This is an optimization exercise on Yosys and OpenROAD, whose aim is small area, a short achievable clock period and few clock cycles per item, not a production implementation.
At most, simulation tests tie the RTL to the original design; equivalence was not proved.
Some runs may be left out. An edit can pass the tests and still lose a function that they never use.
Function not checked in runs 6 and 7: the RTL went through the layout flow alone.

Fig. 1: run 1, met4 routing
Scale bar: 100 µm. Cells faint in the background.
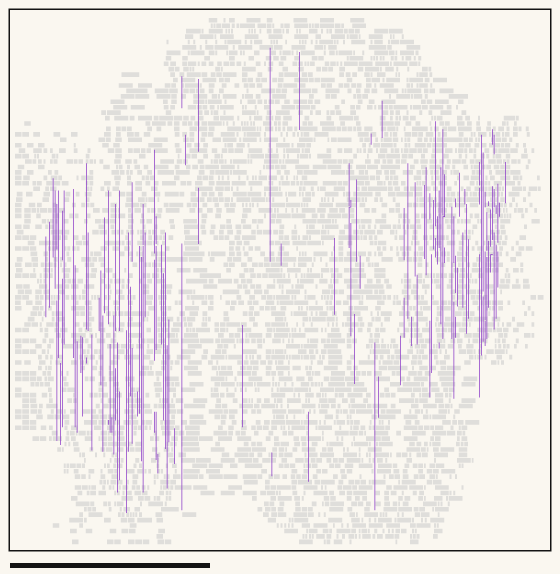
Fig. 2: run 1, signal routing as the flow saved it
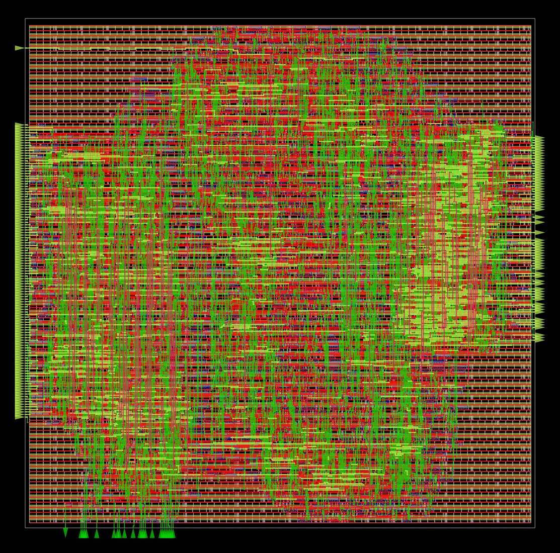
Fig. 3: run 1, met3 routing
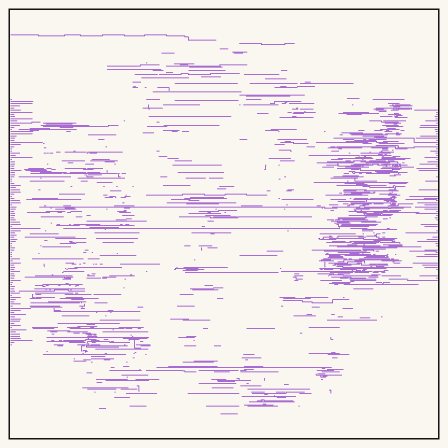
===== flow/run.sh =====
#!/bin/bash
# synth_recipe.tcl (not shown) runs the flow's synth.tcl, then flattens the netlist and writes it again
# the make line also repeats each setting of config.mk as NAME=value (left out here)
make -C /OpenROAD-flow-scripts/flow DESIGN_CONFIG=/design/flow/config.mk WORK_HOME=/design/flow/orfs CLKGATE_MAP_FILE= SYNTH_SCRIPT=/design/flow/synth_recipe.tcl finish

===== flow/config.mk =====
export PLATFORM = sky130hd
export DESIGN_NAME = ysyx_22040228multiplier
export DESIGN_NICKNAME = ysyx_22040228multiplier
export VERILOG_FILES = /design/flow/design.v
export SDC_FILE = /design/flow/constraint.sdc
export NUM_CORES = 4
export LEC_CHECK = 0
export CAP_MARGIN = 20
export CORE_MARGIN = 2
export CORE_UTILIZATION = 40
export PLACE_DENSITY = 0.6
export SETUP_SLACK_MARGIN = 1.4
export SLEW_MARGIN = 20

===== flow/constraint.sdc =====
create_clock -name core_clock -period 6.5 [get_ports {clk}]
set_input_delay 1.3000 -clock core_clock [delete_from_list [all_inputs] [get_ports {clk}]]
set_output_delay 1.3000 -clock core_clock [all_outputs]
set_load 0.01 [all_outputs]

===== flow/design.v =====
module ysyx_22040228multiplier (
    input  wire        clk,
    input  wire        rst,
    input  wire        mult_ready,
    input  wire [7:0]  inst_opcode,
    input  wire [63:0] mult_op1,
    input  wire [63:0] mult_op2,
    output wire [63:0] product_val,
    output wire        mult_finish
);
    localparam K  = 8;                 
    localparam ND = 4;                 
    localparam G  = 9;                 
    localparam GW = 4;                 
    localparam W  = 73;                
    localparam XW = 74;                
    localparam NB = 9;                 
    wire op_mul    = (inst_opcode == 8'b00001110);
    wire op_mulh   = (inst_opcode == 8'b00011100);
    wire op_mulhsu = (inst_opcode == 8'b00111000);
    wire op_mulhu  = (inst_opcode == 8'b01110000);
    wire op_mulw   = (inst_opcode == 8'b11100000);
    wire pw        = inst_opcode[7];                       
    wire lowmode   = inst_opcode[7] | ~inst_opcode[4];     
    wire sa        = ~inst_opcode[6] | inst_opcode[7];     
    wire sb        = ~inst_opcode[5] | inst_opcode[7];     
    wire [64:0] a65 = pw ? {{33{mult_op1[31]}}, mult_op1[31:0]} : {sa & mult_op1[63], mult_op1};
    wire [64:0] b65 = pw ? {{33{mult_op2[31]}}, mult_op2[31:0]} : {sb & mult_op2[63], mult_op2};
    function [G-1:0] fitv;
        input [63:0] o;
        input        w;      
        input        sg;     
        integer g, i;
        reg [G-1:0] f64, fu, f32;
        reg o64, z64, o32, z32;
        begin
            o64 = 1'b1; z64 = 1'b1; o32 = 1'b1; z32 = 1'b1;
            for (g = G; g >= 1; g = g - 1) begin
                for (i = 0; i < 64; i = i + 1)
                    if (i >= g * K - 1 && i <= g * K + K - 2) begin
                        o64 = o64 & o[i];
                        z64 = z64 & ~o[i];
                        if (i < 32) begin
                            o32 = o32 & o[i];
                            z32 = z32 & ~o[i];
                        end
                    end
                f64[g-1] = o64 | z64;
                fu[g-1]  = z64;
                f32[g-1] = o32 | z32;
            end
            fitv = w ? f32 : (sg ? f64 : fu);
        end
    endfunction
    wire [G-1:0] fits_a = fitv(mult_op1, pw, sa);
    wire [G-1:0] fits_b = fitv(mult_op2, pw, sb);
    wire [G-1:0] top_a = fits_a & ~{fits_a[G-2:0], 1'b0};
    wire [G-1:0] top_b = fits_b & ~{fits_b[G-2:0], 1'b0};
    wire swap = |(fits_a & ~fits_b);
    wire [64:0] mc = swap ? b65 : a65;
    wire [XW-1:0] ax = {{(XW-66){a65[64]}}, a65, 1'b0};
    wire [XW-1:0] bx = {{(XW-66){b65[64]}}, b65, 1'b0};
    reg  [K:0]    ga_top, gb_top;
    reg  [GW-1:0] na_m1, nb_m1;
    integer i;
    always @(*) begin
        ga_top = {(K+1){1'b0}};
        gb_top = {(K+1){1'b0}};
        na_m1  = {GW{1'b0}};
        nb_m1  = {GW{1'b0}};
        for (i = 0; i < G; i = i + 1) begin
            ga_top = ga_top | ({(K+1){top_a[i]}} & ax[i*K +: K+1]);
            gb_top = gb_top | ({(K+1){top_b[i]}} & bx[i*K +: K+1]);
            na_m1  = na_m1 | ({GW{top_a[i]}} & i[GW-1:0]);
            nb_m1  = nb_m1 | ({GW{top_b[i]}} & i[GW-1:0]);
        end
    end
    wire [GW-1:0] nm1 = swap ? na_m1 : nb_m1;
    wire [GW-1:0] first_idx = lowmode ? nm1 : {GW{1'b0}};
    reg swap_r;
    wire [XW-1:0] mpx = swap_r ? ax : bx;
    function [K:0] grp;
        input [GW-1:0] g;
        integer j;
        begin
            grp = {(K+1){1'b0}};
            for (j = 0; j < G; j = j + 1)
                if (g == j) grp = mpx[j*K +: K+1];
        end
    endfunction
    function [3*ND-1:0] benc;
        input [K:0] b;
        integer j;
        reg [2:0] t;
        begin
            for (j = 0; j < ND; j = j + 1) begin
                t = b[2*j +: 3];
                benc[3*j+2] = t[2];
                benc[3*j+1] = (t[2] ^ t[1]) & ~(t[1] ^ t[0]);
                benc[3*j]   = t[1] ^ t[0];
            end
        end
    endfunction
    reg          busy;      
    reg          stepping;  
    reg          resolve;   
    reg          fin;
    reg          lsb;       
    reg [GW-1:0] cur;       
    reg [GW-1:0] last_r;    
    reg [3*ND-1:0] enc_r;
    reg [64:0]   mc_r;
    reg [W-1:0]  v;
    reg [NB-1:0] pc;
    wire start = mult_ready & ~busy;
    wire is_last = lsb ? (cur == last_r) : (cur == {GW{1'b0}});
    wire [GW-1:0] nxt = lsb ? cur + 1'b1 : cur - 1'b1;
    always @(posedge clk) begin
        if (rst) begin
            busy     <= 1'b0;
            stepping <= 1'b0;
            resolve  <= 1'b0;
            fin      <= 1'b0;
        end else if (start) begin
            busy     <= 1'b1;
            stepping <= 1'b1;
            resolve  <= 1'b0;
            fin      <= 1'b0;
        end else if (fin | ~mult_ready) begin
            busy     <= 1'b0;
            stepping <= 1'b0;
            resolve  <= 1'b0;
            fin      <= 1'b0;
        end else begin
            stepping <= stepping & ~is_last;
            resolve  <= 1'b0;
            fin      <= stepping & is_last;
        end
    end
    always @(posedge clk) begin
        mc_r   <= mc;
        swap_r <= swap;
        if (start) begin
            lsb    <= ~lowmode;
            cur    <= first_idx;
            last_r <= nm1;
            enc_r  <= swap ? (lowmode ? benc(ga_top) : benc(ax[K:0]))
                           : (lowmode ? benc(gb_top) : benc(bx[K:0]));
        end else begin
            cur    <= nxt;
            enc_r  <= benc(grp(nxt));
        end
    end
    reg  [66*ND-1:0] rows;
    reg  [ND-1:0]    ng;
    reg  [65:0]      sel;
    integer d;
    always @(*) begin
        for (d = 0; d < ND; d = d + 1) begin
            sel = ({66{enc_r[3*d]}} & {mc_r[64], mc_r}) | ({66{enc_r[3*d+1]}} & {mc_r, 1'b0});
            sel = sel ^ {66{enc_r[3*d+2]}};
            rows[66*d +: 66] = {~sel[65], sel[64:0]};
            ng[d] = enc_r[3*d+2];
        end
    end
    reg xl, xm, xf;
    always @(posedge clk) begin
        xl <= ~start & lsb;
        xm <= ~start & ~lsb;
        xf <= start;
    end
    localparam [W-1:0] BETA = {{(W-65){1'b0}}, 1'b1, 64'd0};
    wire [W-1:0] x = ({W{xl}} & {{K{1'b0}}, v[W-1:K]}) |
                     ({W{xm}} & {v[W-1-K:0], {K{1'b0}}}) |
                     ({W{xf}} & BETA);
    wire [NB-1:0] cin = ({NB{xl}} & {1'b0, pc[NB-1:1]}) |
                        ({NB{xm}} & {pc[NB-2:0], 1'b0});
    wire e = xl & pc[0] & (&v[K-1:0]);
    wire [W-1:0] cs_s, cs_c;
    ysyx_22040228multiplier_csa u_csa (
        .r0(rows[0 +: 66]), .r1(rows[66 +: 66]), .r2(rows[132 +: 66]), .r3(rows[198 +: 66]),
        .ng(ng), .x(x), .e(e), .cin(cin), .s(cs_s), .c(cs_c));
    wire [W-1:0]  bs;
    wire [NB-1:0] bco;
    assign {bco[0], bs[7:0]} = {1'b0, cs_s[7:0]} + {1'b0, cs_c[7:0]};
    assign {bco[1], bs[15:8]} = {1'b0, cs_s[15:8]} + {1'b0, cs_c[15:8]};
    assign {bco[2], bs[23:16]} = {1'b0, cs_s[23:16]} + {1'b0, cs_c[23:16]};
    assign {bco[3], bs[31:24]} = {1'b0, cs_s[31:24]} + {1'b0, cs_c[31:24]};
    assign {bco[4], bs[39:32]} = {1'b0, cs_s[39:32]} + {1'b0, cs_c[39:32]};
    assign {bco[5], bs[47:40]} = {1'b0, cs_s[47:40]} + {1'b0, cs_c[47:40]};
    assign {bco[6], bs[55:48]} = {1'b0, cs_s[55:48]} + {1'b0, cs_c[55:48]};
    assign {bco[7], bs[63:56]} = {1'b0, cs_s[63:56]} + {1'b0, cs_c[63:56]};
    assign {bco[8], bs[72:64]} = {1'b0, cs_s[72:64]} + {1'b0, cs_c[72:64]};
    wire [W-1:0] pcx;
    assign pcx = {1'b0, 1'b0, 1'b0, 1'b0, 1'b0, 1'b0, 1'b0, 1'b0, pc[8], 1'b0, 1'b0, 1'b0, 1'b0, 1'b0, 1'b0, 1'b0, pc[7], 1'b0, 1'b0, 1'b0, 1'b0, 1'b0, 1'b0, 1'b0, pc[6], 1'b0, 1'b0, 1'b0, 1'b0, 1'b0, 1'b0, 1'b0, pc[5], 1'b0, 1'b0, 1'b0, 1'b0, 1'b0, 1'b0, 1'b0, pc[4], 1'b0, 1'b0, 1'b0, 1'b0, 1'b0, 1'b0, 1'b0, pc[3], 1'b0, 1'b0, 1'b0, 1'b0, 1'b0, 1'b0, 1'b0, pc[2], 1'b0, 1'b0, 1'b0, 1'b0, 1'b0, 1'b0, 1'b0, pc[1], 1'b0, 1'b0, 1'b0, 1'b0, 1'b0, 1'b0, 1'b0, pc[0]};
    wire [W-1:0] r;
    ysyx_22040228multiplier_add u_add (.a(v), .b(pcx), .ci(1'b0), .s(r));
    wire [W-1:0] t = {~r[W-1], r[W-2:0]};
    wire [63:0] ash0 = {{55{t[W-1]}}, t[W-1:64]};
    wire [63:0] ash1 = {{47{t[W-1]}}, t[W-1:56]};
    wire [63:0] ash2 = {{39{t[W-1]}}, t[W-1:48]};
    wire [63:0] ash3 = {{31{t[W-1]}}, t[W-1:40]};
    wire [63:0] ash4 = {{23{t[W-1]}}, t[W-1:32]};
    wire [63:0] ash5 = {{15{t[W-1]}}, t[W-1:24]};
    wire [63:0] ash6 = {{7{t[W-1]}}, t[W-1:16]};
    wire [63:0] ash7 = t[71:8];
    wire [63:0] ash8 = t[63:0];
    reg  [63:0] hi;
    always @(*) begin
        case (last_r)
            4'd0: hi = ash0;
            4'd1: hi = ash1;
            4'd2: hi = ash2;
            4'd3: hi = ash3;
            4'd4: hi = ash4;
            4'd5: hi = ash5;
            4'd6: hi = ash6;
            4'd7: hi = ash7;
            4'd8: hi = ash8;
            default: hi = ash0;
        endcase
    end
    always @(posedge clk) begin
        v  <= bs;
        pc <= {bco[NB-2:0], 1'b0};
    end
    assign product_val = op_mul  ? r[63:0] :
                         op_mulw ? {{32{r[31]}}, r[31:0]} :
                         (op_mulh | op_mulhsu | op_mulhu) ? hi : 64'd0;
    assign mult_finish = fin;
endmodule
module ysyx_22040228multiplier_csa (
    input  wire [65:0] r0, r1, r2, r3,
    input  wire [3:0] ng,
    input  wire [72:0] x,
    input  wire        e,
    input  wire [8:0] cin,
    output wire [72:0] s,
    output wire [72:0] c
);
    wire t0s = 1'b1 ^ cin[8];
    wire t0c = 1'b1 & cin[8];
    wire t1s = cin[0] ^ x[0];
    wire t1c = cin[0] & x[0];
    wire t2s = x[4] ^ ng[2];
    wire t2c = x[4] & ng[2];
    wire t3s = x[5] ^ r0[5];
    wire t3c = x[5] & r0[5];
    wire t4s = x[6] ^ ng[3] ^ r0[6];
    wire t4c = (x[6] & ng[3]) | (x[6] & r0[6]) | (ng[3] & r0[6]);
    wire t5s = r1[4] ^ r2[2];
    wire t5c = r1[4] & r2[2];
    wire t6s = x[7] ^ r0[7] ^ r1[5];
    wire t6c = (x[7] & r0[7]) | (x[7] & r1[5]) | (r0[7] & r1[5]);
    wire t7s = r2[3] ^ r3[1];
    wire t7c = r2[3] & r3[1];
    wire t8s = cin[1] ^ x[8] ^ r0[8];
    wire t8c = (cin[1] & x[8]) | (cin[1] & r0[8]) | (x[8] & r0[8]);
    wire t9s = r1[6] ^ r2[4] ^ r3[2];
    wire t9c = (r1[6] & r2[4]) | (r1[6] & r3[2]) | (r2[4] & r3[2]);
    wire t10s = x[9] ^ r0[9] ^ r1[7];
    wire t10c = (x[9] & r0[9]) | (x[9] & r1[7]) | (r0[9] & r1[7]);
    wire t11s = r2[5] ^ r3[3];
    wire t11c = r2[5] & r3[3];
    wire t12s = x[10] ^ r0[10] ^ r1[8];
    wire t12c = (x[10] & r0[10]) | (x[10] & r1[8]) | (r0[10] & r1[8]);
    wire t13s = r2[6] ^ r3[4];
    wire t13c = r2[6] & r3[4];
    wire t14s = x[11] ^ r0[11] ^ r1[9];
    wire t14c = (x[11] & r0[11]) | (x[11] & r1[9]) | (r0[11] & r1[9]);
    wire t15s = r2[7] ^ r3[5];
    wire t15c = r2[7] & r3[5];
    wire t16s = x[12] ^ r0[12] ^ r1[10];
    wire t16c = (x[12] & r0[12]) | (x[12] & r1[10]) | (r0[12] & r1[10]);
    wire t17s = r2[8] ^ r3[6];
    wire t17c = r2[8] & r3[6];
    wire t18s = x[13] ^ r0[13] ^ r1[11];
    wire t18c = (x[13] & r0[13]) | (x[13] & r1[11]) | (r0[13] & r1[11]);
    wire t19s = r2[9] ^ r3[7];
    wire t19c = r2[9] & r3[7];
    wire t20s = x[14] ^ r0[14] ^ r1[12];
    wire t20c = (x[14] & r0[14]) | (x[14] & r1[12]) | (r0[14] & r1[12]);
    wire t21s = r2[10] ^ r3[8];
    wire t21c = r2[10] & r3[8];
    wire t22s = x[15] ^ r0[15] ^ r1[13];
    wire t22c = (x[15] & r0[15]) | (x[15] & r1[13]) | (r0[15] & r1[13]);
    wire t23s = r2[11] ^ r3[9];
    wire t23c = r2[11] & r3[9];
    wire t24s = cin[2] ^ x[16] ^ r0[16];
    wire t24c = (cin[2] & x[16]) | (cin[2] & r0[16]) | (x[16] & r0[16]);
    wire t25s = r1[14] ^ r2[12] ^ r3[10];
    wire t25c = (r1[14] & r2[12]) | (r1[14] & r3[10]) | (r2[12] & r3[10]);
    wire t26s = x[17] ^ r0[17] ^ r1[15];
    wire t26c = (x[17] & r0[17]) | (x[17] & r1[15]) | (r0[17] & r1[15]);
    wire t27s = r2[13] ^ r3[11];
    wire t27c = r2[13] & r3[11];
    wire t28s = x[18] ^ r0[18] ^ r1[16];
    wire t28c = (x[18] & r0[18]) | (x[18] & r1[16]) | (r0[18] & r1[16]);
    wire t29s = r2[14] ^ r3[12];
    wire t29c = r2[14] & r3[12];
    wire t30s = x[19] ^ r0[19] ^ r1[17];
    wire t30c = (x[19] & r0[19]) | (x[19] & r1[17]) | (r0[19] & r1[17]);
    wire t31s = r2[15] ^ r3[13];
    wire t31c = r2[15] & r3[13];
    wire t32s = x[20] ^ r0[20] ^ r1[18];
    wire t32c = (x[20] & r0[20]) | (x[20] & r1[18]) | (r0[20] & r1[18]);
    wire t33s = r2[16] ^ r3[14];
    wire t33c = r2[16] & r3[14];
    wire t34s = x[21] ^ r0[21] ^ r1[19];
    wire t34c = (x[21] & r0[21]) | (x[21] & r1[19]) | (r0[21] & r1[19]);
    wire t35s = r2[17] ^ r3[15];
    wire t35c = r2[17] & r3[15];
    wire t36s = x[22] ^ r0[22] ^ r1[20];
    wire t36c = (x[22] & r0[22]) | (x[22] & r1[20]) | (r0[22] & r1[20]);
    wire t37s = r2[18] ^ r3[16];
    wire t37c = r2[18] & r3[16];
    wire t38s = x[23] ^ r0[23] ^ r1[21];
    wire t38c = (x[23] & r0[23]) | (x[23] & r1[21]) | (r0[23] & r1[21]);
    wire t39s = r2[19] ^ r3[17];
    wire t39c = r2[19] & r3[17];
    wire t40s = cin[3] ^ x[24] ^ r0[24];
    wire t40c = (cin[3] & x[24]) | (cin[3] & r0[24]) | (x[24] & r0[24]);
    wire t41s = r1[22] ^ r2[20] ^ r3[18];
    wire t41c = (r1[22] & r2[20]) | (r1[22] & r3[18]) | (r2[20] & r3[18]);
    wire t42s = x[25] ^ r0[25] ^ r1[23];
    wire t42c = (x[25] & r0[25]) | (x[25] & r1[23]) | (r0[25] & r1[23]);
    wire t43s = r2[21] ^ r3[19];
    wire t43c = r2[21] & r3[19];
    wire t44s = x[26] ^ r0[26] ^ r1[24];
    wire t44c = (x[26] & r0[26]) | (x[26] & r1[24]) | (r0[26] & r1[24]);
    wire t45s = r2[22] ^ r3[20];
    wire t45c = r2[22] & r3[20];
    wire t46s = x[27] ^ r0[27] ^ r1[25];
    wire t46c = (x[27] & r0[27]) | (x[27] & r1[25]) | (r0[27] & r1[25]);
    wire t47s = r2[23] ^ r3[21];
    wire t47c = r2[23] & r3[21];
    wire t48s = x[28] ^ r0[28] ^ r1[26];
    wire t48c = (x[28] & r0[28]) | (x[28] & r1[26]) | (r0[28] & r1[26]);
    wire t49s = r2[24] ^ r3[22];
    wire t49c = r2[24] & r3[22];
    wire t50s = x[29] ^ r0[29] ^ r1[27];
    wire t50c = (x[29] & r0[29]) | (x[29] & r1[27]) | (r0[29] & r1[27]);
    wire t51s = r2[25] ^ r3[23];
    wire t51c = r2[25] & r3[23];
    wire t52s = x[30] ^ r0[30] ^ r1[28];
    wire t52c = (x[30] & r0[30]) | (x[30] & r1[28]) | (r0[30] & r1[28]);
    wire t53s = r2[26] ^ r3[24];
    wire t53c = r2[26] & r3[24];
    wire t54s = x[31] ^ r0[31] ^ r1[29];
    wire t54c = (x[31] & r0[31]) | (x[31] & r1[29]) | (r0[31] & r1[29]);
    wire t55s = r2[27] ^ r3[25];
    wire t55c = r2[27] & r3[25];
    wire t56s = cin[4] ^ x[32] ^ r0[32];
    wire t56c = (cin[4] & x[32]) | (cin[4] & r0[32]) | (x[32] & r0[32]);
    wire t57s = r1[30] ^ r2[28] ^ r3[26];
    wire t57c = (r1[30] & r2[28]) | (r1[30] & r3[26]) | (r2[28] & r3[26]);
    wire t58s = x[33] ^ r0[33] ^ r1[31];
    wire t58c = (x[33] & r0[33]) | (x[33] & r1[31]) | (r0[33] & r1[31]);
    wire t59s = r2[29] ^ r3[27];
    wire t59c = r2[29] & r3[27];
    wire t60s = x[34] ^ r0[34] ^ r1[32];
    wire t60c = (x[34] & r0[34]) | (x[34] & r1[32]) | (r0[34] & r1[32]);
    wire t61s = r2[30] ^ r3[28];
    wire t61c = r2[30] & r3[28];
    wire t62s = x[35] ^ r0[35] ^ r1[33];
    wire t62c = (x[35] & r0[35]) | (x[35] & r1[33]) | (r0[35] & r1[33]);
    wire t63s = r2[31] ^ r3[29];
    wire t63c = r2[31] & r3[29];
    wire t64s = x[36] ^ r0[36] ^ r1[34];
    wire t64c = (x[36] & r0[36]) | (x[36] & r1[34]) | (r0[36] & r1[34]);
    wire t65s = r2[32] ^ r3[30];
    wire t65c = r2[32] & r3[30];
    wire t66s = x[37] ^ r0[37] ^ r1[35];
    wire t66c = (x[37] & r0[37]) | (x[37] & r1[35]) | (r0[37] & r1[35]);
    wire t67s = r2[33] ^ r3[31];
    wire t67c = r2[33] & r3[31];
    wire t68s = x[38] ^ r0[38] ^ r1[36];
    wire t68c = (x[38] & r0[38]) | (x[38] & r1[36]) | (r0[38] & r1[36]);
    wire t69s = r2[34] ^ r3[32];
    wire t69c = r2[34] & r3[32];
    wire t70s = x[39] ^ r0[39] ^ r1[37];
    wire t70c = (x[39] & r0[39]) | (x[39] & r1[37]) | (r0[39] & r1[37]);
    wire t71s = r2[35] ^ r3[33];
    wire t71c = r2[35] & r3[33];
    wire t72s = cin[5] ^ x[40] ^ r0[40];
    wire t72c = (cin[5] & x[40]) | (cin[5] & r0[40]) | (x[40] & r0[40]);
    wire t73s = r1[38] ^ r2[36] ^ r3[34];
    wire t73c = (r1[38] & r2[36]) | (r1[38] & r3[34]) | (r2[36] & r3[34]);
    wire t74s = x[41] ^ r0[41] ^ r1[39];
    wire t74c = (x[41] & r0[41]) | (x[41] & r1[39]) | (r0[41] & r1[39]);
    wire t75s = r2[37] ^ r3[35];
    wire t75c = r2[37] & r3[35];
    wire t76s = x[42] ^ r0[42] ^ r1[40];
    wire t76c = (x[42] & r0[42]) | (x[42] & r1[40]) | (r0[42] & r1[40]);
    wire t77s = r2[38] ^ r3[36];
    wire t77c = r2[38] & r3[36];
    wire t78s = x[43] ^ r0[43] ^ r1[41];
    wire t78c = (x[43] & r0[43]) | (x[43] & r1[41]) | (r0[43] & r1[41]);
    wire t79s = r2[39] ^ r3[37];
    wire t79c = r2[39] & r3[37];
    wire t80s = x[44] ^ r0[44] ^ r1[42];
    wire t80c = (x[44] & r0[44]) | (x[44] & r1[42]) | (r0[44] & r1[42]);
    wire t81s = r2[40] ^ r3[38];
    wire t81c = r2[40] & r3[38];
    wire t82s = x[45] ^ r0[45] ^ r1[43];
    wire t82c = (x[45] & r0[45]) | (x[45] & r1[43]) | (r0[45] & r1[43]);
    wire t83s = r2[41] ^ r3[39];
    wire t83c = r2[41] & r3[39];
    wire t84s = x[46] ^ r0[46] ^ r1[44];
    wire t84c = (x[46] & r0[46]) | (x[46] & r1[44]) | (r0[46] & r1[44]);
    wire t85s = r2[42] ^ r3[40];
    wire t85c = r2[42] & r3[40];
    wire t86s = x[47] ^ r0[47] ^ r1[45];
    wire t86c = (x[47] & r0[47]) | (x[47] & r1[45]) | (r0[47] & r1[45]);
    wire t87s = r2[43] ^ r3[41];
    wire t87c = r2[43] & r3[41];
    wire t88s = cin[6] ^ x[48] ^ r0[48];
    wire t88c = (cin[6] & x[48]) | (cin[6] & r0[48]) | (x[48] & r0[48]);
    wire t89s = r1[46] ^ r2[44] ^ r3[42];
    wire t89c = (r1[46] & r2[44]) | (r1[46] & r3[42]) | (r2[44] & r3[42]);
    wire t90s = x[49] ^ r0[49] ^ r1[47];
    wire t90c = (x[49] & r0[49]) | (x[49] & r1[47]) | (r0[49] & r1[47]);
    wire t91s = r2[45] ^ r3[43];
    wire t91c = r2[45] & r3[43];
    wire t92s = x[50] ^ r0[50] ^ r1[48];
    wire t92c = (x[50] & r0[50]) | (x[50] & r1[48]) | (r0[50] & r1[48]);
    wire t93s = r2[46] ^ r3[44];
    wire t93c = r2[46] & r3[44];
    wire t94s = x[51] ^ r0[51] ^ r1[49];
    wire t94c = (x[51] & r0[51]) | (x[51] & r1[49]) | (r0[51] & r1[49]);
    wire t95s = r2[47] ^ r3[45];
    wire t95c = r2[47] & r3[45];
    wire t96s = x[52] ^ r0[52] ^ r1[50];
    wire t96c = (x[52] & r0[52]) | (x[52] & r1[50]) | (r0[52] & r1[50]);
    wire t97s = r2[48] ^ r3[46];
    wire t97c = r2[48] & r3[46];
    wire t98s = x[53] ^ r0[53] ^ r1[51];
    wire t98c = (x[53] & r0[53]) | (x[53] & r1[51]) | (r0[53] & r1[51]);
    wire t99s = r2[49] ^ r3[47];
    wire t99c = r2[49] & r3[47];
    wire t100s = x[54] ^ r0[54] ^ r1[52];
    wire t100c = (x[54] & r0[54]) | (x[54] & r1[52]) | (r0[54] & r1[52]);
    wire t101s = r2[50] ^ r3[48];
    wire t101c = r2[50] & r3[48];
    wire t102s = x[55] ^ r0[55] ^ r1[53];
    wire t102c = (x[55] & r0[55]) | (x[55] & r1[53]) | (r0[55] & r1[53]);
    wire t103s = r2[51] ^ r3[49];
    wire t103c = r2[51] & r3[49];
    wire t104s = cin[7] ^ x[56] ^ r0[56];
    wire t104c = (cin[7] & x[56]) | (cin[7] & r0[56]) | (x[56] & r0[56]);
    wire t105s = r1[54] ^ r2[52] ^ r3[50];
    wire t105c = (r1[54] & r2[52]) | (r1[54] & r3[50]) | (r2[52] & r3[50]);
    wire t106s = x[57] ^ r0[57] ^ r1[55];
    wire t106c = (x[57] & r0[57]) | (x[57] & r1[55]) | (r0[57] & r1[55]);
    wire t107s = r2[53] ^ r3[51];
    wire t107c = r2[53] & r3[51];
    wire t108s = x[58] ^ r0[58] ^ r1[56];
    wire t108c = (x[58] & r0[58]) | (x[58] & r1[56]) | (r0[58] & r1[56]);
    wire t109s = r2[54] ^ r3[52];
    wire t109c = r2[54] & r3[52];
    wire t110s = x[59] ^ r0[59] ^ r1[57];
    wire t110c = (x[59] & r0[59]) | (x[59] & r1[57]) | (r0[59] & r1[57]);
    wire t111s = r2[55] ^ r3[53];
    wire t111c = r2[55] & r3[53];
    wire t112s = x[60] ^ r0[60] ^ r1[58];
    wire t112c = (x[60] & r0[60]) | (x[60] & r1[58]) | (r0[60] & r1[58]);
    wire t113s = r2[56] ^ r3[54];
    wire t113c = r2[56] & r3[54];
    wire t114s = x[61] ^ r0[61] ^ r1[59];
    wire t114c = (x[61] & r0[61]) | (x[61] & r1[59]) | (r0[61] & r1[59]);
    wire t115s = r2[57] ^ r3[55];
    wire t115c = r2[57] & r3[55];
    wire t116s = x[62] ^ r0[62] ^ r1[60];
    wire t116c = (x[62] & r0[62]) | (x[62] & r1[60]) | (r0[62] & r1[60]);
    wire t117s = r2[58] ^ r3[56];
    wire t117c = r2[58] & r3[56];
    wire t118s = x[63] ^ r0[63] ^ r1[61];
    wire t118c = (x[63] & r0[63]) | (x[63] & r1[61]) | (r0[63] & r1[61]);
    wire t119s = r2[59] ^ r3[57];
    wire t119c = r2[59] & r3[57];
    wire t120s = x[64] ^ r0[64] ^ r1[62];
    wire t120c = (x[64] & r0[64]) | (x[64] & r1[62]) | (r0[64] & r1[62]);
    wire t121s = r2[60] ^ r3[58] ^ t0s;
    wire t121c = (r2[60] & r3[58]) | (r2[60] & t0s) | (r3[58] & t0s);
    wire t122s = x[65] ^ r0[65] ^ r1[63];
    wire t122c = (x[65] & r0[65]) | (x[65] & r1[63]) | (r0[65] & r1[63]);
    wire t123s = r2[61] ^ r3[59] ^ t0c;
    wire t123c = (r2[61] & r3[59]) | (r2[61] & t0c) | (r3[59] & t0c);
    wire t124s = 1'b1 ^ x[66] ^ r1[64];
    wire t124c = (1'b1 & x[66]) | (1'b1 & r1[64]) | (x[66] & r1[64]);
    wire t125s = r2[62] ^ r3[60];
    wire t125c = r2[62] & r3[60];
    wire t126s = x[67] ^ r1[65] ^ r2[63];
    wire t126c = (x[67] & r1[65]) | (x[67] & r2[63]) | (r1[65] & r2[63]);
    wire t127s = 1'b1 ^ x[68];
    wire t127c = 1'b1 & x[68];
    wire t128s = e ^ ng[0];
    wire t128c = e & ng[0];
    wire t129s = x[1] ^ r0[1];
    wire t129c = x[1] & r0[1];
    wire t130s = x[2] ^ ng[1] ^ r0[2];
    wire t130c = (x[2] & ng[1]) | (x[2] & r0[2]) | (ng[1] & r0[2]);
    wire t131s = x[3] ^ r0[3];
    wire t131c = x[3] & r0[3];
    wire t132s = r0[4] ^ r1[2] ^ r2[0];
    wire t132c = (r0[4] & r1[2]) | (r0[4] & r2[0]) | (r1[2] & r2[0]);
    wire t133s = r1[3] ^ r2[1] ^ t2c;
    wire t133c = (r1[3] & r2[1]) | (r1[3] & t2c) | (r2[1] & t2c);
    wire t134s = r3[0] ^ t3c ^ t4s;
    wire t134c = (r3[0] & t3c) | (r3[0] & t4s) | (t3c & t4s);
    wire t135s = t4c ^ t5c ^ t6s;
    wire t135c = (t4c & t5c) | (t4c & t6s) | (t5c & t6s);
    wire t136s = t6c ^ t7c ^ t8s;
    wire t136c = (t6c & t7c) | (t6c & t8s) | (t7c & t8s);
    wire t137s = t8c ^ t9c ^ t10s;
    wire t137c = (t8c & t9c) | (t8c & t10s) | (t9c & t10s);
    wire t138s = t10c ^ t11c ^ t12s;
    wire t138c = (t10c & t11c) | (t10c & t12s) | (t11c & t12s);
    wire t139s = t12c ^ t13c ^ t14s;
    wire t139c = (t12c & t13c) | (t12c & t14s) | (t13c & t14s);
    wire t140s = t14c ^ t15c ^ t16s;
    wire t140c = (t14c & t15c) | (t14c & t16s) | (t15c & t16s);
    wire t141s = t16c ^ t17c ^ t18s;
    wire t141c = (t16c & t17c) | (t16c & t18s) | (t17c & t18s);
    wire t142s = t18c ^ t19c ^ t20s;
    wire t142c = (t18c & t19c) | (t18c & t20s) | (t19c & t20s);
    wire t143s = t20c ^ t21c ^ t22s;
    wire t143c = (t20c & t21c) | (t20c & t22s) | (t21c & t22s);
    wire t144s = t22c ^ t23c ^ t24s;
    wire t144c = (t22c & t23c) | (t22c & t24s) | (t23c & t24s);
    wire t145s = t24c ^ t25c ^ t26s;
    wire t145c = (t24c & t25c) | (t24c & t26s) | (t25c & t26s);
    wire t146s = t26c ^ t27c ^ t28s;
    wire t146c = (t26c & t27c) | (t26c & t28s) | (t27c & t28s);
    wire t147s = t28c ^ t29c ^ t30s;
    wire t147c = (t28c & t29c) | (t28c & t30s) | (t29c & t30s);
    wire t148s = t30c ^ t31c ^ t32s;
    wire t148c = (t30c & t31c) | (t30c & t32s) | (t31c & t32s);
    wire t149s = t32c ^ t33c ^ t34s;
    wire t149c = (t32c & t33c) | (t32c & t34s) | (t33c & t34s);
    wire t150s = t34c ^ t35c ^ t36s;
    wire t150c = (t34c & t35c) | (t34c & t36s) | (t35c & t36s);
    wire t151s = t36c ^ t37c ^ t38s;
    wire t151c = (t36c & t37c) | (t36c & t38s) | (t37c & t38s);
    wire t152s = t38c ^ t39c ^ t40s;
    wire t152c = (t38c & t39c) | (t38c & t40s) | (t39c & t40s);
    wire t153s = t40c ^ t41c ^ t42s;
    wire t153c = (t40c & t41c) | (t40c & t42s) | (t41c & t42s);
    wire t154s = t42c ^ t43c ^ t44s;
    wire t154c = (t42c & t43c) | (t42c & t44s) | (t43c & t44s);
    wire t155s = t44c ^ t45c ^ t46s;
    wire t155c = (t44c & t45c) | (t44c & t46s) | (t45c & t46s);
    wire t156s = t46c ^ t47c ^ t48s;
    wire t156c = (t46c & t47c) | (t46c & t48s) | (t47c & t48s);
    wire t157s = t48c ^ t49c ^ t50s;
    wire t157c = (t48c & t49c) | (t48c & t50s) | (t49c & t50s);
    wire t158s = t50c ^ t51c ^ t52s;
    wire t158c = (t50c & t51c) | (t50c & t52s) | (t51c & t52s);
    wire t159s = t52c ^ t53c ^ t54s;
    wire t159c = (t52c & t53c) | (t52c & t54s) | (t53c & t54s);
    wire t160s = t54c ^ t55c ^ t56s;
    wire t160c = (t54c & t55c) | (t54c & t56s) | (t55c & t56s);
    wire t161s = t56c ^ t57c ^ t58s;
    wire t161c = (t56c & t57c) | (t56c & t58s) | (t57c & t58s);
    wire t162s = t58c ^ t59c ^ t60s;
    wire t162c = (t58c & t59c) | (t58c & t60s) | (t59c & t60s);
    wire t163s = t60c ^ t61c ^ t62s;
    wire t163c = (t60c & t61c) | (t60c & t62s) | (t61c & t62s);
    wire t164s = t62c ^ t63c ^ t64s;
    wire t164c = (t62c & t63c) | (t62c & t64s) | (t63c & t64s);
    wire t165s = t64c ^ t65c ^ t66s;
    wire t165c = (t64c & t65c) | (t64c & t66s) | (t65c & t66s);
    wire t166s = t66c ^ t67c ^ t68s;
    wire t166c = (t66c & t67c) | (t66c & t68s) | (t67c & t68s);
    wire t167s = t68c ^ t69c ^ t70s;
    wire t167c = (t68c & t69c) | (t68c & t70s) | (t69c & t70s);
    wire t168s = t70c ^ t71c ^ t72s;
    wire t168c = (t70c & t71c) | (t70c & t72s) | (t71c & t72s);
    wire t169s = t72c ^ t73c ^ t74s;
    wire t169c = (t72c & t73c) | (t72c & t74s) | (t73c & t74s);
    wire t170s = t74c ^ t75c ^ t76s;
    wire t170c = (t74c & t75c) | (t74c & t76s) | (t75c & t76s);
    wire t171s = t76c ^ t77c ^ t78s;
    wire t171c = (t76c & t77c) | (t76c & t78s) | (t77c & t78s);
    wire t172s = t78c ^ t79c ^ t80s;
    wire t172c = (t78c & t79c) | (t78c & t80s) | (t79c & t80s);
    wire t173s = t80c ^ t81c ^ t82s;
    wire t173c = (t80c & t81c) | (t80c & t82s) | (t81c & t82s);
    wire t174s = t82c ^ t83c ^ t84s;
    wire t174c = (t82c & t83c) | (t82c & t84s) | (t83c & t84s);
    wire t175s = t84c ^ t85c ^ t86s;
    wire t175c = (t84c & t85c) | (t84c & t86s) | (t85c & t86s);
    wire t176s = t86c ^ t87c ^ t88s;
    wire t176c = (t86c & t87c) | (t86c & t88s) | (t87c & t88s);
    wire t177s = t88c ^ t89c ^ t90s;
    wire t177c = (t88c & t89c) | (t88c & t90s) | (t89c & t90s);
    wire t178s = t90c ^ t91c ^ t92s;
    wire t178c = (t90c & t91c) | (t90c & t92s) | (t91c & t92s);
    wire t179s = t92c ^ t93c ^ t94s;
    wire t179c = (t92c & t93c) | (t92c & t94s) | (t93c & t94s);
    wire t180s = t94c ^ t95c ^ t96s;
    wire t180c = (t94c & t95c) | (t94c & t96s) | (t95c & t96s);
    wire t181s = t96c ^ t97c ^ t98s;
    wire t181c = (t96c & t97c) | (t96c & t98s) | (t97c & t98s);
    wire t182s = t98c ^ t99c ^ t100s;
    wire t182c = (t98c & t99c) | (t98c & t100s) | (t99c & t100s);
    wire t183s = t100c ^ t101c ^ t102s;
    wire t183c = (t100c & t101c) | (t100c & t102s) | (t101c & t102s);
    wire t184s = t102c ^ t103c ^ t104s;
    wire t184c = (t102c & t103c) | (t102c & t104s) | (t103c & t104s);
    wire t185s = t104c ^ t105c ^ t106s;
    wire t185c = (t104c & t105c) | (t104c & t106s) | (t105c & t106s);
    wire t186s = t106c ^ t107c ^ t108s;
    wire t186c = (t106c & t107c) | (t106c & t108s) | (t107c & t108s);
    wire t187s = t108c ^ t109c ^ t110s;
    wire t187c = (t108c & t109c) | (t108c & t110s) | (t109c & t110s);
    wire t188s = t110c ^ t111c ^ t112s;
    wire t188c = (t110c & t111c) | (t110c & t112s) | (t111c & t112s);
    wire t189s = t112c ^ t113c ^ t114s;
    wire t189c = (t112c & t113c) | (t112c & t114s) | (t113c & t114s);
    wire t190s = t114c ^ t115c ^ t116s;
    wire t190c = (t114c & t115c) | (t114c & t116s) | (t115c & t116s);
    wire t191s = t116c ^ t117c ^ t118s;
    wire t191c = (t116c & t117c) | (t116c & t118s) | (t117c & t118s);
    wire t192s = t118c ^ t119c ^ t120s;
    wire t192c = (t118c & t119c) | (t118c & t120s) | (t119c & t120s);
    wire t193s = t120c ^ t121c ^ t122s;
    wire t193c = (t120c & t121c) | (t120c & t122s) | (t121c & t122s);
    wire t194s = t122c ^ t123c ^ t124s;
    wire t194c = (t122c & t123c) | (t122c & t124s) | (t123c & t124s);
    wire t195s = r3[61] ^ t124c ^ t125c;
    wire t195c = (r3[61] & t124c) | (r3[61] & t125c) | (t124c & t125c);
    wire t196s = r2[64] ^ r3[62] ^ t126c;
    wire t196c = (r2[64] & r3[62]) | (r2[64] & t126c) | (r3[62] & t126c);
    wire t197s = x[69] ^ r2[65] ^ r3[63];
    wire t197c = (x[69] & r2[65]) | (x[69] & r3[63]) | (r2[65] & r3[63]);
    wire t198s = 1'b1 ^ x[70];
    wire t198c = 1'b1 & x[70];
    wire t199s = r0[0] ^ t1s;
    wire t199c = r0[0] & t1s;
    wire t200s = t1c ^ t128c ^ t129s;
    wire t200c = (t1c & t128c) | (t1c & t129s) | (t128c & t129s);
    wire t201s = r1[0] ^ t129c ^ t130s;
    wire t201c = (r1[0] & t129c) | (r1[0] & t130s) | (t129c & t130s);
    wire t202s = r1[1] ^ t130c ^ t131s;
    wire t202c = (r1[1] & t130c) | (r1[1] & t131s) | (t130c & t131s);
    wire t203s = t2s ^ t131c ^ t132s;
    wire t203c = (t2s & t131c) | (t2s & t132s) | (t131c & t132s);
    wire t204s = t3s ^ t132c ^ t133s;
    wire t204c = (t3s & t132c) | (t3s & t133s) | (t132c & t133s);
    wire t205s = t5s ^ t133c ^ t134s;
    wire t205c = (t5s & t133c) | (t5s & t134s) | (t133c & t134s);
    wire t206s = t7s ^ t134c ^ t135s;
    wire t206c = (t7s & t134c) | (t7s & t135s) | (t134c & t135s);
    wire t207s = t9s ^ t135c ^ t136s;
    wire t207c = (t9s & t135c) | (t9s & t136s) | (t135c & t136s);
    wire t208s = t11s ^ t136c ^ t137s;
    wire t208c = (t11s & t136c) | (t11s & t137s) | (t136c & t137s);
    wire t209s = t13s ^ t137c ^ t138s;
    wire t209c = (t13s & t137c) | (t13s & t138s) | (t137c & t138s);
    wire t210s = t15s ^ t138c ^ t139s;
    wire t210c = (t15s & t138c) | (t15s & t139s) | (t138c & t139s);
    wire t211s = t17s ^ t139c ^ t140s;
    wire t211c = (t17s & t139c) | (t17s & t140s) | (t139c & t140s);
    wire t212s = t19s ^ t140c ^ t141s;
    wire t212c = (t19s & t140c) | (t19s & t141s) | (t140c & t141s);
    wire t213s = t21s ^ t141c ^ t142s;
    wire t213c = (t21s & t141c) | (t21s & t142s) | (t141c & t142s);
    wire t214s = t23s ^ t142c ^ t143s;
    wire t214c = (t23s & t142c) | (t23s & t143s) | (t142c & t143s);
    wire t215s = t25s ^ t143c ^ t144s;
    wire t215c = (t25s & t143c) | (t25s & t144s) | (t143c & t144s);
    wire t216s = t27s ^ t144c ^ t145s;
    wire t216c = (t27s & t144c) | (t27s & t145s) | (t144c & t145s);
    wire t217s = t29s ^ t145c ^ t146s;
    wire t217c = (t29s & t145c) | (t29s & t146s) | (t145c & t146s);
    wire t218s = t31s ^ t146c ^ t147s;
    wire t218c = (t31s & t146c) | (t31s & t147s) | (t146c & t147s);
    wire t219s = t33s ^ t147c ^ t148s;
    wire t219c = (t33s & t147c) | (t33s & t148s) | (t147c & t148s);
    wire t220s = t35s ^ t148c ^ t149s;
    wire t220c = (t35s & t148c) | (t35s & t149s) | (t148c & t149s);
    wire t221s = t37s ^ t149c ^ t150s;
    wire t221c = (t37s & t149c) | (t37s & t150s) | (t149c & t150s);
    wire t222s = t39s ^ t150c ^ t151s;
    wire t222c = (t39s & t150c) | (t39s & t151s) | (t150c & t151s);
    wire t223s = t41s ^ t151c ^ t152s;
    wire t223c = (t41s & t151c) | (t41s & t152s) | (t151c & t152s);
    wire t224s = t43s ^ t152c ^ t153s;
    wire t224c = (t43s & t152c) | (t43s & t153s) | (t152c & t153s);
    wire t225s = t45s ^ t153c ^ t154s;
    wire t225c = (t45s & t153c) | (t45s & t154s) | (t153c & t154s);
    wire t226s = t47s ^ t154c ^ t155s;
    wire t226c = (t47s & t154c) | (t47s & t155s) | (t154c & t155s);
    wire t227s = t49s ^ t155c ^ t156s;
    wire t227c = (t49s & t155c) | (t49s & t156s) | (t155c & t156s);
    wire t228s = t51s ^ t156c ^ t157s;
    wire t228c = (t51s & t156c) | (t51s & t157s) | (t156c & t157s);
    wire t229s = t53s ^ t157c ^ t158s;
    wire t229c = (t53s & t157c) | (t53s & t158s) | (t157c & t158s);
    wire t230s = t55s ^ t158c ^ t159s;
    wire t230c = (t55s & t158c) | (t55s & t159s) | (t158c & t159s);
    wire t231s = t57s ^ t159c ^ t160s;
    wire t231c = (t57s & t159c) | (t57s & t160s) | (t159c & t160s);
    wire t232s = t59s ^ t160c ^ t161s;
    wire t232c = (t59s & t160c) | (t59s & t161s) | (t160c & t161s);
    wire t233s = t61s ^ t161c ^ t162s;
    wire t233c = (t61s & t161c) | (t61s & t162s) | (t161c & t162s);
    wire t234s = t63s ^ t162c ^ t163s;
    wire t234c = (t63s & t162c) | (t63s & t163s) | (t162c & t163s);
    wire t235s = t65s ^ t163c ^ t164s;
    wire t235c = (t65s & t163c) | (t65s & t164s) | (t163c & t164s);
    wire t236s = t67s ^ t164c ^ t165s;
    wire t236c = (t67s & t164c) | (t67s & t165s) | (t164c & t165s);
    wire t237s = t69s ^ t165c ^ t166s;
    wire t237c = (t69s & t165c) | (t69s & t166s) | (t165c & t166s);
    wire t238s = t71s ^ t166c ^ t167s;
    wire t238c = (t71s & t166c) | (t71s & t167s) | (t166c & t167s);
    wire t239s = t73s ^ t167c ^ t168s;
    wire t239c = (t73s & t167c) | (t73s & t168s) | (t167c & t168s);
    wire t240s = t75s ^ t168c ^ t169s;
    wire t240c = (t75s & t168c) | (t75s & t169s) | (t168c & t169s);
    wire t241s = t77s ^ t169c ^ t170s;
    wire t241c = (t77s & t169c) | (t77s & t170s) | (t169c & t170s);
    wire t242s = t79s ^ t170c ^ t171s;
    wire t242c = (t79s & t170c) | (t79s & t171s) | (t170c & t171s);
    wire t243s = t81s ^ t171c ^ t172s;
    wire t243c = (t81s & t171c) | (t81s & t172s) | (t171c & t172s);
    wire t244s = t83s ^ t172c ^ t173s;
    wire t244c = (t83s & t172c) | (t83s & t173s) | (t172c & t173s);
    wire t245s = t85s ^ t173c ^ t174s;
    wire t245c = (t85s & t173c) | (t85s & t174s) | (t173c & t174s);
    wire t246s = t87s ^ t174c ^ t175s;
    wire t246c = (t87s & t174c) | (t87s & t175s) | (t174c & t175s);
    wire t247s = t89s ^ t175c ^ t176s;
    wire t247c = (t89s & t175c) | (t89s & t176s) | (t175c & t176s);
    wire t248s = t91s ^ t176c ^ t177s;
    wire t248c = (t91s & t176c) | (t91s & t177s) | (t176c & t177s);
    wire t249s = t93s ^ t177c ^ t178s;
    wire t249c = (t93s & t177c) | (t93s & t178s) | (t177c & t178s);
    wire t250s = t95s ^ t178c ^ t179s;
    wire t250c = (t95s & t178c) | (t95s & t179s) | (t178c & t179s);
    wire t251s = t97s ^ t179c ^ t180s;
    wire t251c = (t97s & t179c) | (t97s & t180s) | (t179c & t180s);
    wire t252s = t99s ^ t180c ^ t181s;
    wire t252c = (t99s & t180c) | (t99s & t181s) | (t180c & t181s);
    wire t253s = t101s ^ t181c ^ t182s;
    wire t253c = (t101s & t181c) | (t101s & t182s) | (t181c & t182s);
    wire t254s = t103s ^ t182c ^ t183s;
    wire t254c = (t103s & t182c) | (t103s & t183s) | (t182c & t183s);
    wire t255s = t105s ^ t183c ^ t184s;
    wire t255c = (t105s & t183c) | (t105s & t184s) | (t183c & t184s);
    wire t256s = t107s ^ t184c ^ t185s;
    wire t256c = (t107s & t184c) | (t107s & t185s) | (t184c & t185s);
    wire t257s = t109s ^ t185c ^ t186s;
    wire t257c = (t109s & t185c) | (t109s & t186s) | (t185c & t186s);
    wire t258s = t111s ^ t186c ^ t187s;
    wire t258c = (t111s & t186c) | (t111s & t187s) | (t186c & t187s);
    wire t259s = t113s ^ t187c ^ t188s;
    wire t259c = (t113s & t187c) | (t113s & t188s) | (t187c & t188s);
    wire t260s = t115s ^ t188c ^ t189s;
    wire t260c = (t115s & t188c) | (t115s & t189s) | (t188c & t189s);
    wire t261s = t117s ^ t189c ^ t190s;
    wire t261c = (t117s & t189c) | (t117s & t190s) | (t189c & t190s);
    wire t262s = t119s ^ t190c ^ t191s;
    wire t262c = (t119s & t190c) | (t119s & t191s) | (t190c & t191s);
    wire t263s = t121s ^ t191c ^ t192s;
    wire t263c = (t121s & t191c) | (t121s & t192s) | (t191c & t192s);
    wire t264s = t123s ^ t192c ^ t193s;
    wire t264c = (t123s & t192c) | (t123s & t193s) | (t192c & t193s);
    wire t265s = t125s ^ t193c ^ t194s;
    wire t265c = (t125s & t193c) | (t125s & t194s) | (t193c & t194s);
    wire t266s = t126s ^ t194c ^ t195s;
    wire t266c = (t126s & t194c) | (t126s & t195s) | (t194c & t195s);
    wire t267s = t127s ^ t195c ^ t196s;
    wire t267c = (t127s & t195c) | (t127s & t196s) | (t195c & t196s);
    wire t268s = t127c ^ t196c ^ t197s;
    wire t268c = (t127c & t196c) | (t127c & t197s) | (t196c & t197s);
    wire t269s = r3[64] ^ t197c ^ t198s;
    wire t269c = (r3[64] & t197c) | (r3[64] & t198s) | (t197c & t198s);
    wire t270s = x[71] ^ r3[65] ^ t198c;
    wire t270c = (x[71] & r3[65]) | (x[71] & t198c) | (r3[65] & t198c);
    assign s = {x[72], t269c, t268c, t267c, t266c, t265c, t264c, t263c, t262c, t261c, t260c, t259c, t258c, t257c, t256c, t255c, t254c, t253c, t252c, t251c, t250c, t249c, t248c, t247c, t246c, t245c, t244c, t243c, t242c, t241c, t240c, t239c, t238c, t237c, t236c, t235c, t234c, t233c, t232c, t231c, t230c, t229c, t228c, t227c, t226c, t225c, t224c, t223c, t222c, t221c, t220c, t219c, t218c, t217c, t216c, t215c, t214c, t213c, t212c, t211c, t210c, t209c, t208c, t207c, t206c, t205c, t204c, t203c, t202c, t201c, t200c, t199c, t128s};
    assign c = {t270c, t270s, t269s, t268s, t267s, t266s, t265s, t264s, t263s, t262s, t261s, t260s, t259s, t258s, t257s, t256s, t255s, t254s, t253s, t252s, t251s, t250s, t249s, t248s, t247s, t246s, t245s, t244s, t243s, t242s, t241s, t240s, t239s, t238s, t237s, t236s, t235s, t234s, t233s, t232s, t231s, t230s, t229s, t228s, t227s, t226s, t225s, t224s, t223s, t222s, t221s, t220s, t219s, t218s, t217s, t216s, t215s, t214s, t213s, t212s, t211s, t210s, t209s, t208s, t207s, t206s, t205s, t204s, t203s, t202s, t201s, t200s, t199s};
endmodule
module ysyx_22040228multiplier_add (
    input  wire [72:0] a,
    input  wire [72:0] b,
    input  wire        ci,
    output wire [72:0] s
);
    wire [72:0] p0 = a ^ b;
    wire [72:0] g0 = a & b;
    wire gc = g0[0] | (p0[0] & ci);
    wire gg0 = g0[1] | (p0[1] & gc);
    wire pp0 = p0[1] & p0[0];
    wire gg1 = g0[3] | (p0[3] & g0[2]);
    wire pp1 = p0[3] & p0[2];
    wire gg2 = g0[5] | (p0[5] & g0[4]);
    wire pp2 = p0[5] & p0[4];
    wire gg3 = g0[7] | (p0[7] & g0[6]);
    wire pp3 = p0[7] & p0[6];
    wire gg4 = g0[9] | (p0[9] & g0[8]);
    wire pp4 = p0[9] & p0[8];
    wire gg5 = g0[11] | (p0[11] & g0[10]);
    wire pp5 = p0[11] & p0[10];
    wire gg6 = g0[13] | (p0[13] & g0[12]);
    wire pp6 = p0[13] & p0[12];
    wire gg7 = g0[15] | (p0[15] & g0[14]);
    wire pp7 = p0[15] & p0[14];
    wire gg8 = g0[17] | (p0[17] & g0[16]);
    wire pp8 = p0[17] & p0[16];
    wire gg9 = g0[19] | (p0[19] & g0[18]);
    wire pp9 = p0[19] & p0[18];
    wire gg10 = g0[21] | (p0[21] & g0[20]);
    wire pp10 = p0[21] & p0[20];
    wire gg11 = g0[23] | (p0[23] & g0[22]);
    wire pp11 = p0[23] & p0[22];
    wire gg12 = g0[25] | (p0[25] & g0[24]);
    wire pp12 = p0[25] & p0[24];
    wire gg13 = g0[27] | (p0[27] & g0[26]);
    wire pp13 = p0[27] & p0[26];
    wire gg14 = g0[29] | (p0[29] & g0[28]);
    wire pp14 = p0[29] & p0[28];
    wire gg15 = g0[31] | (p0[31] & g0[30]);
    wire pp15 = p0[31] & p0[30];
    wire gg16 = g0[33] | (p0[33] & g0[32]);
    wire pp16 = p0[33] & p0[32];
    wire gg17 = g0[35] | (p0[35] & g0[34]);
    wire pp17 = p0[35] & p0[34];
    wire gg18 = g0[37] | (p0[37] & g0[36]);
    wire pp18 = p0[37] & p0[36];
    wire gg19 = g0[39] | (p0[39] & g0[38]);
    wire pp19 = p0[39] & p0[38];
    wire gg20 = g0[41] | (p0[41] & g0[40]);
    wire pp20 = p0[41] & p0[40];
    wire gg21 = g0[43] | (p0[43] & g0[42]);
    wire pp21 = p0[43] & p0[42];
    wire gg22 = g0[45] | (p0[45] & g0[44]);
    wire pp22 = p0[45] & p0[44];
    wire gg23 = g0[47] | (p0[47] & g0[46]);
    wire pp23 = p0[47] & p0[46];
    wire gg24 = g0[49] | (p0[49] & g0[48]);
    wire pp24 = p0[49] & p0[48];
    wire gg25 = g0[51] | (p0[51] & g0[50]);
    wire pp25 = p0[51] & p0[50];
    wire gg26 = g0[53] | (p0[53] & g0[52]);
    wire pp26 = p0[53] & p0[52];
    wire gg27 = g0[55] | (p0[55] & g0[54]);
    wire pp27 = p0[55] & p0[54];
    wire gg28 = g0[57] | (p0[57] & g0[56]);
    wire pp28 = p0[57] & p0[56];
    wire gg29 = g0[59] | (p0[59] & g0[58]);
    wire pp29 = p0[59] & p0[58];
    wire gg30 = g0[61] | (p0[61] & g0[60]);
    wire pp30 = p0[61] & p0[60];
    wire gg31 = g0[63] | (p0[63] & g0[62]);
    wire pp31 = p0[63] & p0[62];
    wire gg32 = g0[65] | (p0[65] & g0[64]);
    wire pp32 = p0[65] & p0[64];
    wire gg33 = g0[67] | (p0[67] & g0[66]);
    wire pp33 = p0[67] & p0[66];
    wire gg34 = g0[69] | (p0[69] & g0[68]);
    wire pp34 = p0[69] & p0[68];
    wire gg35 = g0[71] | (p0[71] & g0[70]);
    wire pp35 = p0[71] & p0[70];
    wire gg36 = g0[2] | (p0[2] & gg0);
    wire pp36 = p0[2] & pp0;
    wire gg37 = gg1 | (pp1 & gg0);
    wire pp37 = pp1 & pp0;
    wire gg38 = g0[6] | (p0[6] & gg2);
    wire pp38 = p0[6] & pp2;
    wire gg39 = gg3 | (pp3 & gg2);
    wire pp39 = pp3 & pp2;
    wire gg40 = g0[10] | (p0[10] & gg4);
    wire pp40 = p0[10] & pp4;
    wire gg41 = gg5 | (pp5 & gg4);
    wire pp41 = pp5 & pp4;
    wire gg42 = g0[14] | (p0[14] & gg6);
    wire pp42 = p0[14] & pp6;
    wire gg43 = gg7 | (pp7 & gg6);
    wire pp43 = pp7 & pp6;
    wire gg44 = g0[18] | (p0[18] & gg8);
    wire pp44 = p0[18] & pp8;
    wire gg45 = gg9 | (pp9 & gg8);
    wire pp45 = pp9 & pp8;
    wire gg46 = g0[22] | (p0[22] & gg10);
    wire pp46 = p0[22] & pp10;
    wire gg47 = gg11 | (pp11 & gg10);
    wire pp47 = pp11 & pp10;
    wire gg48 = g0[26] | (p0[26] & gg12);
    wire pp48 = p0[26] & pp12;
    wire gg49 = gg13 | (pp13 & gg12);
    wire pp49 = pp13 & pp12;
    wire gg50 = g0[30] | (p0[30] & gg14);
    wire pp50 = p0[30] & pp14;
    wire gg51 = gg15 | (pp15 & gg14);
    wire pp51 = pp15 & pp14;
    wire gg52 = g0[34] | (p0[34] & gg16);
    wire pp52 = p0[34] & pp16;
    wire gg53 = gg17 | (pp17 & gg16);
    wire pp53 = pp17 & pp16;
    wire gg54 = g0[38] | (p0[38] & gg18);
    wire pp54 = p0[38] & pp18;
    wire gg55 = gg19 | (pp19 & gg18);
    wire pp55 = pp19 & pp18;
    wire gg56 = g0[42] | (p0[42] & gg20);
    wire pp56 = p0[42] & pp20;
    wire gg57 = gg21 | (pp21 & gg20);
    wire pp57 = pp21 & pp20;
    wire gg58 = g0[46] | (p0[46] & gg22);
    wire pp58 = p0[46] & pp22;
    wire gg59 = gg23 | (pp23 & gg22);
    wire pp59 = pp23 & pp22;
    wire gg60 = g0[50] | (p0[50] & gg24);
    wire pp60 = p0[50] & pp24;
    wire gg61 = gg25 | (pp25 & gg24);
    wire pp61 = pp25 & pp24;
    wire gg62 = g0[54] | (p0[54] & gg26);
    wire pp62 = p0[54] & pp26;
    wire gg63 = gg27 | (pp27 & gg26);
    wire pp63 = pp27 & pp26;
    wire gg64 = g0[58] | (p0[58] & gg28);
    wire pp64 = p0[58] & pp28;
    wire gg65 = gg29 | (pp29 & gg28);
    wire pp65 = pp29 & pp28;
    wire gg66 = g0[62] | (p0[62] & gg30);
    wire pp66 = p0[62] & pp30;
    wire gg67 = gg31 | (pp31 & gg30);
    wire pp67 = pp31 & pp30;
    wire gg68 = g0[66] | (p0[66] & gg32);
    wire pp68 = p0[66] & pp32;
    wire gg69 = gg33 | (pp33 & gg32);
    wire pp69 = pp33 & pp32;
    wire gg70 = g0[70] | (p0[70] & gg34);
    wire pp70 = p0[70] & pp34;
    wire gg71 = gg35 | (pp35 & gg34);
    wire pp71 = pp35 & pp34;
    wire gg72 = g0[4] | (p0[4] & gg37);
    wire pp72 = p0[4] & pp37;
    wire gg73 = gg2 | (pp2 & gg37);
    wire pp73 = pp2 & pp37;
    wire gg74 = gg38 | (pp38 & gg37);
    wire pp74 = pp38 & pp37;
    wire gg75 = gg39 | (pp39 & gg37);
    wire pp75 = pp39 & pp37;
    wire gg76 = g0[12] | (p0[12] & gg41);
    wire pp76 = p0[12] & pp41;
    wire gg77 = gg6 | (pp6 & gg41);
    wire pp77 = pp6 & pp41;
    wire gg78 = gg42 | (pp42 & gg41);
    wire pp78 = pp42 & pp41;
    wire gg79 = gg43 | (pp43 & gg41);
    wire pp79 = pp43 & pp41;
    wire gg80 = g0[20] | (p0[20] & gg45);
    wire pp80 = p0[20] & pp45;
    wire gg81 = gg10 | (pp10 & gg45);
    wire pp81 = pp10 & pp45;
    wire gg82 = gg46 | (pp46 & gg45);
    wire pp82 = pp46 & pp45;
    wire gg83 = gg47 | (pp47 & gg45);
    wire pp83 = pp47 & pp45;
    wire gg84 = g0[28] | (p0[28] & gg49);
    wire pp84 = p0[28] & pp49;
    wire gg85 = gg14 | (pp14 & gg49);
    wire pp85 = pp14 & pp49;
    wire gg86 = gg50 | (pp50 & gg49);
    wire pp86 = pp50 & pp49;
    wire gg87 = gg51 | (pp51 & gg49);
    wire pp87 = pp51 & pp49;
    wire gg88 = g0[36] | (p0[36] & gg53);
    wire pp88 = p0[36] & pp53;
    wire gg89 = gg18 | (pp18 & gg53);
    wire pp89 = pp18 & pp53;
    wire gg90 = gg54 | (pp54 & gg53);
    wire pp90 = pp54 & pp53;
    wire gg91 = gg55 | (pp55 & gg53);
    wire pp91 = pp55 & pp53;
    wire gg92 = g0[44] | (p0[44] & gg57);
    wire pp92 = p0[44] & pp57;
    wire gg93 = gg22 | (pp22 & gg57);
    wire pp93 = pp22 & pp57;
    wire gg94 = gg58 | (pp58 & gg57);
    wire pp94 = pp58 & pp57;
    wire gg95 = gg59 | (pp59 & gg57);
    wire pp95 = pp59 & pp57;
    wire gg96 = g0[52] | (p0[52] & gg61);
    wire pp96 = p0[52] & pp61;
    wire gg97 = gg26 | (pp26 & gg61);
    wire pp97 = pp26 & pp61;
    wire gg98 = gg62 | (pp62 & gg61);
    wire pp98 = pp62 & pp61;
    wire gg99 = gg63 | (pp63 & gg61);
    wire pp99 = pp63 & pp61;
    wire gg100 = g0[60] | (p0[60] & gg65);
    wire pp100 = p0[60] & pp65;
    wire gg101 = gg30 | (pp30 & gg65);
    wire pp101 = pp30 & pp65;
    wire gg102 = gg66 | (pp66 & gg65);
    wire pp102 = pp66 & pp65;
    wire gg103 = gg67 | (pp67 & gg65);
    wire pp103 = pp67 & pp65;
    wire gg104 = g0[68] | (p0[68] & gg69);
    wire pp104 = p0[68] & pp69;
    wire gg105 = gg34 | (pp34 & gg69);
    wire pp105 = pp34 & pp69;
    wire gg106 = gg70 | (pp70 & gg69);
    wire pp106 = pp70 & pp69;
    wire gg107 = gg71 | (pp71 & gg69);
    wire pp107 = pp71 & pp69;
    wire gg108 = g0[8] | (p0[8] & gg75);
    wire pp108 = p0[8] & pp75;
    wire gg109 = gg4 | (pp4 & gg75);
    wire pp109 = pp4 & pp75;
    wire gg110 = gg40 | (pp40 & gg75);
    wire pp110 = pp40 & pp75;
    wire gg111 = gg41 | (pp41 & gg75);
    wire pp111 = pp41 & pp75;
    wire gg112 = gg76 | (pp76 & gg75);
    wire pp112 = pp76 & pp75;
    wire gg113 = gg77 | (pp77 & gg75);
    wire pp113 = pp77 & pp75;
    wire gg114 = gg78 | (pp78 & gg75);
    wire pp114 = pp78 & pp75;
    wire gg115 = gg79 | (pp79 & gg75);
    wire pp115 = pp79 & pp75;
    wire gg116 = g0[24] | (p0[24] & gg83);
    wire pp116 = p0[24] & pp83;
    wire gg117 = gg12 | (pp12 & gg83);
    wire pp117 = pp12 & pp83;
    wire gg118 = gg48 | (pp48 & gg83);
    wire pp118 = pp48 & pp83;
    wire gg119 = gg49 | (pp49 & gg83);
    wire pp119 = pp49 & pp83;
    wire gg120 = gg84 | (pp84 & gg83);
    wire pp120 = pp84 & pp83;
    wire gg121 = gg85 | (pp85 & gg83);
    wire pp121 = pp85 & pp83;
    wire gg122 = gg86 | (pp86 & gg83);
    wire pp122 = pp86 & pp83;
    wire gg123 = gg87 | (pp87 & gg83);
    wire pp123 = pp87 & pp83;
    wire gg124 = g0[40] | (p0[40] & gg91);
    wire pp124 = p0[40] & pp91;
    wire gg125 = gg20 | (pp20 & gg91);
    wire pp125 = pp20 & pp91;
    wire gg126 = gg56 | (pp56 & gg91);
    wire pp126 = pp56 & pp91;
    wire gg127 = gg57 | (pp57 & gg91);
    wire pp127 = pp57 & pp91;
    wire gg128 = gg92 | (pp92 & gg91);
    wire pp128 = pp92 & pp91;
    wire gg129 = gg93 | (pp93 & gg91);
    wire pp129 = pp93 & pp91;
    wire gg130 = gg94 | (pp94 & gg91);
    wire pp130 = pp94 & pp91;
    wire gg131 = gg95 | (pp95 & gg91);
    wire pp131 = pp95 & pp91;
    wire gg132 = g0[56] | (p0[56] & gg99);
    wire pp132 = p0[56] & pp99;
    wire gg133 = gg28 | (pp28 & gg99);
    wire pp133 = pp28 & pp99;
    wire gg134 = gg64 | (pp64 & gg99);
    wire pp134 = pp64 & pp99;
    wire gg135 = gg65 | (pp65 & gg99);
    wire pp135 = pp65 & pp99;
    wire gg136 = gg100 | (pp100 & gg99);
    wire pp136 = pp100 & pp99;
    wire gg137 = gg101 | (pp101 & gg99);
    wire pp137 = pp101 & pp99;
    wire gg138 = gg102 | (pp102 & gg99);
    wire pp138 = pp102 & pp99;
    wire gg139 = gg103 | (pp103 & gg99);
    wire pp139 = pp103 & pp99;
    wire gg140 = g0[72] | (p0[72] & gg107);
    wire pp140 = p0[72] & pp107;
    wire gg141 = g0[16] | (p0[16] & gg115);
    wire pp141 = p0[16] & pp115;
    wire gg142 = gg8 | (pp8 & gg115);
    wire pp142 = pp8 & pp115;
    wire gg143 = gg44 | (pp44 & gg115);
    wire pp143 = pp44 & pp115;
    wire gg144 = gg45 | (pp45 & gg115);
    wire pp144 = pp45 & pp115;
    wire gg145 = gg80 | (pp80 & gg115);
    wire pp145 = pp80 & pp115;
    wire gg146 = gg81 | (pp81 & gg115);
    wire pp146 = pp81 & pp115;
    wire gg147 = gg82 | (pp82 & gg115);
    wire pp147 = pp82 & pp115;
    wire gg148 = gg83 | (pp83 & gg115);
    wire pp148 = pp83 & pp115;
    wire gg149 = gg116 | (pp116 & gg115);
    wire pp149 = pp116 & pp115;
    wire gg150 = gg117 | (pp117 & gg115);
    wire pp150 = pp117 & pp115;
    wire gg151 = gg118 | (pp118 & gg115);
    wire pp151 = pp118 & pp115;
    wire gg152 = gg119 | (pp119 & gg115);
    wire pp152 = pp119 & pp115;
    wire gg153 = gg120 | (pp120 & gg115);
    wire pp153 = pp120 & pp115;
    wire gg154 = gg121 | (pp121 & gg115);
    wire pp154 = pp121 & pp115;
    wire gg155 = gg122 | (pp122 & gg115);
    wire pp155 = pp122 & pp115;
    wire gg156 = gg123 | (pp123 & gg115);
    wire pp156 = pp123 & pp115;
    wire gg157 = g0[48] | (p0[48] & gg131);
    wire pp157 = p0[48] & pp131;
    wire gg158 = gg24 | (pp24 & gg131);
    wire pp158 = pp24 & pp131;
    wire gg159 = gg60 | (pp60 & gg131);
    wire pp159 = pp60 & pp131;
    wire gg160 = gg61 | (pp61 & gg131);
    wire pp160 = pp61 & pp131;
    wire gg161 = gg96 | (pp96 & gg131);
    wire pp161 = pp96 & pp131;
    wire gg162 = gg97 | (pp97 & gg131);
    wire pp162 = pp97 & pp131;
    wire gg163 = gg98 | (pp98 & gg131);
    wire pp163 = pp98 & pp131;
    wire gg164 = gg99 | (pp99 & gg131);
    wire pp164 = pp99 & pp131;
    wire gg165 = gg132 | (pp132 & gg131);
    wire pp165 = pp132 & pp131;
    wire gg166 = gg133 | (pp133 & gg131);
    wire pp166 = pp133 & pp131;
    wire gg167 = gg134 | (pp134 & gg131);
    wire pp167 = pp134 & pp131;
    wire gg168 = gg135 | (pp135 & gg131);
    wire pp168 = pp135 & pp131;
    wire gg169 = gg136 | (pp136 & gg131);
    wire pp169 = pp136 & pp131;
    wire gg170 = gg137 | (pp137 & gg131);
    wire pp170 = pp137 & pp131;
    wire gg171 = gg138 | (pp138 & gg131);
    wire pp171 = pp138 & pp131;
    wire gg172 = gg139 | (pp139 & gg131);
    wire pp172 = pp139 & pp131;
    wire gg173 = g0[32] | (p0[32] & gg156);
    wire pp173 = p0[32] & pp156;
    wire gg174 = gg16 | (pp16 & gg156);
    wire pp174 = pp16 & pp156;
    wire gg175 = gg52 | (pp52 & gg156);
    wire pp175 = pp52 & pp156;
    wire gg176 = gg53 | (pp53 & gg156);
    wire pp176 = pp53 & pp156;
    wire gg177 = gg88 | (pp88 & gg156);
    wire pp177 = pp88 & pp156;
    wire gg178 = gg89 | (pp89 & gg156);
    wire pp178 = pp89 & pp156;
    wire gg179 = gg90 | (pp90 & gg156);
    wire pp179 = pp90 & pp156;
    wire gg180 = gg91 | (pp91 & gg156);
    wire pp180 = pp91 & pp156;
    wire gg181 = gg124 | (pp124 & gg156);
    wire pp181 = pp124 & pp156;
    wire gg182 = gg125 | (pp125 & gg156);
    wire pp182 = pp125 & pp156;
    wire gg183 = gg126 | (pp126 & gg156);
    wire pp183 = pp126 & pp156;
    wire gg184 = gg127 | (pp127 & gg156);
    wire pp184 = pp127 & pp156;
    wire gg185 = gg128 | (pp128 & gg156);
    wire pp185 = pp128 & pp156;
    wire gg186 = gg129 | (pp129 & gg156);
    wire pp186 = pp129 & pp156;
    wire gg187 = gg130 | (pp130 & gg156);
    wire pp187 = pp130 & pp156;
    wire gg188 = gg131 | (pp131 & gg156);
    wire pp188 = pp131 & pp156;
    wire gg189 = gg157 | (pp157 & gg156);
    wire pp189 = pp157 & pp156;
    wire gg190 = gg158 | (pp158 & gg156);
    wire pp190 = pp158 & pp156;
    wire gg191 = gg159 | (pp159 & gg156);
    wire pp191 = pp159 & pp156;
    wire gg192 = gg160 | (pp160 & gg156);
    wire pp192 = pp160 & pp156;
    wire gg193 = gg161 | (pp161 & gg156);
    wire pp193 = pp161 & pp156;
    wire gg194 = gg162 | (pp162 & gg156);
    wire pp194 = pp162 & pp156;
    wire gg195 = gg163 | (pp163 & gg156);
    wire pp195 = pp163 & pp156;
    wire gg196 = gg164 | (pp164 & gg156);
    wire pp196 = pp164 & pp156;
    wire gg197 = gg165 | (pp165 & gg156);
    wire pp197 = pp165 & pp156;
    wire gg198 = gg166 | (pp166 & gg156);
    wire pp198 = pp166 & pp156;
    wire gg199 = gg167 | (pp167 & gg156);
    wire pp199 = pp167 & pp156;
    wire gg200 = gg168 | (pp168 & gg156);
    wire pp200 = pp168 & pp156;
    wire gg201 = gg169 | (pp169 & gg156);
    wire pp201 = pp169 & pp156;
    wire gg202 = gg170 | (pp170 & gg156);
    wire pp202 = pp170 & pp156;
    wire gg203 = gg171 | (pp171 & gg156);
    wire pp203 = pp171 & pp156;
    wire gg204 = gg172 | (pp172 & gg156);
    wire pp204 = pp172 & pp156;
    wire gg205 = g0[64] | (p0[64] & gg204);
    wire pp205 = p0[64] & pp204;
    wire gg206 = gg32 | (pp32 & gg204);
    wire pp206 = pp32 & pp204;
    wire gg207 = gg68 | (pp68 & gg204);
    wire pp207 = pp68 & pp204;
    wire gg208 = gg69 | (pp69 & gg204);
    wire pp208 = pp69 & pp204;
    wire gg209 = gg104 | (pp104 & gg204);
    wire pp209 = pp104 & pp204;
    wire gg210 = gg105 | (pp105 & gg204);
    wire pp210 = pp105 & pp204;
    wire gg211 = gg106 | (pp106 & gg204);
    wire pp211 = pp106 & pp204;
    wire gg212 = gg107 | (pp107 & gg204);
    wire pp212 = pp107 & pp204;
    wire gg213 = gg140 | (pp140 & gg204);
    wire pp213 = pp140 & pp204;
    assign s = {p0[72] ^ gg212, p0[71] ^ gg211, p0[70] ^ gg210, p0[69] ^ gg209, p0[68] ^ gg208, p0[67] ^ gg207, p0[66] ^ gg206, p0[65] ^ gg205, p0[64] ^ gg204, p0[63] ^ gg203, p0[62] ^ gg202, p0[61] ^ gg201, p0[60] ^ gg200, p0[59] ^ gg199, p0[58] ^ gg198, p0[57] ^ gg197, p0[56] ^ gg196, p0[55] ^ gg195, p0[54] ^ gg194, p0[53] ^ gg193, p0[52] ^ gg192, p0[51] ^ gg191, p0[50] ^ gg190, p0[49] ^ gg189, p0[48] ^ gg188, p0[47] ^ gg187, p0[46] ^ gg186, p0[45] ^ gg185, p0[44] ^ gg184, p0[43] ^ gg183, p0[42] ^ gg182, p0[41] ^ gg181, p0[40] ^ gg180, p0[39] ^ gg179, p0[38] ^ gg178, p0[37] ^ gg177, p0[36] ^ gg176, p0[35] ^ gg175, p0[34] ^ gg174, p0[33] ^ gg173, p0[32] ^ gg156, p0[31] ^ gg155, p0[30] ^ gg154, p0[29] ^ gg153, p0[28] ^ gg152, p0[27] ^ gg151, p0[26] ^ gg150, p0[25] ^ gg149, p0[24] ^ gg148, p0[23] ^ gg147, p0[22] ^ gg146, p0[21] ^ gg145, p0[20] ^ gg144, p0[19] ^ gg143, p0[18] ^ gg142, p0[17] ^ gg141, p0[16] ^ gg115, p0[15] ^ gg114, p0[14] ^ gg113, p0[13] ^ gg112, p0[12] ^ gg111, p0[11] ^ gg110, p0[10] ^ gg109, p0[9] ^ gg108, p0[8] ^ gg75, p0[7] ^ gg74, p0[6] ^ gg73, p0[5] ^ gg72, p0[4] ^ gg37, p0[3] ^ gg36, p0[2] ^ gg0, p0[1] ^ gc, p0[0] ^ ci};
endmodule

==> flow_metrics.env, run 1 <==
export IMPL_crit_required_ns=5.20
export IMPL_synth_area_um2=28400
export IMPL_synth_most_common_cell="inv_1"
export IMPL_synth_top_cell_by_area="fa_1"
export IMPL_maxSlewHeadroom_pct=16.4
export IMPL_seq_area_frac_synth_pct=12.5
export IMPL_fin_skew_ns=0.0144
export IMPL_grt_pass1_wl_mm=168
export IMPL_timing_final_crit_period_ns=5.29
export IMPL_slew_viol_final=0
export IMPL_antenna_found_initial=0
export IMPL_status="timing/DRC/antenna clean"
export IMPL_max_stage_delay_ns=0.46
export IMPL_hold_path_class="reg2reg"
export IMPL_grt_max_degree=67
export IMPL_crit_slowest_cell="fa_2"
export IMPL_die_w_um=270
export IMPL_root_buffer="clkbuf_16"
export IMPL_setup_violations=0
export IMPL_postLayoutSetupSlackWorst_ns=1.21
export IMPL_synth_cell_type_count=94
export IMPL_ctsHoldBuffers=0
export IMPL_start_kind="register"
export IMPL_dr_wl_met3_mm=10.8
export IMPL_gp_congestion=1.02
export IMPL_synthToLayoutAreaGrowth_pct=17.4
export IMPL_largest_register_ffs=73
export IMPL_use_met2_pct=45.1
export IMPL_rsz0062_at_grt="yes"
export IMPL_cts_tree="done"
export IMPL_via_per_inst=6.09
export IMPL_synthTopCellsByArea="fa_1 (16%), dfxtp_1 (12%), a22oi_1 (9.0%)"
export IMPL_r2r_start="enc_r[2]"
export IMPL_final_cell_mix="inv_1 (504), a22oi_1 (339), xnor2_1 (269)"
export IMPL_cts_sinks=174
export IMPL_grt_pass1_vias=27100
export IMPL_dpl_worst_slack_ns=0.653
export IMPL_core_region_area_um2=70100
export IMPL_final_common_cell="inv_1"
export IMPL_worstMarginPinSlew_ns=1.25
export IMPL_cts_htree_levels=4
export IMPL_final_util_pct=47.5
export IMPL_ctsLongestPathBuffers=2
export IMPL_finalSetupTns_ns=0
export IMPL_synth_edf_count=5
export IMPL_grt_overflow_total=0
export IMPL_fill_cells=7023
export IMPL_busiest_layer="met2"
export IMPL_cp_max_fo=6
export IMPL_port_buffers=203
export IMPL_synth_top_area_share_pct=15.5
Testbench counts for the RTL of run 1, summed over its fixed seeds: cycles 16,163, items 3,200.
Back to the opening pictures, Fig. 1:
longest straight run: 133 µm
wire length on this layer: 5680 µm
nets with wire on the layer: 128
main direction: vertical

Back to the opening pictures, Fig. 2:
total wire length: 111 mm
DR WL/cell: 23.9 µm

Back to the opening pictures, Fig. 3:
share of all routed wire: 9.7%
longest straight run: 180 µm
nets with wire on the layer: 669
main direction: horizontal
wire length on this layer: 10800 µm
GR met3 Demand/Resource: 5.51%
detailed-route via count: 28.2k

run 1: cell families after synthesis:
family / count (synthesis) / share of synthesized area, %
compound gates: 1015 / 25.4
xor+xnor: 402 / 12.4
mux: 115 / 4.28
fa+ha+maj: 369 / 22.1
simple gates: 675 / 12.2
buf+inv: 806 / 11.1
flops: 174 / 12.5
run 1: final cells by class:
class | count | area, µm² | area share (%)
Antenna cell | 1 | 2.50 | 0.00751
Clock buffer | 18 | 439 | 1.32
Clock inverter | 14 | 150 | 0.451
Inverter | 508 | 1910 | 5.74
Multi-Input combinational cell | 2577 | 22500 | 67.7
Sequential cell | 174 | 3590 | 10.8
Tap cell | 940 | 1180 | 3.53
Timing Repair Buffer | 400 | 3500 | 10.5
run 1: final timing paths:
kind                endpoint  depth (start not counted)
min reg2reg         stepping                          1
max          product_val[17]                         16
min                 stepping                          1
max reg2reg            pc[7]                         18
Fig. 4: run 1, signal wires on met1
Cells faint in the background.
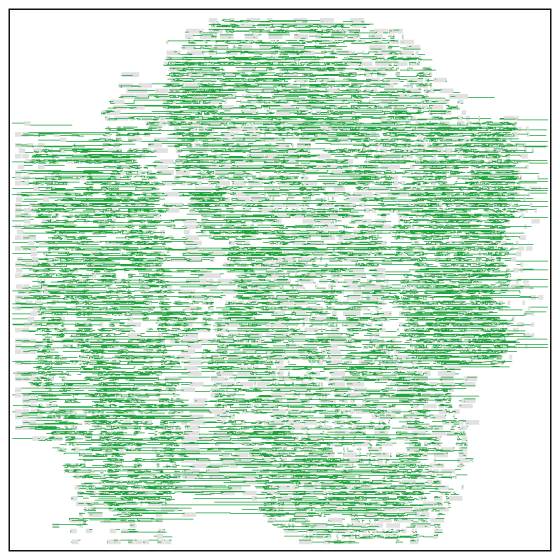

## Run 2: what changed since run 1
--- a/flow/config.mk
+++ b/flow/config.mk
@@ -11,3 +11,2 @@
 export PLACE_DENSITY = 0.6
-export SETUP_SLACK_MARGIN = 1.4
 export SLEW_MARGIN = 20
Fig. 5: run 2, signal wires on met1
Cells faint in the background.
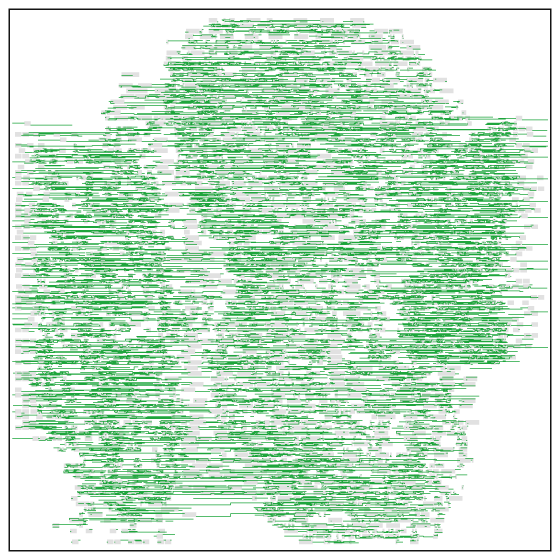
nets with wire on the layer: 3829
longest straight run: 59.3 µm
share of all routed wire: 43%

Fig. 6: run 2, met3 routing
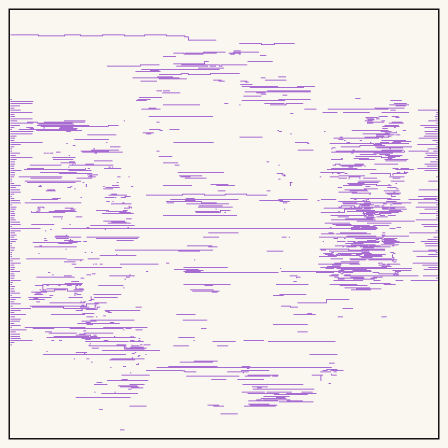
wire length on this layer: 9940 µm
nets with wire on the layer: 626
main direction: horizontal
share of all routed wire: 9.2%
longest straight run: 199 µm

==> flow_metrics.env, run 2 <==
export IMPL_status="timing/DRC/antenna clean"
export IMPL_finalSetupTns_ns=0
export IMPL_postLayoutSetupSlackWorst_ns=0.413
export IMPL_gp_congestion=1.02
export IMPL_cp_max_fo=9
export IMPL_max_stage_delay_ns=0.55
export IMPL_final_cell_mix="inv_1 (504), a22oi_1 (340), xnor2_1 (279)"
export IMPL_cts_sinks=174
export IMPL_grt_overflow_total=0
export IMPL_whs_path_depth=1
export IMPL_synthToLayoutAreaGrowth_pct=12.4
export IMPL_rsz0062_at_grt="no"
export IMPL_vias=27600
export IMPL_ctsLongestPathBuffers=2
export IMPL_grt_max_degree=67
export IMPL_synth_xor_area_share_pct=12.4
export IMPL_totalWireLength_mm=108
export IMPL_hold_path_class="reg2reg"
export IMPL_root_buffer="clkbuf_16"
export IMPL_synthMuxAreaShare_pct=4.28
export IMPL_synth_top_cell_by_area="fa_1"
export IMPL_synth_area_um2=28400
export IMPL_worstMarginPinSlew_ns=1.13
export IMPL_synthTopCellsByArea="fa_1 (16%), dfxtp_1 (12%), a22oi_1 (9.0%)"
export IMPL_synth_cell_type_count=94
export IMPL_final_common_cell="inv_1"
export IMPL_yosys_area_share_simple_pct=12.2
export IMPL_r2r_start="enc_r[11]"
export IMPL_synth_most_common_cell="inv_1"
export IMPL_slew_viol_final=0
export IMPL_die_w_um=270
export IMPL_synth_fa_ha_area_share_pct=22.1
export IMPL_via_per_inst=6.07
export IMPL_synth_edf_count=5
export IMPL_dr_wl_met3_mm=9.94
export IMPL_dpl_worst_slack_ns=0.653
export IMPL_ff2ff_path_depth=16
export IMPL_largest_register_ffs=73
export IMPL_port_buffers=203
export IMPL_cts_tree="done"
==> run 2: cell counts after synthesis <==
No cell type changed its count.
==> run 2: worst max-delay path by stage <==
stage / to / cells past startpoint / start / slack (ns)
global route: product_val[19] / 14 / pc[1] / 0.09
global placement: product_val[7] / 11 / inst_opcode[7] / 0.69
floorplan: product_val[17] / 18 / pc[1] / 1.60
finish: product_val[17] / 15 / v[24] / 0.41
detailed placement: product_val[7] / 11 / inst_opcode[7] / 0.65
CTS: product_val[19] / 14 / pc[1] / 0.30
==> run 2: timing repair <==
item / in CTS / in global routing
setup buffers: 0 / 0
hold buffers: 0 / 0
resized for setup: 0 / 1
hold endpoints to repair: 0 / 0
setup endpoints to repair: 0 / 10
==> run 2: final cells by class <==
cell class              instances  area (µm²)
clock buffers                  18         439
multi-input cells            2576       21700
flip-flops and latches        174        3560
repair buffers                314        2940
inverters                     508        1910
diodes                          1        2.50
fillers                      7112       38300
clock inverters                14         150
well taps                     940        1180
Fig. 7: run 2, signal routing as the flow saved it
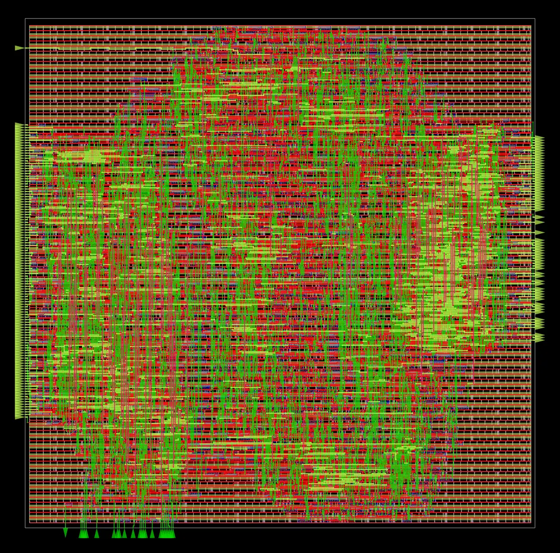

## Run 3: what changed since run 2
--- a/flow/config.mk
+++ b/flow/config.mk
@@ -11,2 +11,3 @@
 export PLACE_DENSITY = 0.6
+export SETUP_SLACK_MARGIN = 1.0
 export SLEW_MARGIN = 20
Fig. 8: run 3, signal routing as the flow saved it
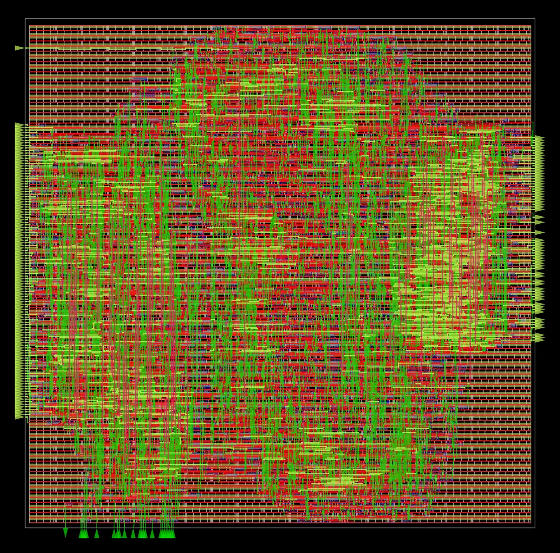
detailed-route via count: 27.8k
total wire length: 109 mm
gr usage total: 29.3%
highest metal layer with signal wires: met4
met3 routed WL: 10.5 mm

Fig. 9: run 3, signal wires on met1
Cells faint in the background.
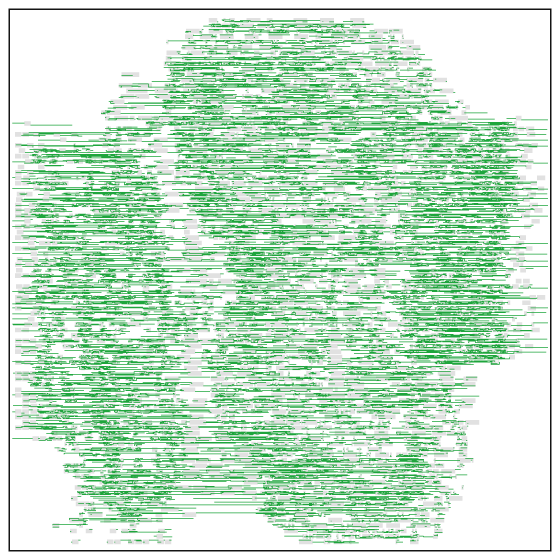
wire length on this layer: 46.9 mm
longest straight run: 58.4 µm
share of all routed wire: 43%
nets with wire on the layer: 3875
GR met1 Demand/Resource: 40.3%

==> flow_metrics.env, run 3 <==
export IMPL_status="timing/DRC/antenna clean"
export IMPL_num_antenna_cells=0
export IMPL_root_buffer="clkbuf_16"
export IMPL_final_common_cell="inv_1"
export IMPL_postLayoutSetupSlackWorst_ns=1.02
export IMPL_clock_area_share_pct=1.80
export IMPL_synthToLayoutAreaGrowth_pct=15.1
export IMPL_multi_input_gates=2577
export IMPL_grt_max_degree=67
export IMPL_dpl_worst_slack_ns=0.653
export IMPL_seq_share_pct=10.9
export IMPL_synth_most_common_cell="inv_1"
export IMPL_ff2ff_path_depth=16
export IMPL_multi_input_area_share_pct=67.9
export IMPL_ctsLongestPathBuffers=2
export IMPL_largestClassByArea="multi-input combinational cells"
export IMPL_synth_edf_count=5
export IMPL_largest_register_ffs=73
export IMPL_synth_top_cell_by_area="fa_1"
export IMPL_worstMarginPinSlew_ns=1.16
export IMPL_gp_congestion=1.02
export IMPL_yosys_area_share_simple_pct=12.2
export IMPL_regArea_um2=3580
export IMPL_synth_xor_area_share_pct=12.4
export IMPL_slew_viol_final=0
export IMPL_grt_overflow_total=0
export IMPL_port_buffers=203
export IMPL_cp_max_fo=8
export IMPL_die_w_um=270
export IMPL_max_stage_delay_ns=0.60
export IMPL_tap_cells=940
export IMPL_multi_input_area_um2=22200
export IMPL_synth_cell_type_count=94
export IMPL_hold_path_class="reg2reg"
export IMPL_whs_path_depth=1
export IMPL_seq_cell_count=174
export IMPL_finalSetupTns_ns=0
export IMPL_buffers_excl_clock=345
export IMPL_startpoint="pc[3]"
export IMPL_syn_nets=4064
export IMPL_synth_area_um2=28400
export IMPL_synthMuxAreaShare_pct=4.28
export IMPL_final_cell_mix="inv_1 (504), a22oi_1 (340), xnor2_1 (271)"
export IMPL_synth_fa_ha_area_share_pct=22.1
export IMPL_cts_sinks=174
export IMPL_crit_cells=14
export IMPL_fill_cells=7065
run 3: changes by cell type in the layout (fill, tap and decap cells not counted), moves of 6 or more:
cell and delta:
dlymetal6s2s_1 +26, clkdlybuf4s50_1 -49, dlygate4sd2_1 +15, o21ai_0 -12, o21ai_1 +8, xnor2_1 -8
buf_4 +25, xnor2_2 +6, dfxtp_1 -8, dfxtp_2 +6
run 3: how the worst min path moves through the flow:
stage          from        to  slack, ns
6_report       busy  stepping       0.45
3_3_place_gp   busy  stepping       0.43
4_1_cts        busy  stepping       0.46
3_5_place_dp   busy  stepping       0.44
5_1_grt        busy      busy       0.48
2_1_floorplan  busy  stepping       0.42
run 3: kinds of logic (layout without fill, tap and decap cells):
| logic type | after synthesis | after routing |
|---|---|---|
| adder cells (fa/ha/maj) | 369 | 369 |
| AO/OA/AOI/OAI | 1015 | 1015 |
| multiplexers | 115 | 115 |
| flip-flops | 174 | 174 |
| AND/OR/NAND/NOR | 675 | 676 |
| XOR/XNOR | 402 | 402 |
| buffers and inverters | 806 | 885 |
run 3: what timing repair did:
item,CTS,global route
pin swaps,8,24
hold buffers,0,0
endpoints found under the setup margin,64,56
gates resized for setup,76,102
cloned,0,1
buffers inserted,14,17
Fig. 10: run 3, met4 routing
Scale bar: 100 µm. Cells faint in the background.
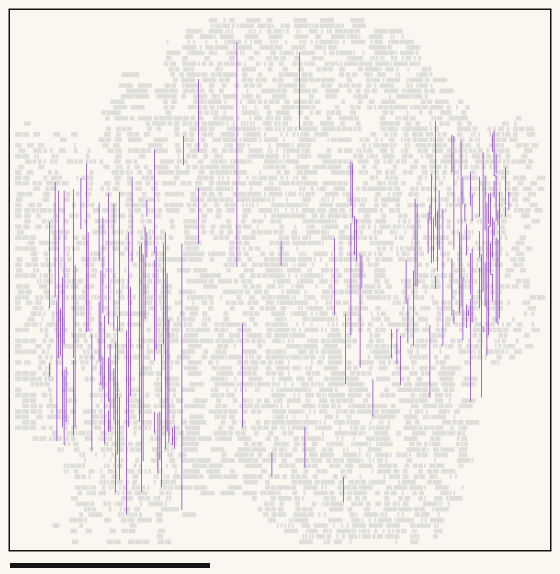

## Run 4: what changed since run 3
--- a/flow/config.mk
+++ b/flow/config.mk
@@ -9,5 +9,5 @@
 export CORE_MARGIN = 2
-export CORE_UTILIZATION = 40
-export PLACE_DENSITY = 0.6
-export SETUP_SLACK_MARGIN = 1.0
+export CORE_UTILIZATION = 45
+export PLACE_DENSITY = 0.7
+export SETUP_SLACK_MARGIN = 1.2
 export SLEW_MARGIN = 20
Fig. 11: run 4, met4 routing
Scale bar: 100 µm. Cells faint in the background.
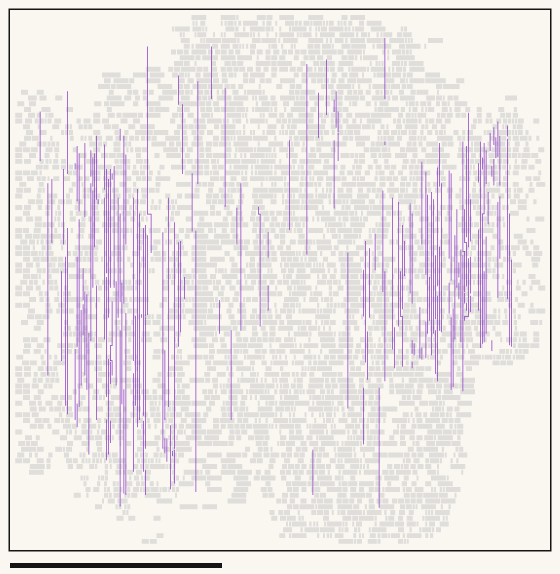
nets with wire on the layer: 161
wire length on this layer: 7090 µm
main direction: vertical
detailed-route via count: 28.5k
total wire length: 109 mm

Fig. 12: run 4, met3 routing
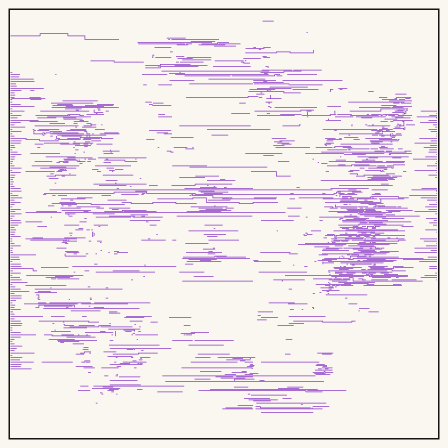
share of all routed wire: 11%
wire length on this layer: 12100 µm
nets with wire on the layer: 760
main direction: horizontal

==> flow_metrics.env, run 4 <==
export IMPL_final_cell_mix="inv_1 (504), a22oi_1 (340), xnor2_1 (270)"
export IMPL_synthMuxAreaShare_pct=4.28
export IMPL_io_pins=204
export IMPL_crit_buf_inv=3
export IMPL_synth_xor_area_share_pct=12.4
export IMPL_max_stage_delay_ns=0.67
export IMPL_postLayoutSetupSlackWorst_ns=1.10
export IMPL_largest_register_ffs=73
export IMPL_cts_sinks=174
export IMPL_maxCapViolCount=0
export IMPL_grt_usage_pct=33.1
export IMPL_dp_cells=4427
export IMPL_crit_slowest_cell="fa_2"
export IMPL_die_w_um=255
export IMPL_yosys_area_share_simple_pct=12.2
export IMPL_crit_cells=17
export IMPL_worstMarginPinSlew_ns=1.19
export IMPL_cts_htree_levels=4
export IMPL_grt_overflow_total=0
export IMPL_min_to="busy"
export IMPL_arrival_ns=4.10
export IMPL_final_area_um2=33100
export IMPL_grt_max_degree=67
export IMPL_min_delay_start="busy"
export IMPL_ys_warn_count=1
export IMPL_fp_dieH_um=255
export IMPL_rr_endpoint="pc[3]"
export IMPL_via_per_inst=6.31
export IMPL_ctsHoldBuffers=0
export IMPL_fin_skew_ns=0.0187
export IMPL_port_buffers=203
export IMPL_hold_worst_slack_ns=0.456
export IMPL_ff2ff_path_depth=19
export IMPL_synth_ff_type="dfxtp_1"
export IMPL_start_kind="register"
export IMPL_syn_nets=4064
export IMPL_final_common_cell="inv_1"
export IMPL_cp_max_fo=3
export IMPL_root_buffer="clkbuf_16"
export IMPL_cts_tree="done"
export IMPL_whs_path_depth=1
export IMPL_gp_congestion=1.06
export IMPL_hold_path_class="reg2reg"
export IMPL_synthTopCellsByArea="fa_1 (16%), dfxtp_1 (12%), a22oi_1 (9.0%)"
export IMPL_startpoint="pc[3]"
export IMPL_synth_cell_type_count=94
export IMPL_synth_area_um2=28400
export IMPL_synthToLayoutAreaGrowth_pct=16.5
export IMPL_syn_avg_cell_area_um2=7.98
export IMPL_reg_top3="v x73, mc_r x65, enc_r x12"
export IMPL_synth_top_cell_by_area="fa_1"
export IMPL_antenna_found_initial=0
export IMPL_synth_edf_count=5
export IMPL_ctsLongestPathBuffers=2
export IMPL_die_area_um2=65100
export IMPL_maxSlewHeadroom_pct=20.2
export IMPL_slew_viol_final=0
export IMPL_synth_most_common_cell="inv_1"
export IMPL_r2r_start="enc_r[2]"
export IMPL_finalSetupTns_ns=0
export IMPL_placed_area_um2=31200
export IMPL_synth_fa_ha_area_share_pct=22.1
export IMPL_status="timing/DRC/antenna clean"
export IMPL_drtIter0Drc=3965
export IMPL_final_nets=4169
export IMPL_dpl_worst_slack_ns=0.745
export IMPL_synth_common_cells="inv_1 (505), a22oi_1 (340), xnor2_1 (279)"
[run 4: cells by family (layout without fill, tap and decap cells)]
family,count (synthesis),after routing
AOI/OAI and AO/OA,1015,1015
xor gates and xnor gates,402,402
adders and majority gates,369,369
buffers and inverters,806,924
DFF,174,174
muxes,115,115
other,0,1
and+or+nand+nor,675,675
[run 4: area by class of cell]
cell class	count	area, µm²
fill	5928	29700
multi-input combinational	2576	22400
sequential	174	3570
timing repair buffer	384	3530
inverter	508	1910
tap	846	1060
clock buffer	17	425
clock inverter	15	169
antenna	1	2.50
[run 4: timing repair]
| item | CTS | global route |
|---|---|---|
| gates cloned | 0 | 1 |
| setup endpoints to repair | 64 | 57 |
| buffers inserted | 31 | 29 |
| pin swaps | 25 | 35 |
| resized for setup | 161 | 130 |
[run 4: layer usage]
metal  share of wire (%)  global-route usage, %  vias to the layer above
met3                  11                   7.17                      409
met5                   0                      0                        -
met1                  41                   44.3                    13400
met2                  42                   49.5                     1997
met4                 6.5                   18.4                        0
li1                    -                      -                    12700
Fig. 13: run 4, signal routing as the flow saved it
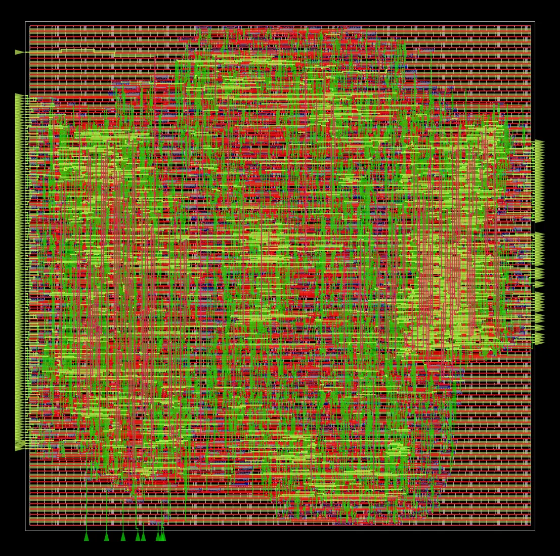

## Run 5: what changed since run 4
--- a/flow/design.v
+++ b/flow/design.v
@@ -17,13 +17,113 @@
     localparam NB = 9;                 
-    wire op_mul    = (inst_opcode == 8'b00001110);
-    wire op_mulh   = (inst_opcode == 8'b00011100);
-    wire op_mulhsu = (inst_opcode == 8'b00111000);
-    wire op_mulhu  = (inst_opcode == 8'b01110000);
-    wire op_mulw   = (inst_opcode == 8'b11100000);
-    wire pw        = inst_opcode[7];                       
-    wire lowmode   = inst_opcode[7] | ~inst_opcode[4];     
-    wire sa        = ~inst_opcode[6] | inst_opcode[7];     
-    wire sb        = ~inst_opcode[5] | inst_opcode[7];     
+    reg          busy;      
+    reg          stepping;  
+    reg          fin;
+    reg          lsb;       
+    reg          o_lo, o_w, o_hi;   
+    reg          swap_r;
+    reg [GW-1:0] cur;       
+    reg [GW-1:0] last_r;    
+    reg [3*ND-1:0] enc_r;
+    reg [64:0]   mc_r;
+    reg          xl, xm, xf;
+    reg [W-1:0]  v;
+    reg [NB-1:0] pc;
+    wire [64:0]     mc;
+    wire            swap, lowmode, c_lo, c_w, c_hi;
+    wire [GW-1:0]   nm1;
+    wire [3*ND-1:0] enc_first;
+    ysyx_22040228multiplier_prep u_prep (
+        .inst_opcode(inst_opcode), .mult_op1(mult_op1), .mult_op2(mult_op2),
+        .mc(mc), .swap(swap), .lowmode(lowmode), .nm1(nm1), .enc_first(enc_first),
+        .c_lo(c_lo), .c_w(c_w), .c_hi(c_hi));
+    wire start = mult_ready & ~busy;
+    wire is_last = lsb ? (cur == last_r) : (cur == {GW{1'b0}});
+    wire [GW-1:0] nxt = lsb ? cur + 1'b1 : cur - 1'b1;
+    wire [3*ND-1:0] enc_next;
+    ysyx_22040228multiplier_nenc u_nenc (
+        .inst_opcode(inst_opcode), .mult_op1(mult_op1), .mult_op2(mult_op2),
+        .swap(swap_r), .idx(nxt), .enc(enc_next));
+    always @(posedge clk) begin
+        if (rst) begin
+            busy     <= 1'b0;
+            stepping <= 1'b0;
+            fin      <= 1'b0;
+        end else if (start) begin
+            busy     <= 1'b1;
+            stepping <= 1'b1;
+            fin      <= 1'b0;
+        end else if (fin | ~mult_ready) begin
+            busy     <= 1'b0;
+            stepping <= 1'b0;
+            fin      <= 1'b0;
+        end else begin
+            stepping <= stepping & ~is_last;
+            fin      <= stepping & is_last;
+        end
+    end
+    always @(posedge clk) begin
+        mc_r   <= mc;
+        swap_r <= swap;
+        xl     <= ~start & lsb;
+        xm     <= ~start & ~lsb;
+        xf     <= start;
+        if (start) begin
+            o_lo   <= c_lo;
+            o_w    <= c_w;
+            o_hi   <= c_hi;
+            lsb    <= ~lowmode;
+            cur    <= lowmode ? nm1 : {GW{1'b0}};
+            last_r <= nm1;
+            enc_r  <= enc_first;
+        end else begin
+            cur    <= nxt;
+            enc_r  <= enc_next;
+        end
+    end
+    wire [W-1:0]  bs;
+    wire [NB-1:0] bco;
+    ysyx_22040228multiplier_step u_step (
+        .enc(enc_r), .mc(mc_r), .v(v), .pc(pc), .xl(xl), .xm(xm), .xf(xf),
+        .bs(bs), .bco(bco));
+    always @(posedge clk) begin
+        v  <= bs;
+        pc <= {bco[NB-2:0], 1'b0};
+    end
+    ysyx_22040228multiplier_out u_out (
+        .v(v), .pc(pc), .last(last_r), .o_lo(o_lo), .o_w(o_w), .o_hi(o_hi),
+        .product_val(product_val));
+    assign mult_finish = fin;
+endmodule
+module ysyx_22040228multiplier_prep (
+    input  wire [7:0]  inst_opcode,
+    input  wire [63:0] mult_op1,
+    input  wire [63:0] mult_op2,
+    output wire [64:0] mc,
+    output wire        swap,
+    output wire        lowmode,
+    output wire [3:0] nm1,
+    output wire [11:0] enc_first,
+    output wire        c_lo,
+    output wire        c_w,
+    output wire        c_hi
+);
+    localparam K  = 8;                 
+    localparam ND = 4;                 
+    localparam G  = 9;                 
+    localparam GW = 4;                 
+    localparam W  = 73;                
+    localparam XW = 74;                
+    localparam NB = 9;                 
+    assign c_lo = (inst_opcode == 8'b00001110);
+    assign c_w  = (inst_opcode == 8'b11100000);
+    assign c_hi = (inst_opcode == 8'b00011100) | (inst_opcode == 8'b00111000) |
+                  (inst_opcode == 8'b01110000);
+    assign lowmode = inst_opcode[7] | ~inst_opcode[4];     
+    wire pw = inst_opcode[7];                       
+    wire sa = ~inst_opcode[6] | inst_opcode[7];     
+    wire sb = ~inst_opcode[5] | inst_opcode[7];     
     wire [64:0] a65 = pw ? {{33{mult_op1[31]}}, mult_op1[31:0]} : {sa & mult_op1[63], mult_op1};
     wire [64:0] b65 = pw ? {{33{mult_op2[31]}}, mult_op2[31:0]} : {sb & mult_op2[63], mult_op2};
+    wire [XW-1:0] ax = {{(XW-66){a65[64]}}, a65, 1'b0};
+    wire [XW-1:0] bx = {{(XW-66){b65[64]}}, b65, 1'b0};
     function [G-1:0] fitv;
@@ -58,6 +158,17 @@
     wire [G-1:0] top_b = fits_b & ~{fits_b[G-2:0], 1'b0};
-    wire swap = |(fits_a & ~fits_b);
-    wire [64:0] mc = swap ? b65 : a65;
-    wire [XW-1:0] ax = {{(XW-66){a65[64]}}, a65, 1'b0};
-    wire [XW-1:0] bx = {{(XW-66){b65[64]}}, b65, 1'b0};
+    assign swap = |(fits_a & ~fits_b);
+    assign mc = swap ? b65 : a65;
+    function [3*ND-1:0] benc;
+        input [K:0] b;
+        integer j;
+        reg [2:0] t;
+        begin
+            for (j = 0; j < ND; j = j + 1) begin
+                t = b[2*j +: 3];
+                benc[3*j+2] = t[2];
+                benc[3*j+1] = (t[2] ^ t[1]) & ~(t[1] ^ t[0]);
+                benc[3*j]   = t[1] ^ t[0];
+            end
+        end
+    endfunction
     reg  [K:0]    ga_top, gb_top;
@@ -77,15 +188,28 @@
     end
-    wire [GW-1:0] nm1 = swap ? na_m1 : nb_m1;
-    wire [GW-1:0] first_idx = lowmode ? nm1 : {GW{1'b0}};
-    reg swap_r;
-    wire [XW-1:0] mpx = swap_r ? ax : bx;
-    function [K:0] grp;
-        input [GW-1:0] g;
-        integer j;
-        begin
-            grp = {(K+1){1'b0}};
-            for (j = 0; j < G; j = j + 1)
-                if (g == j) grp = mpx[j*K +: K+1];
-        end
-    endfunction
+    assign nm1 = swap ? na_m1 : nb_m1;
+    assign enc_first = swap ? (lowmode ? benc(ga_top) : benc(ax[K:0]))
+                            : (lowmode ? benc(gb_top) : benc(bx[K:0]));
+endmodule
+module ysyx_22040228multiplier_nenc (
+    input  wire [7:0]  inst_opcode,
+    input  wire [63:0] mult_op1,
+    input  wire [63:0] mult_op2,
+    input  wire        swap,
+    input  wire [3:0] idx,
+    output wire [11:0] enc
+);
+    localparam K  = 8;                 
+    localparam ND = 4;                 
+    localparam G  = 9;                 
+    localparam GW = 4;                 
+    localparam W  = 73;                
+    localparam XW = 74;                
+    localparam NB = 9;                 
+    wire pw = inst_opcode[7];                       
+    wire sa = ~inst_opcode[6] | inst_opcode[7];     
+    wire sb = ~inst_opcode[5] | inst_opcode[7];     
+    wire [64:0] a65 = pw ? {{33{mult_op1[31]}}, mult_op1[31:0]} : {sa & mult_op1[63], mult_op1};
+    wire [64:0] b65 = pw ? {{33{mult_op2[31]}}, mult_op2[31:0]} : {sb & mult_op2[63], mult_op2};
+    wire [XW-1:0] ax = {{(XW-66){a65[64]}}, a65, 1'b0};
+    wire [XW-1:0] bx = {{(XW-66){b65[64]}}, b65, 1'b0};
     function [3*ND-1:0] benc;
@@ -103,52 +227,30 @@
     endfunction
-    reg          busy;      
-    reg          stepping;  
-    reg          resolve;   
-    reg          fin;
-    reg          lsb;       
-    reg [GW-1:0] cur;       
-    reg [GW-1:0] last_r;    
-    reg [3*ND-1:0] enc_r;
-    reg [64:0]   mc_r;
-    reg [W-1:0]  v;
-    reg [NB-1:0] pc;
-    wire start = mult_ready & ~busy;
-    wire is_last = lsb ? (cur == last_r) : (cur == {GW{1'b0}});
-    wire [GW-1:0] nxt = lsb ? cur + 1'b1 : cur - 1'b1;
-    always @(posedge clk) begin
-        if (rst) begin
-            busy     <= 1'b0;
-            stepping <= 1'b0;
-            resolve  <= 1'b0;
-            fin      <= 1'b0;
-        end else if (start) begin
-            busy     <= 1'b1;
-            stepping <= 1'b1;
-            resolve  <= 1'b0;
-            fin      <= 1'b0;
-        end else if (fin | ~mult_ready) begin
-            busy     <= 1'b0;
-            stepping <= 1'b0;
-            resolve  <= 1'b0;
-            fin      <= 1'b0;
-        end else begin
-            stepping <= stepping & ~is_last;
-            resolve  <= 1'b0;
-            fin      <= stepping & is_last;
-        end
-    end
-    always @(posedge clk) begin
-        mc_r   <= mc;
-        swap_r <= swap;
-        if (start) begin
-            lsb    <= ~lowmode;
-            cur    <= first_idx;
-            last_r <= nm1;
-            enc_r  <= swap ? (lowmode ? benc(ga_top) : benc(ax[K:0]))
-                           : (lowmode ? benc(gb_top) : benc(bx[K:0]));
-        end else begin
-            cur    <= nxt;
-            enc_r  <= benc(grp(nxt));
-        end
+    wire [XW-1:0] mpx = swap ? ax : bx;
+    reg  [K:0] g;
+    integer j;
+    always @(*) begin
+        g = {(K+1){1'b0}};
+        for (j = 0; j < G; j = j + 1)
+            if (idx == j) g = mpx[j*K +: K+1];
     end
+    assign enc = benc(g);
+endmodule
+module ysyx_22040228multiplier_step (
+    input  wire [11:0] enc,
+    input  wire [64:0] mc,
+    input  wire [72:0] v,
+    input  wire [8:0] pc,
+    input  wire        xl,     
+    input  wire        xm,     
+    input  wire        xf,     
+    output wire [72:0] bs,
+    output wire [8:0] bco
+);
+    localparam K  = 8;                 
+    localparam ND = 4;                 
+    localparam G  = 9;                 
+    localparam GW = 4;                 
+    localparam W  = 73;                
+    localparam XW = 74;                
+    localparam NB = 9;                 
     reg  [66*ND-1:0] rows;
@@ -159,14 +261,8 @@
         for (d = 0; d < ND; d = d + 1) begin
-            sel = ({66{enc_r[3*d]}} & {mc_r[64], mc_r}) | ({66{enc_r[3*d+1]}} & {mc_r, 1'b0});
-            sel = sel ^ {66{enc_r[3*d+2]}};
+            sel = ({66{enc[3*d]}} & {mc[64], mc}) | ({66{enc[3*d+1]}} & {mc, 1'b0});
+            sel = sel ^ {66{enc[3*d+2]}};
             rows[66*d +: 66] = {~sel[65], sel[64:0]};
-            ng[d] = enc_r[3*d+2];
+            ng[d] = enc[3*d+2];
         end
     end
-    reg xl, xm, xf;
-    always @(posedge clk) begin
-        xl <= ~start & lsb;
-        xm <= ~start & ~lsb;
-        xf <= start;
-    end
     localparam [W-1:0] BETA = {{(W-65){1'b0}}, 1'b1, 64'd0};
@@ -182,4 +278,2 @@
         .ng(ng), .x(x), .e(e), .cin(cin), .s(cs_s), .c(cs_c));
-    wire [W-1:0]  bs;
-    wire [NB-1:0] bco;
     assign {bco[0], bs[7:0]} = {1'b0, cs_s[7:0]} + {1'b0, cs_c[7:0]};
@@ -193,2 +287,19 @@
     assign {bco[8], bs[72:64]} = {1'b0, cs_s[72:64]} + {1'b0, cs_c[72:64]};
+endmodule
+module ysyx_22040228multiplier_out (
+    input  wire [72:0] v,
+    input  wire [8:0] pc,
+    input  wire [3:0] last,
+    input  wire        o_lo,
+    input  wire        o_w,
+    input  wire        o_hi,
+    output wire [63:0] product_val
+);
+    localparam K  = 8;                 
+    localparam ND = 4;                 
+    localparam G  = 9;                 
+    localparam GW = 4;                 
+    localparam W  = 73;                
+    localparam XW = 74;                
+    localparam NB = 9;                 
     wire [W-1:0] pcx;
@@ -209,3 +320,3 @@
     always @(*) begin
-        case (last_r)
+        case (last)
             4'd0: hi = ash0;
@@ -222,10 +333,5 @@
     end
-    always @(posedge clk) begin
-        v  <= bs;
-        pc <= {bco[NB-2:0], 1'b0};
-    end
-    assign product_val = op_mul  ? r[63:0] :
-                         op_mulw ? {{32{r[31]}}, r[31:0]} :
-                         (op_mulh | op_mulhsu | op_mulhu) ? hi : 64'd0;
-    assign mult_finish = fin;
+    assign product_val = ({64{o_lo}} & r[63:0]) |
+                         ({64{o_w}}  & {{32{r[31]}}, r[31:0]}) |
+                         ({64{o_hi}} & hi);
 endmodule
--- a/flow/config.mk
+++ b/flow/config.mk
@@ -9,5 +9,4 @@
 export CORE_MARGIN = 2
-export CORE_UTILIZATION = 45
-export PLACE_DENSITY = 0.7
-export SETUP_SLACK_MARGIN = 1.2
+export CORE_UTILIZATION = 40
+export PLACE_DENSITY = 0.6
 export SLEW_MARGIN = 20
Fig. 14: run 5, signal routing as the flow saved it
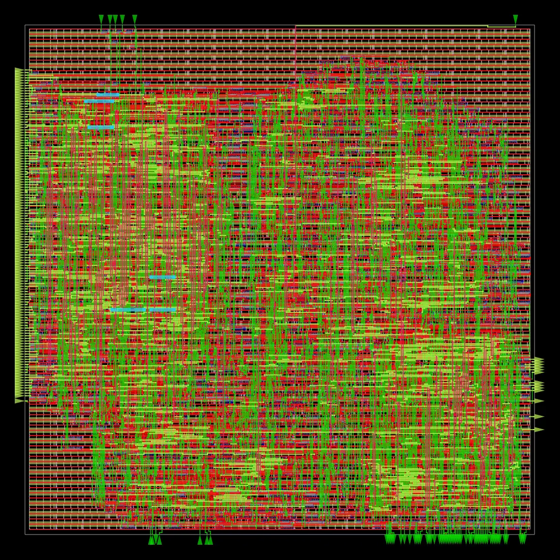
detailed-route via count: 28.5k
gr usage total: 34.4%

Fig. 15: run 5, signal wires on met2
Scale bar: 100 µm. Cells faint in the background.
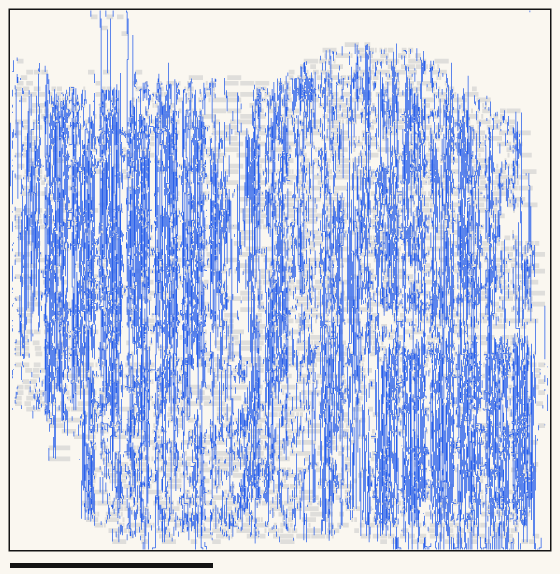
main direction: vertical
longest straight run: 88.7 µm
share of all routed wire: 43%
wire length on this layer: 53.8 mm
global-route track usage on met2: 52.8%
total wire length: 124 mm

==> flow_metrics.env, run 5 <==
export IMPL_status="timing/DRC/antenna clean"
export IMPL_cts_sinks=177
export IMPL_reg_top3="v x73, mc_r x65, enc_r x12"
export IMPL_synth_common_cells="nand2_1 (337), a22oi_1 (334), xnor2_1 (296)"
export IMPL_dp_cells=4347
export IMPL_synth_xor_area_share_pct=13.1
export IMPL_seq_cell_count=177
export IMPL_bufAreaShareNonClock_pct=10.1
export IMPL_antenna_found_initial=7
export IMPL_port_buffers=203
export IMPL_fp_dieH_um=266
export IMPL_busiest_layer="met2"
export IMPL_synthMuxAreaShare_pct=2.53
export IMPL_final_common_cell="nand2_1"
export IMPL_clock_area_share_pct=1.98
export IMPL_rr_endpoint="pc[4]"
export IMPL_r2r_start="enc_r[2]"
export IMPL_worstMarginPinSlew_ns=1.22
export IMPL_crit_slowest_cell="clkdlybuf4s50_1"
export IMPL_postLayoutSetupSlackWorst_ns=0.202
export IMPL_min_delay_start="stepping"
export IMPL_inv_count=293
export IMPL_num_antenna_cells=0
export IMPL_ys_warn_count=5
export IMPL_tap_cells=882
export IMPL_grt_max_degree=76
export IMPL_synthToLayoutAreaGrowth_pct=13.5
export IMPL_n_clock_buffer=17
export IMPL_synth_most_common_cell="nand2_1"
export IMPL_seq_share_pct=11.7
export IMPL_arrival_ns=5.00
export IMPL_multi_input_area_share_pct=69.2
export IMPL_final_nets=3992
export IMPL_grt_overflow_total=0
Testbench counts for the RTL of run 5, summed over its fixed seeds: cycles 16,163, items 3,200.
[run 5: cell count changes after synthesis, moves of 12 or more]
cell | previous run | this run
mux2i_1 | 73 | 41
a21oi_1 | 150 | 168
nand2_1 | 165 | 337
o22ai_1 | 43 | 31
xnor2_1 | 279 | 296
o221ai_1 | 40 | 16
o21ai_0 | 121 | 147
a21boi_0 | 21 | 1
inv_1 | 505 | 288
mux2_2 | 41 | 22
nor2_1 | 143 | 125
nor3_1 | 57 | 27
a221oi_1 | 37 | 51
a31oi_1 | 4 | 50
[run 5: how the worst max path moves through the flow]
stage	from	end	slack (ns)	depth (start not counted)
after floorplan	pc[1]	product_val[8]	1.66	19
after global placement	mult_op2[57]	mc_r[56]	0.67	16
after detailed placement	mult_op2[57]	mc_r[55]	0.67	16
after CTS	v[8]	product_val[17]	0.11	18
after global routing	v[8]	product_val[17]	0.02	18
final	v[8]	product_val[17]	0.20	18
[run 5: what timing repair did]
item / 4_1_cts / 5_1_grt
hold endpoints to repair: 0 / 0
endpoints found under the setup margin: 0 / 5
resized for setup: 0 / 2
Fig. 16: run 5, met3 routing
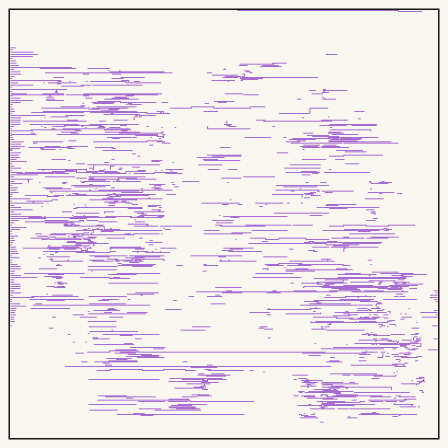

## Run 6: large edit since run 5, in outline
flow/design.v: 1330 -> 1667 lines; modules unchanged: 0
  ysyx_22040228multiplier: edited, 96 -> 674 lines
  ysyx_22040228multiplier_csa: edited, 554 -> 554 lines
  ysyx_22040228multiplier_add: edited, 439 -> 439 lines
  removed: ysyx_22040228multiplier_prep, ysyx_22040228multiplier_nenc, ysyx_22040228multiplier_step, ysyx_22040228multiplier_out
--- a/flow/config.mk
+++ b/flow/config.mk
@@ -10,3 +10,4 @@
 export CORE_UTILIZATION = 40
 export PLACE_DENSITY = 0.6
+export SETUP_SLACK_MARGIN = 1.4
 export SLEW_MARGIN = 20
Fig. 17: run 6, met3 routing
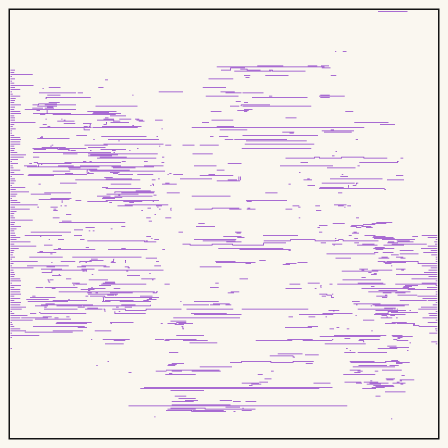
nets with wire on the layer: 602
wire length on this layer: 8810 µm
share of all routed wire: 8.2%
longest straight run: 137 µm
main direction: horizontal
total wire length: 108 mm
GR met3 Demand/Resource: 4.04%

Fig. 18: run 6, signal routing as the flow saved it
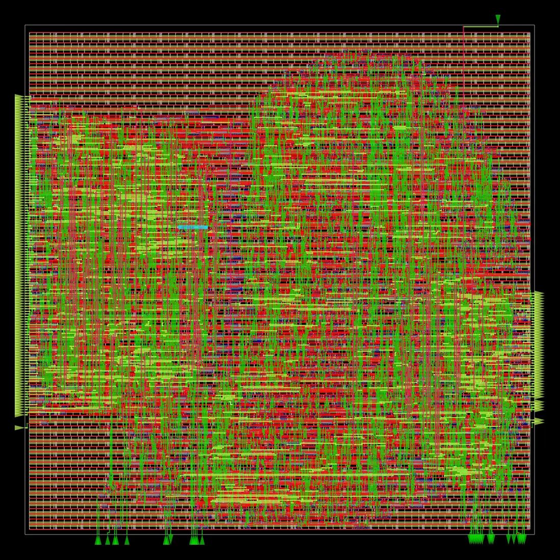
highest metal layer with signal wires: met5
detailed-route via count: 27.5k

==> flow_metrics.env, run 6 <==
export IMPL_ctsLongestPathBuffers=2
export IMPL_final_cell_mix="xnor2_1 (661), a22oi_1 (351), nand2_1 (259)"
export IMPL_syn_inst=3433
export IMPL_regArea_um2=3890
export IMPL_insertion_delay_ns=0.50
export IMPL_num_antenna_cells=0
export IMPL_busiest_layer="met2"
export IMPL_cts_buffers=17
export IMPL_synth_area_um2=27800
export IMPL_crit_family="simple AND/OR/NAND/NOR gates"
export IMPL_fill_cells=6775
export IMPL_post_route_period_util_pct=80.8
export IMPL_synth_fa_ha_area_share_pct=14.3
export IMPL_hold_worst_slack_ns=0.473
export IMPL_via_per_inst=6.17
export IMPL_start_kind="register"
export IMPL_largestClassByArea="multi-input combinational cells"
export IMPL_wire_per_inst_um=24.2
export IMPL_synth_top_area_share_pct=21.2
export IMPL_fin_skew_ns=0.0179
export IMPL_n_clock_buffer=17
export IMPL_largest_register_ffs=73
export IMPL_maxCapViolCount=0
export IMPL_cts_htree_levels=4
export IMPL_crit_required_ns=5.20
export IMPL_hold_path_class="reg2reg"
export IMPL_grt_overflow_total=0
export IMPL_drtIter0Drc=3528
export IMPL_synth_cell_type_count=101
export IMPL_worstMarginPinSlew_ns=1.17
export IMPL_synthToLayoutAreaGrowth_pct=16.4
export IMPL_synthTopCellsByArea="xnor2_1 (21%), dfxtp_1 (13%), a22oi_1 (9.5%)"
export IMPL_synth_common_cells="xnor2_1 (674), a22oi_1 (352), nand2_1 (272)"
export IMPL_synthMuxAreaShare_pct=5.82
export IMPL_status="timing/DRC/antenna clean"
export IMPL_clock_area_share_pct=1.80
export IMPL_inv_count=79
export IMPL_setup_violations=0
export IMPL_hold_violations=0
export IMPL_die_w_um=268
export IMPL_arrival_ns=3.95
export IMPL_drc=0
export IMPL_reg_top3="v x73, mc_r x65, enc_r x12"
export IMPL_synth_most_common_cell="xnor2_1"
export IMPL_synth_top_cell_by_area="xnor2_1"
export IMPL_grt_usage_pct=29.5
export IMPL_fmax_ghz=0.190
export IMPL_synthArstFlopShare_pct=0
export IMPL_antenna_found_initial=1
export IMPL_maxSlewHeadroom_pct=21.1
export IMPL_path_class="reg2out"
export IMPL_yosys_area_share_simple_pct=13.7
export IMPL_grt_pass1_vias=25800
export IMPL_seq_cell_count=186
export IMPL_slew_viol_final=0
export IMPL_die_area_um2=71700
export IMPL_rsz0062_at_grt="yes"
export IMPL_ant_nets=0
export IMPL_initial_core_util_pct=40.5
export IMPL_use_met2_pct=45.4
export IMPL_grt_max_degree=66
export IMPL_ctsHoldBuffers=0
export IMPL_yosys_register_bits=186
export IMPL_synth_compound_area_share_pct=21.9
export IMPL_timing_final_crit_period_ns=5.25
export IMPL_tap_cells=931
export IMPL_fp_dieH_um=268
export IMPL_final_nets=3824
export IMPL_synth_ff_type="dfxtp_1"
export IMPL_final_common_cell="xnor2_1"
export IMPL_multi_input_gates=2885
export IMPL_bufAreaShareNonClock_pct=9.74
export IMPL_multi_input_area_um2=23300
export IMPL_crit_slowest_cell="nor4bb_4"
export IMPL_multi_input_area_share_pct=71.9
export IMPL_path_clk_slew_ns=0.08
export IMPL_seq_share_pct=12.0
export IMPL_syn_avg_cell_area_um2=8.11
export IMPL_dr_wl_met3_mm=8.81
export IMPL_grt_pass1_wl_mm=163
export IMPL_buffers_excl_clock=347
export IMPL_final_util_pct=47.2
export IMPL_ys_warn_count=1
export IMPL_syn_nets=3741
export IMPL_port_buffers=203
export IMPL_cp_end_kind="output port"
export IMPL_gp_congestion=1.00
export IMPL_met1_usage_pct=40.3
export IMPL_synth_xor_area_share_pct=25.2
export IMPL_cts_sinks=186
## run 6: cell count changes in the layout (fill, tap and decap cells not counted), moves of 37 or more
cell	previous run	this run
clkdlybuf4s50_1	203	139
a31oi_1	50	11
maj3_1	0	163
buf_6	0	41
a222oi_1	15	52
fa_1	219	29
inv_1	287	76
nor2_1	123	161
nand2_1	337	259
mux2i_1	41	101
a21oi_1	168	123
o21ai_0	147	80
xnor2_1	296	661
## run 6: path summary, 6_finish.rpt
check | slack (ns) | end | start | cells after the start
setup / recovery | 1.25 | product_val[17] | v[8] | 16
hold / removal | 0.47 | busy | busy | 1
setup reg to reg | 1.80 | v[15] | enc_r[0] | 17
hold reg to reg | 0.47 | busy | busy | 1
## run 6: per-stage QoR
| stage | cell area [µm²] | setup slack, ns | cells |
|---|---|---|---|
| after global routing | 32400 | 1.15 | 4460 |
| after global placement | 30400 | 0.609 | 4349 |
| after floorplan | 27800 | 1.79 | 3433 |
| final | 32400 | 1.25 | 4460 |
| after CTS | 31800 | 1.20 | 4430 |
| after detailed placement | 30400 | 0.495 | 4349 |
## run 6: repair_timing
item | CTS | global route
endpoints found under the setup margin | 64 | 67
pin swaps | 44 | 38
buffers inserted | 49 | 30
resized for setup | 293 | 131
Fig. 19: run 6, signal wires on met2
Scale bar: 100 µm. Cells faint in the background.
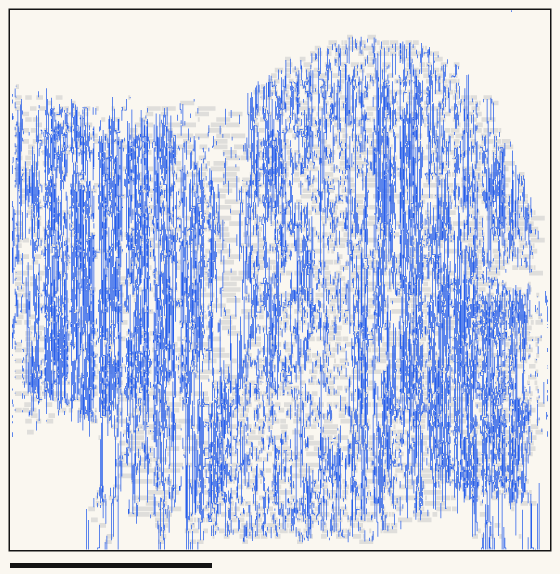

--- run 7: outline of the changes from run 6 ---
flow/design.v: 1667 -> 939 lines; modules unchanged: 0
  ysyx_22040228multiplier: edited, 674 -> 747 lines
  ysyx_22040228multiplier_out: new, 192 lines
  removed: ysyx_22040228multiplier_csa, ysyx_22040228multiplier_add
--- a/flow/config.mk
+++ b/flow/config.mk
@@ -10,4 +10,5 @@
 export CORE_UTILIZATION = 40
 export PLACE_DENSITY = 0.6
-export SETUP_SLACK_MARGIN = 1.4
+export SETUP_SLACK_MARGIN = 1.0
 export SLEW_MARGIN = 20
+export SYNTH_HIERARCHICAL = 1
Fig. 20: run 7, signal wires on met2
Scale bar: 100 µm. Cells faint in the background.
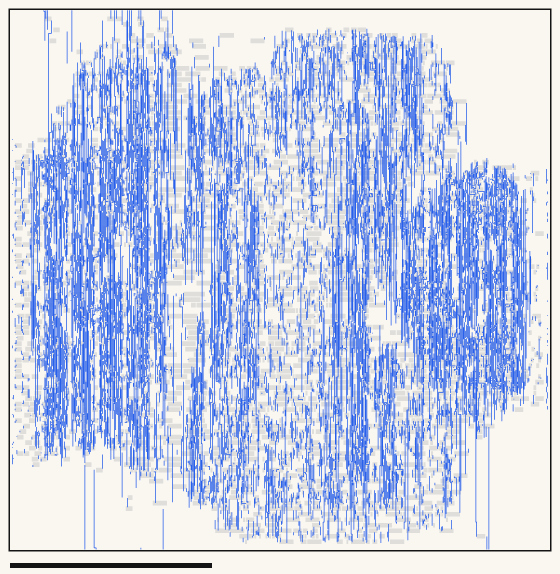
share of all routed wire: 43%
longest straight run: 111 µm
nets with wire on the layer: 3184
total wire length: 108 mm
detailed-route via count: 27.3k
global-route track usage on met2: 45.0%

==> flow_metrics.env, run 7 <==
export IMPL_die_w_um=267
export IMPL_regArea_um2=3730
export IMPL_path_clk_slew_ns=0.08
export IMPL_ctsLongestPathBuffers=2
export IMPL_io_pins=204
export IMPL_final_cell_mix="a22oi_1 (334), inv_1 (299), xnor2_1 (279)"
export IMPL_wl_met2_mm=46.5
export IMPL_crit_slowest_cell="dfxtp_4"
export IMPL_syn_nets=3808
export IMPL_final_nets=3938
export IMPL_cts_buffers=17
export IMPL_status="timing/DRC/antenna clean"
export IMPL_fmax_ghz=0.177
export IMPL_startpoint="v[14]"
export IMPL_num_antenna_cells=0
export IMPL_worstPathCellList="nand2_1, a2111oi_2, nor2_1, o31ai_4, buf_6, buf_12, o211ai_1, nand3b_1, o21a_1, ha_4, a21oi_4, nor3_2, xnor2_1, buf_4, buf_12, buf_12, o22ai_1, a221o_1, nor3_2, o22ai_1, clkbuf_2"
export IMPL_maxCapViolCount=0
export IMPL_num_rows=96
export IMPL_worstMarginPinSlew_ns=1.21
export IMPL_via_per_inst=6.32
export IMPL_wl_met1_mm=45.8
export IMPL_post_route_period_util_pct=86.9
export IMPL_syn_inst=3295
export IMPL_busiest_layer="met2"
export IMPL_hold_violations=0
export IMPL_drtIter0Drc=3628
export IMPL_cp_max_fo=5
export IMPL_highest_layer="met4"
export IMPL_met1_usage_pct=40.3
export IMPL_port_buffers=203
export IMPL_rrSetupSlack_ns=1.63
export IMPL_insertion_delay_ns=0.46
export IMPL_antenna_found_initial=1
export IMPL_synthToLayoutAreaGrowth_pct=17.6
export IMPL_crit_required_ns=5.20
export IMPL_multi_input_area_um2=22500
export IMPL_slew_viol_final=0
export IMPL_hold_path_class="reg2reg"
export IMPL_synth_area_um2=27600
export IMPL_maxSlewHeadroom_pct=19.1
export IMPL_drc=0
export IMPL_drive_gt1_share_pct=15.1
export IMPL_final_area_um2=32500
export IMPL_fill_cells=6704
export IMPL_min_to="stepping"
export IMPL_cp_end_kind="output port"
export IMPL_placed_area_um2=30400
export IMPL_ant_nets=0
export IMPL_r2r_start="enc_r[4]"
export IMPL_core_region_area_um2=68500
export IMPL_syn_avg_cell_area_um2=8.39
export IMPL_arrival_ns=4.35
export IMPL_regMostFlops="v"
export IMPL_ff2ff_path_depth=18
export IMPL_first_pass_iters=8
export IMPL_grt_max_degree=53
export IMPL_fp_dieH_um=267
export IMPL_rr_endpoint="v[72]"
export IMPL_crit_end="product_val[30]"
export IMPL_reg_top3="v x73, mc_r x65, enc_r x12"
export IMPL_final_common_cell="a22oi_1"
export IMPL_grt_pass1_vias=25800
export IMPL_setup_violations=0
export IMPL_ys_warn_count=8
export IMPL_fin_skew_ns=0.0185
export IMPL_ctsHoldBuffers=0
export IMPL_grt_usage_pct=29.3
export IMPL_dp_hpwl_mm=82.9
export IMPL_hold_worst_slack_ns=0.449
export IMPL_die_area_um2=71200
export IMPL_path_class="reg2out"
export IMPL_gp_congestion=1.01
export IMPL_dr_wl_met3_mm=9.66
export IMPL_grt_overflow_total=0
export IMPL_cts_htree_levels=4
export IMPL_root_buffer="clkbuf_16"
export IMPL_whs_path_depth=1
export IMPL_cts_resized=194
export IMPL_initial_core_util_pct=40.4
export IMPL_final_util_pct=47.5
export IMPL_wire_per_inst_um=24.9
export IMPL_start_kind="register"
export IMPL_largest_register_ffs=73
export IMPL_instances_no_fill=4320
export IMPL_post_cts_buffers=54
export IMPL_min_delay_start="busy"
export IMPL_rsz0062_at_grt="yes"
export IMPL_dp_cells=4195
export IMPL_timing_final_crit_period_ns=5.65
export IMPL_cts_sinks=177
export IMPL_grt_pass1_wl_mm=160
Fig. 21: run 7, met3 routing
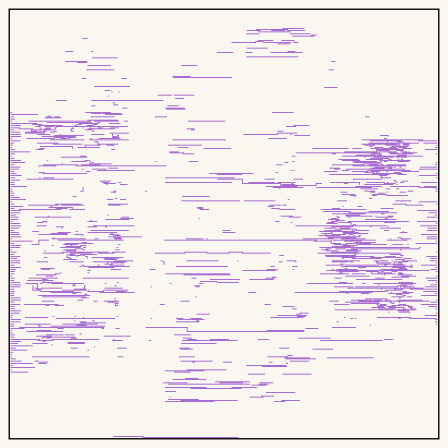
longest straight run: 94.8 µm
nets with wire on the layer: 686
GR met3 Demand/Resource: 3.74%

[run 7: final cells by class]
| cell class | count | share of cell area, % |
|---|---|---|
| inverters | 303 | 3.50 |
| clock buffers | 17 | 1.31 |
| multi-input cells | 2527 | 69.1 |
| well taps | 882 | 3.39 |
| repair buffers | 399 | 10.7 |
| clock inverters | 15 | 0.535 |
| flip-flops and latches | 177 | 11.5 |
[run 7: critical path: cells and delay by family, from the launching register on]
kind / cells / cell delay [ns]
AO/OA/AOI/OAI: 8 / 1.68
buffers and inverters: 6 / 0.83
adder cells (fa/ha/maj): 1 / 0.23
AND/OR/NAND/NOR: 5 / 0.59
flip-flops: 1 / 0.37
XOR/XNOR: 1 / 0.18
[run 7: through the flow]
step | setup WS [ns]
finish | 0.851
global route | 0.683
CTS | 0.910
detailed placement | 0.536
global placement | 0.521
floorplan | 1.63

==> separate check: timing with driven ports <==
Ports are ideal in the flow. The routed layouts listed here were re-timed in OpenROAD.
Step 1 assumes that a clkbuf_16 drives the clock port and a buf_2 every other input.
Step 2 times the ports against the registers' clock, not the clock port: input delays grow and output delays shrink by t, the midpoint of the rising clock arrivals with the driver on.
Three values: no drivers, after step 1, after step 2; two values: the first two.
run	t, ns	setup slack, ns	hold slack, ns	worst slew at a driven data input, ns	cell pins on the clock port's net
run 1	0.546	1.206 / 1.145 / 0.943	0.453 / 0.453 / 0.453	0.05	1
run 2	0.547	0.413 / 0.352 / 0.529	0.453 / 0.453 / 0.453	0.05	1
run 3	0.548	1.020 / 0.959 / 0.888	0.453 / 0.453 / 0.453	0.05	1
run 4	0.550	1.100 / 1.041 / 0.827	0.456 / 0.456 / 0.456	0.04	1
run 5	0.559	0.202 / 0.140 / 0.699	0.454 / 0.454 / 0.454	0.07	1
run 6	0.551	1.245 / 1.183 / 0.974	0.473 / 0.473 / 0.473	0.07	1
run 7	0.498	0.851 / 0.801 / 0.724	0.449 / 0.449 / 0.449	0.05	1
After both steps setup and hold are still met in every run listed. For run 4, which loses most, drivers alone change the setup slack by -0.059 ns; drivers and shift together by -0.273 ns.
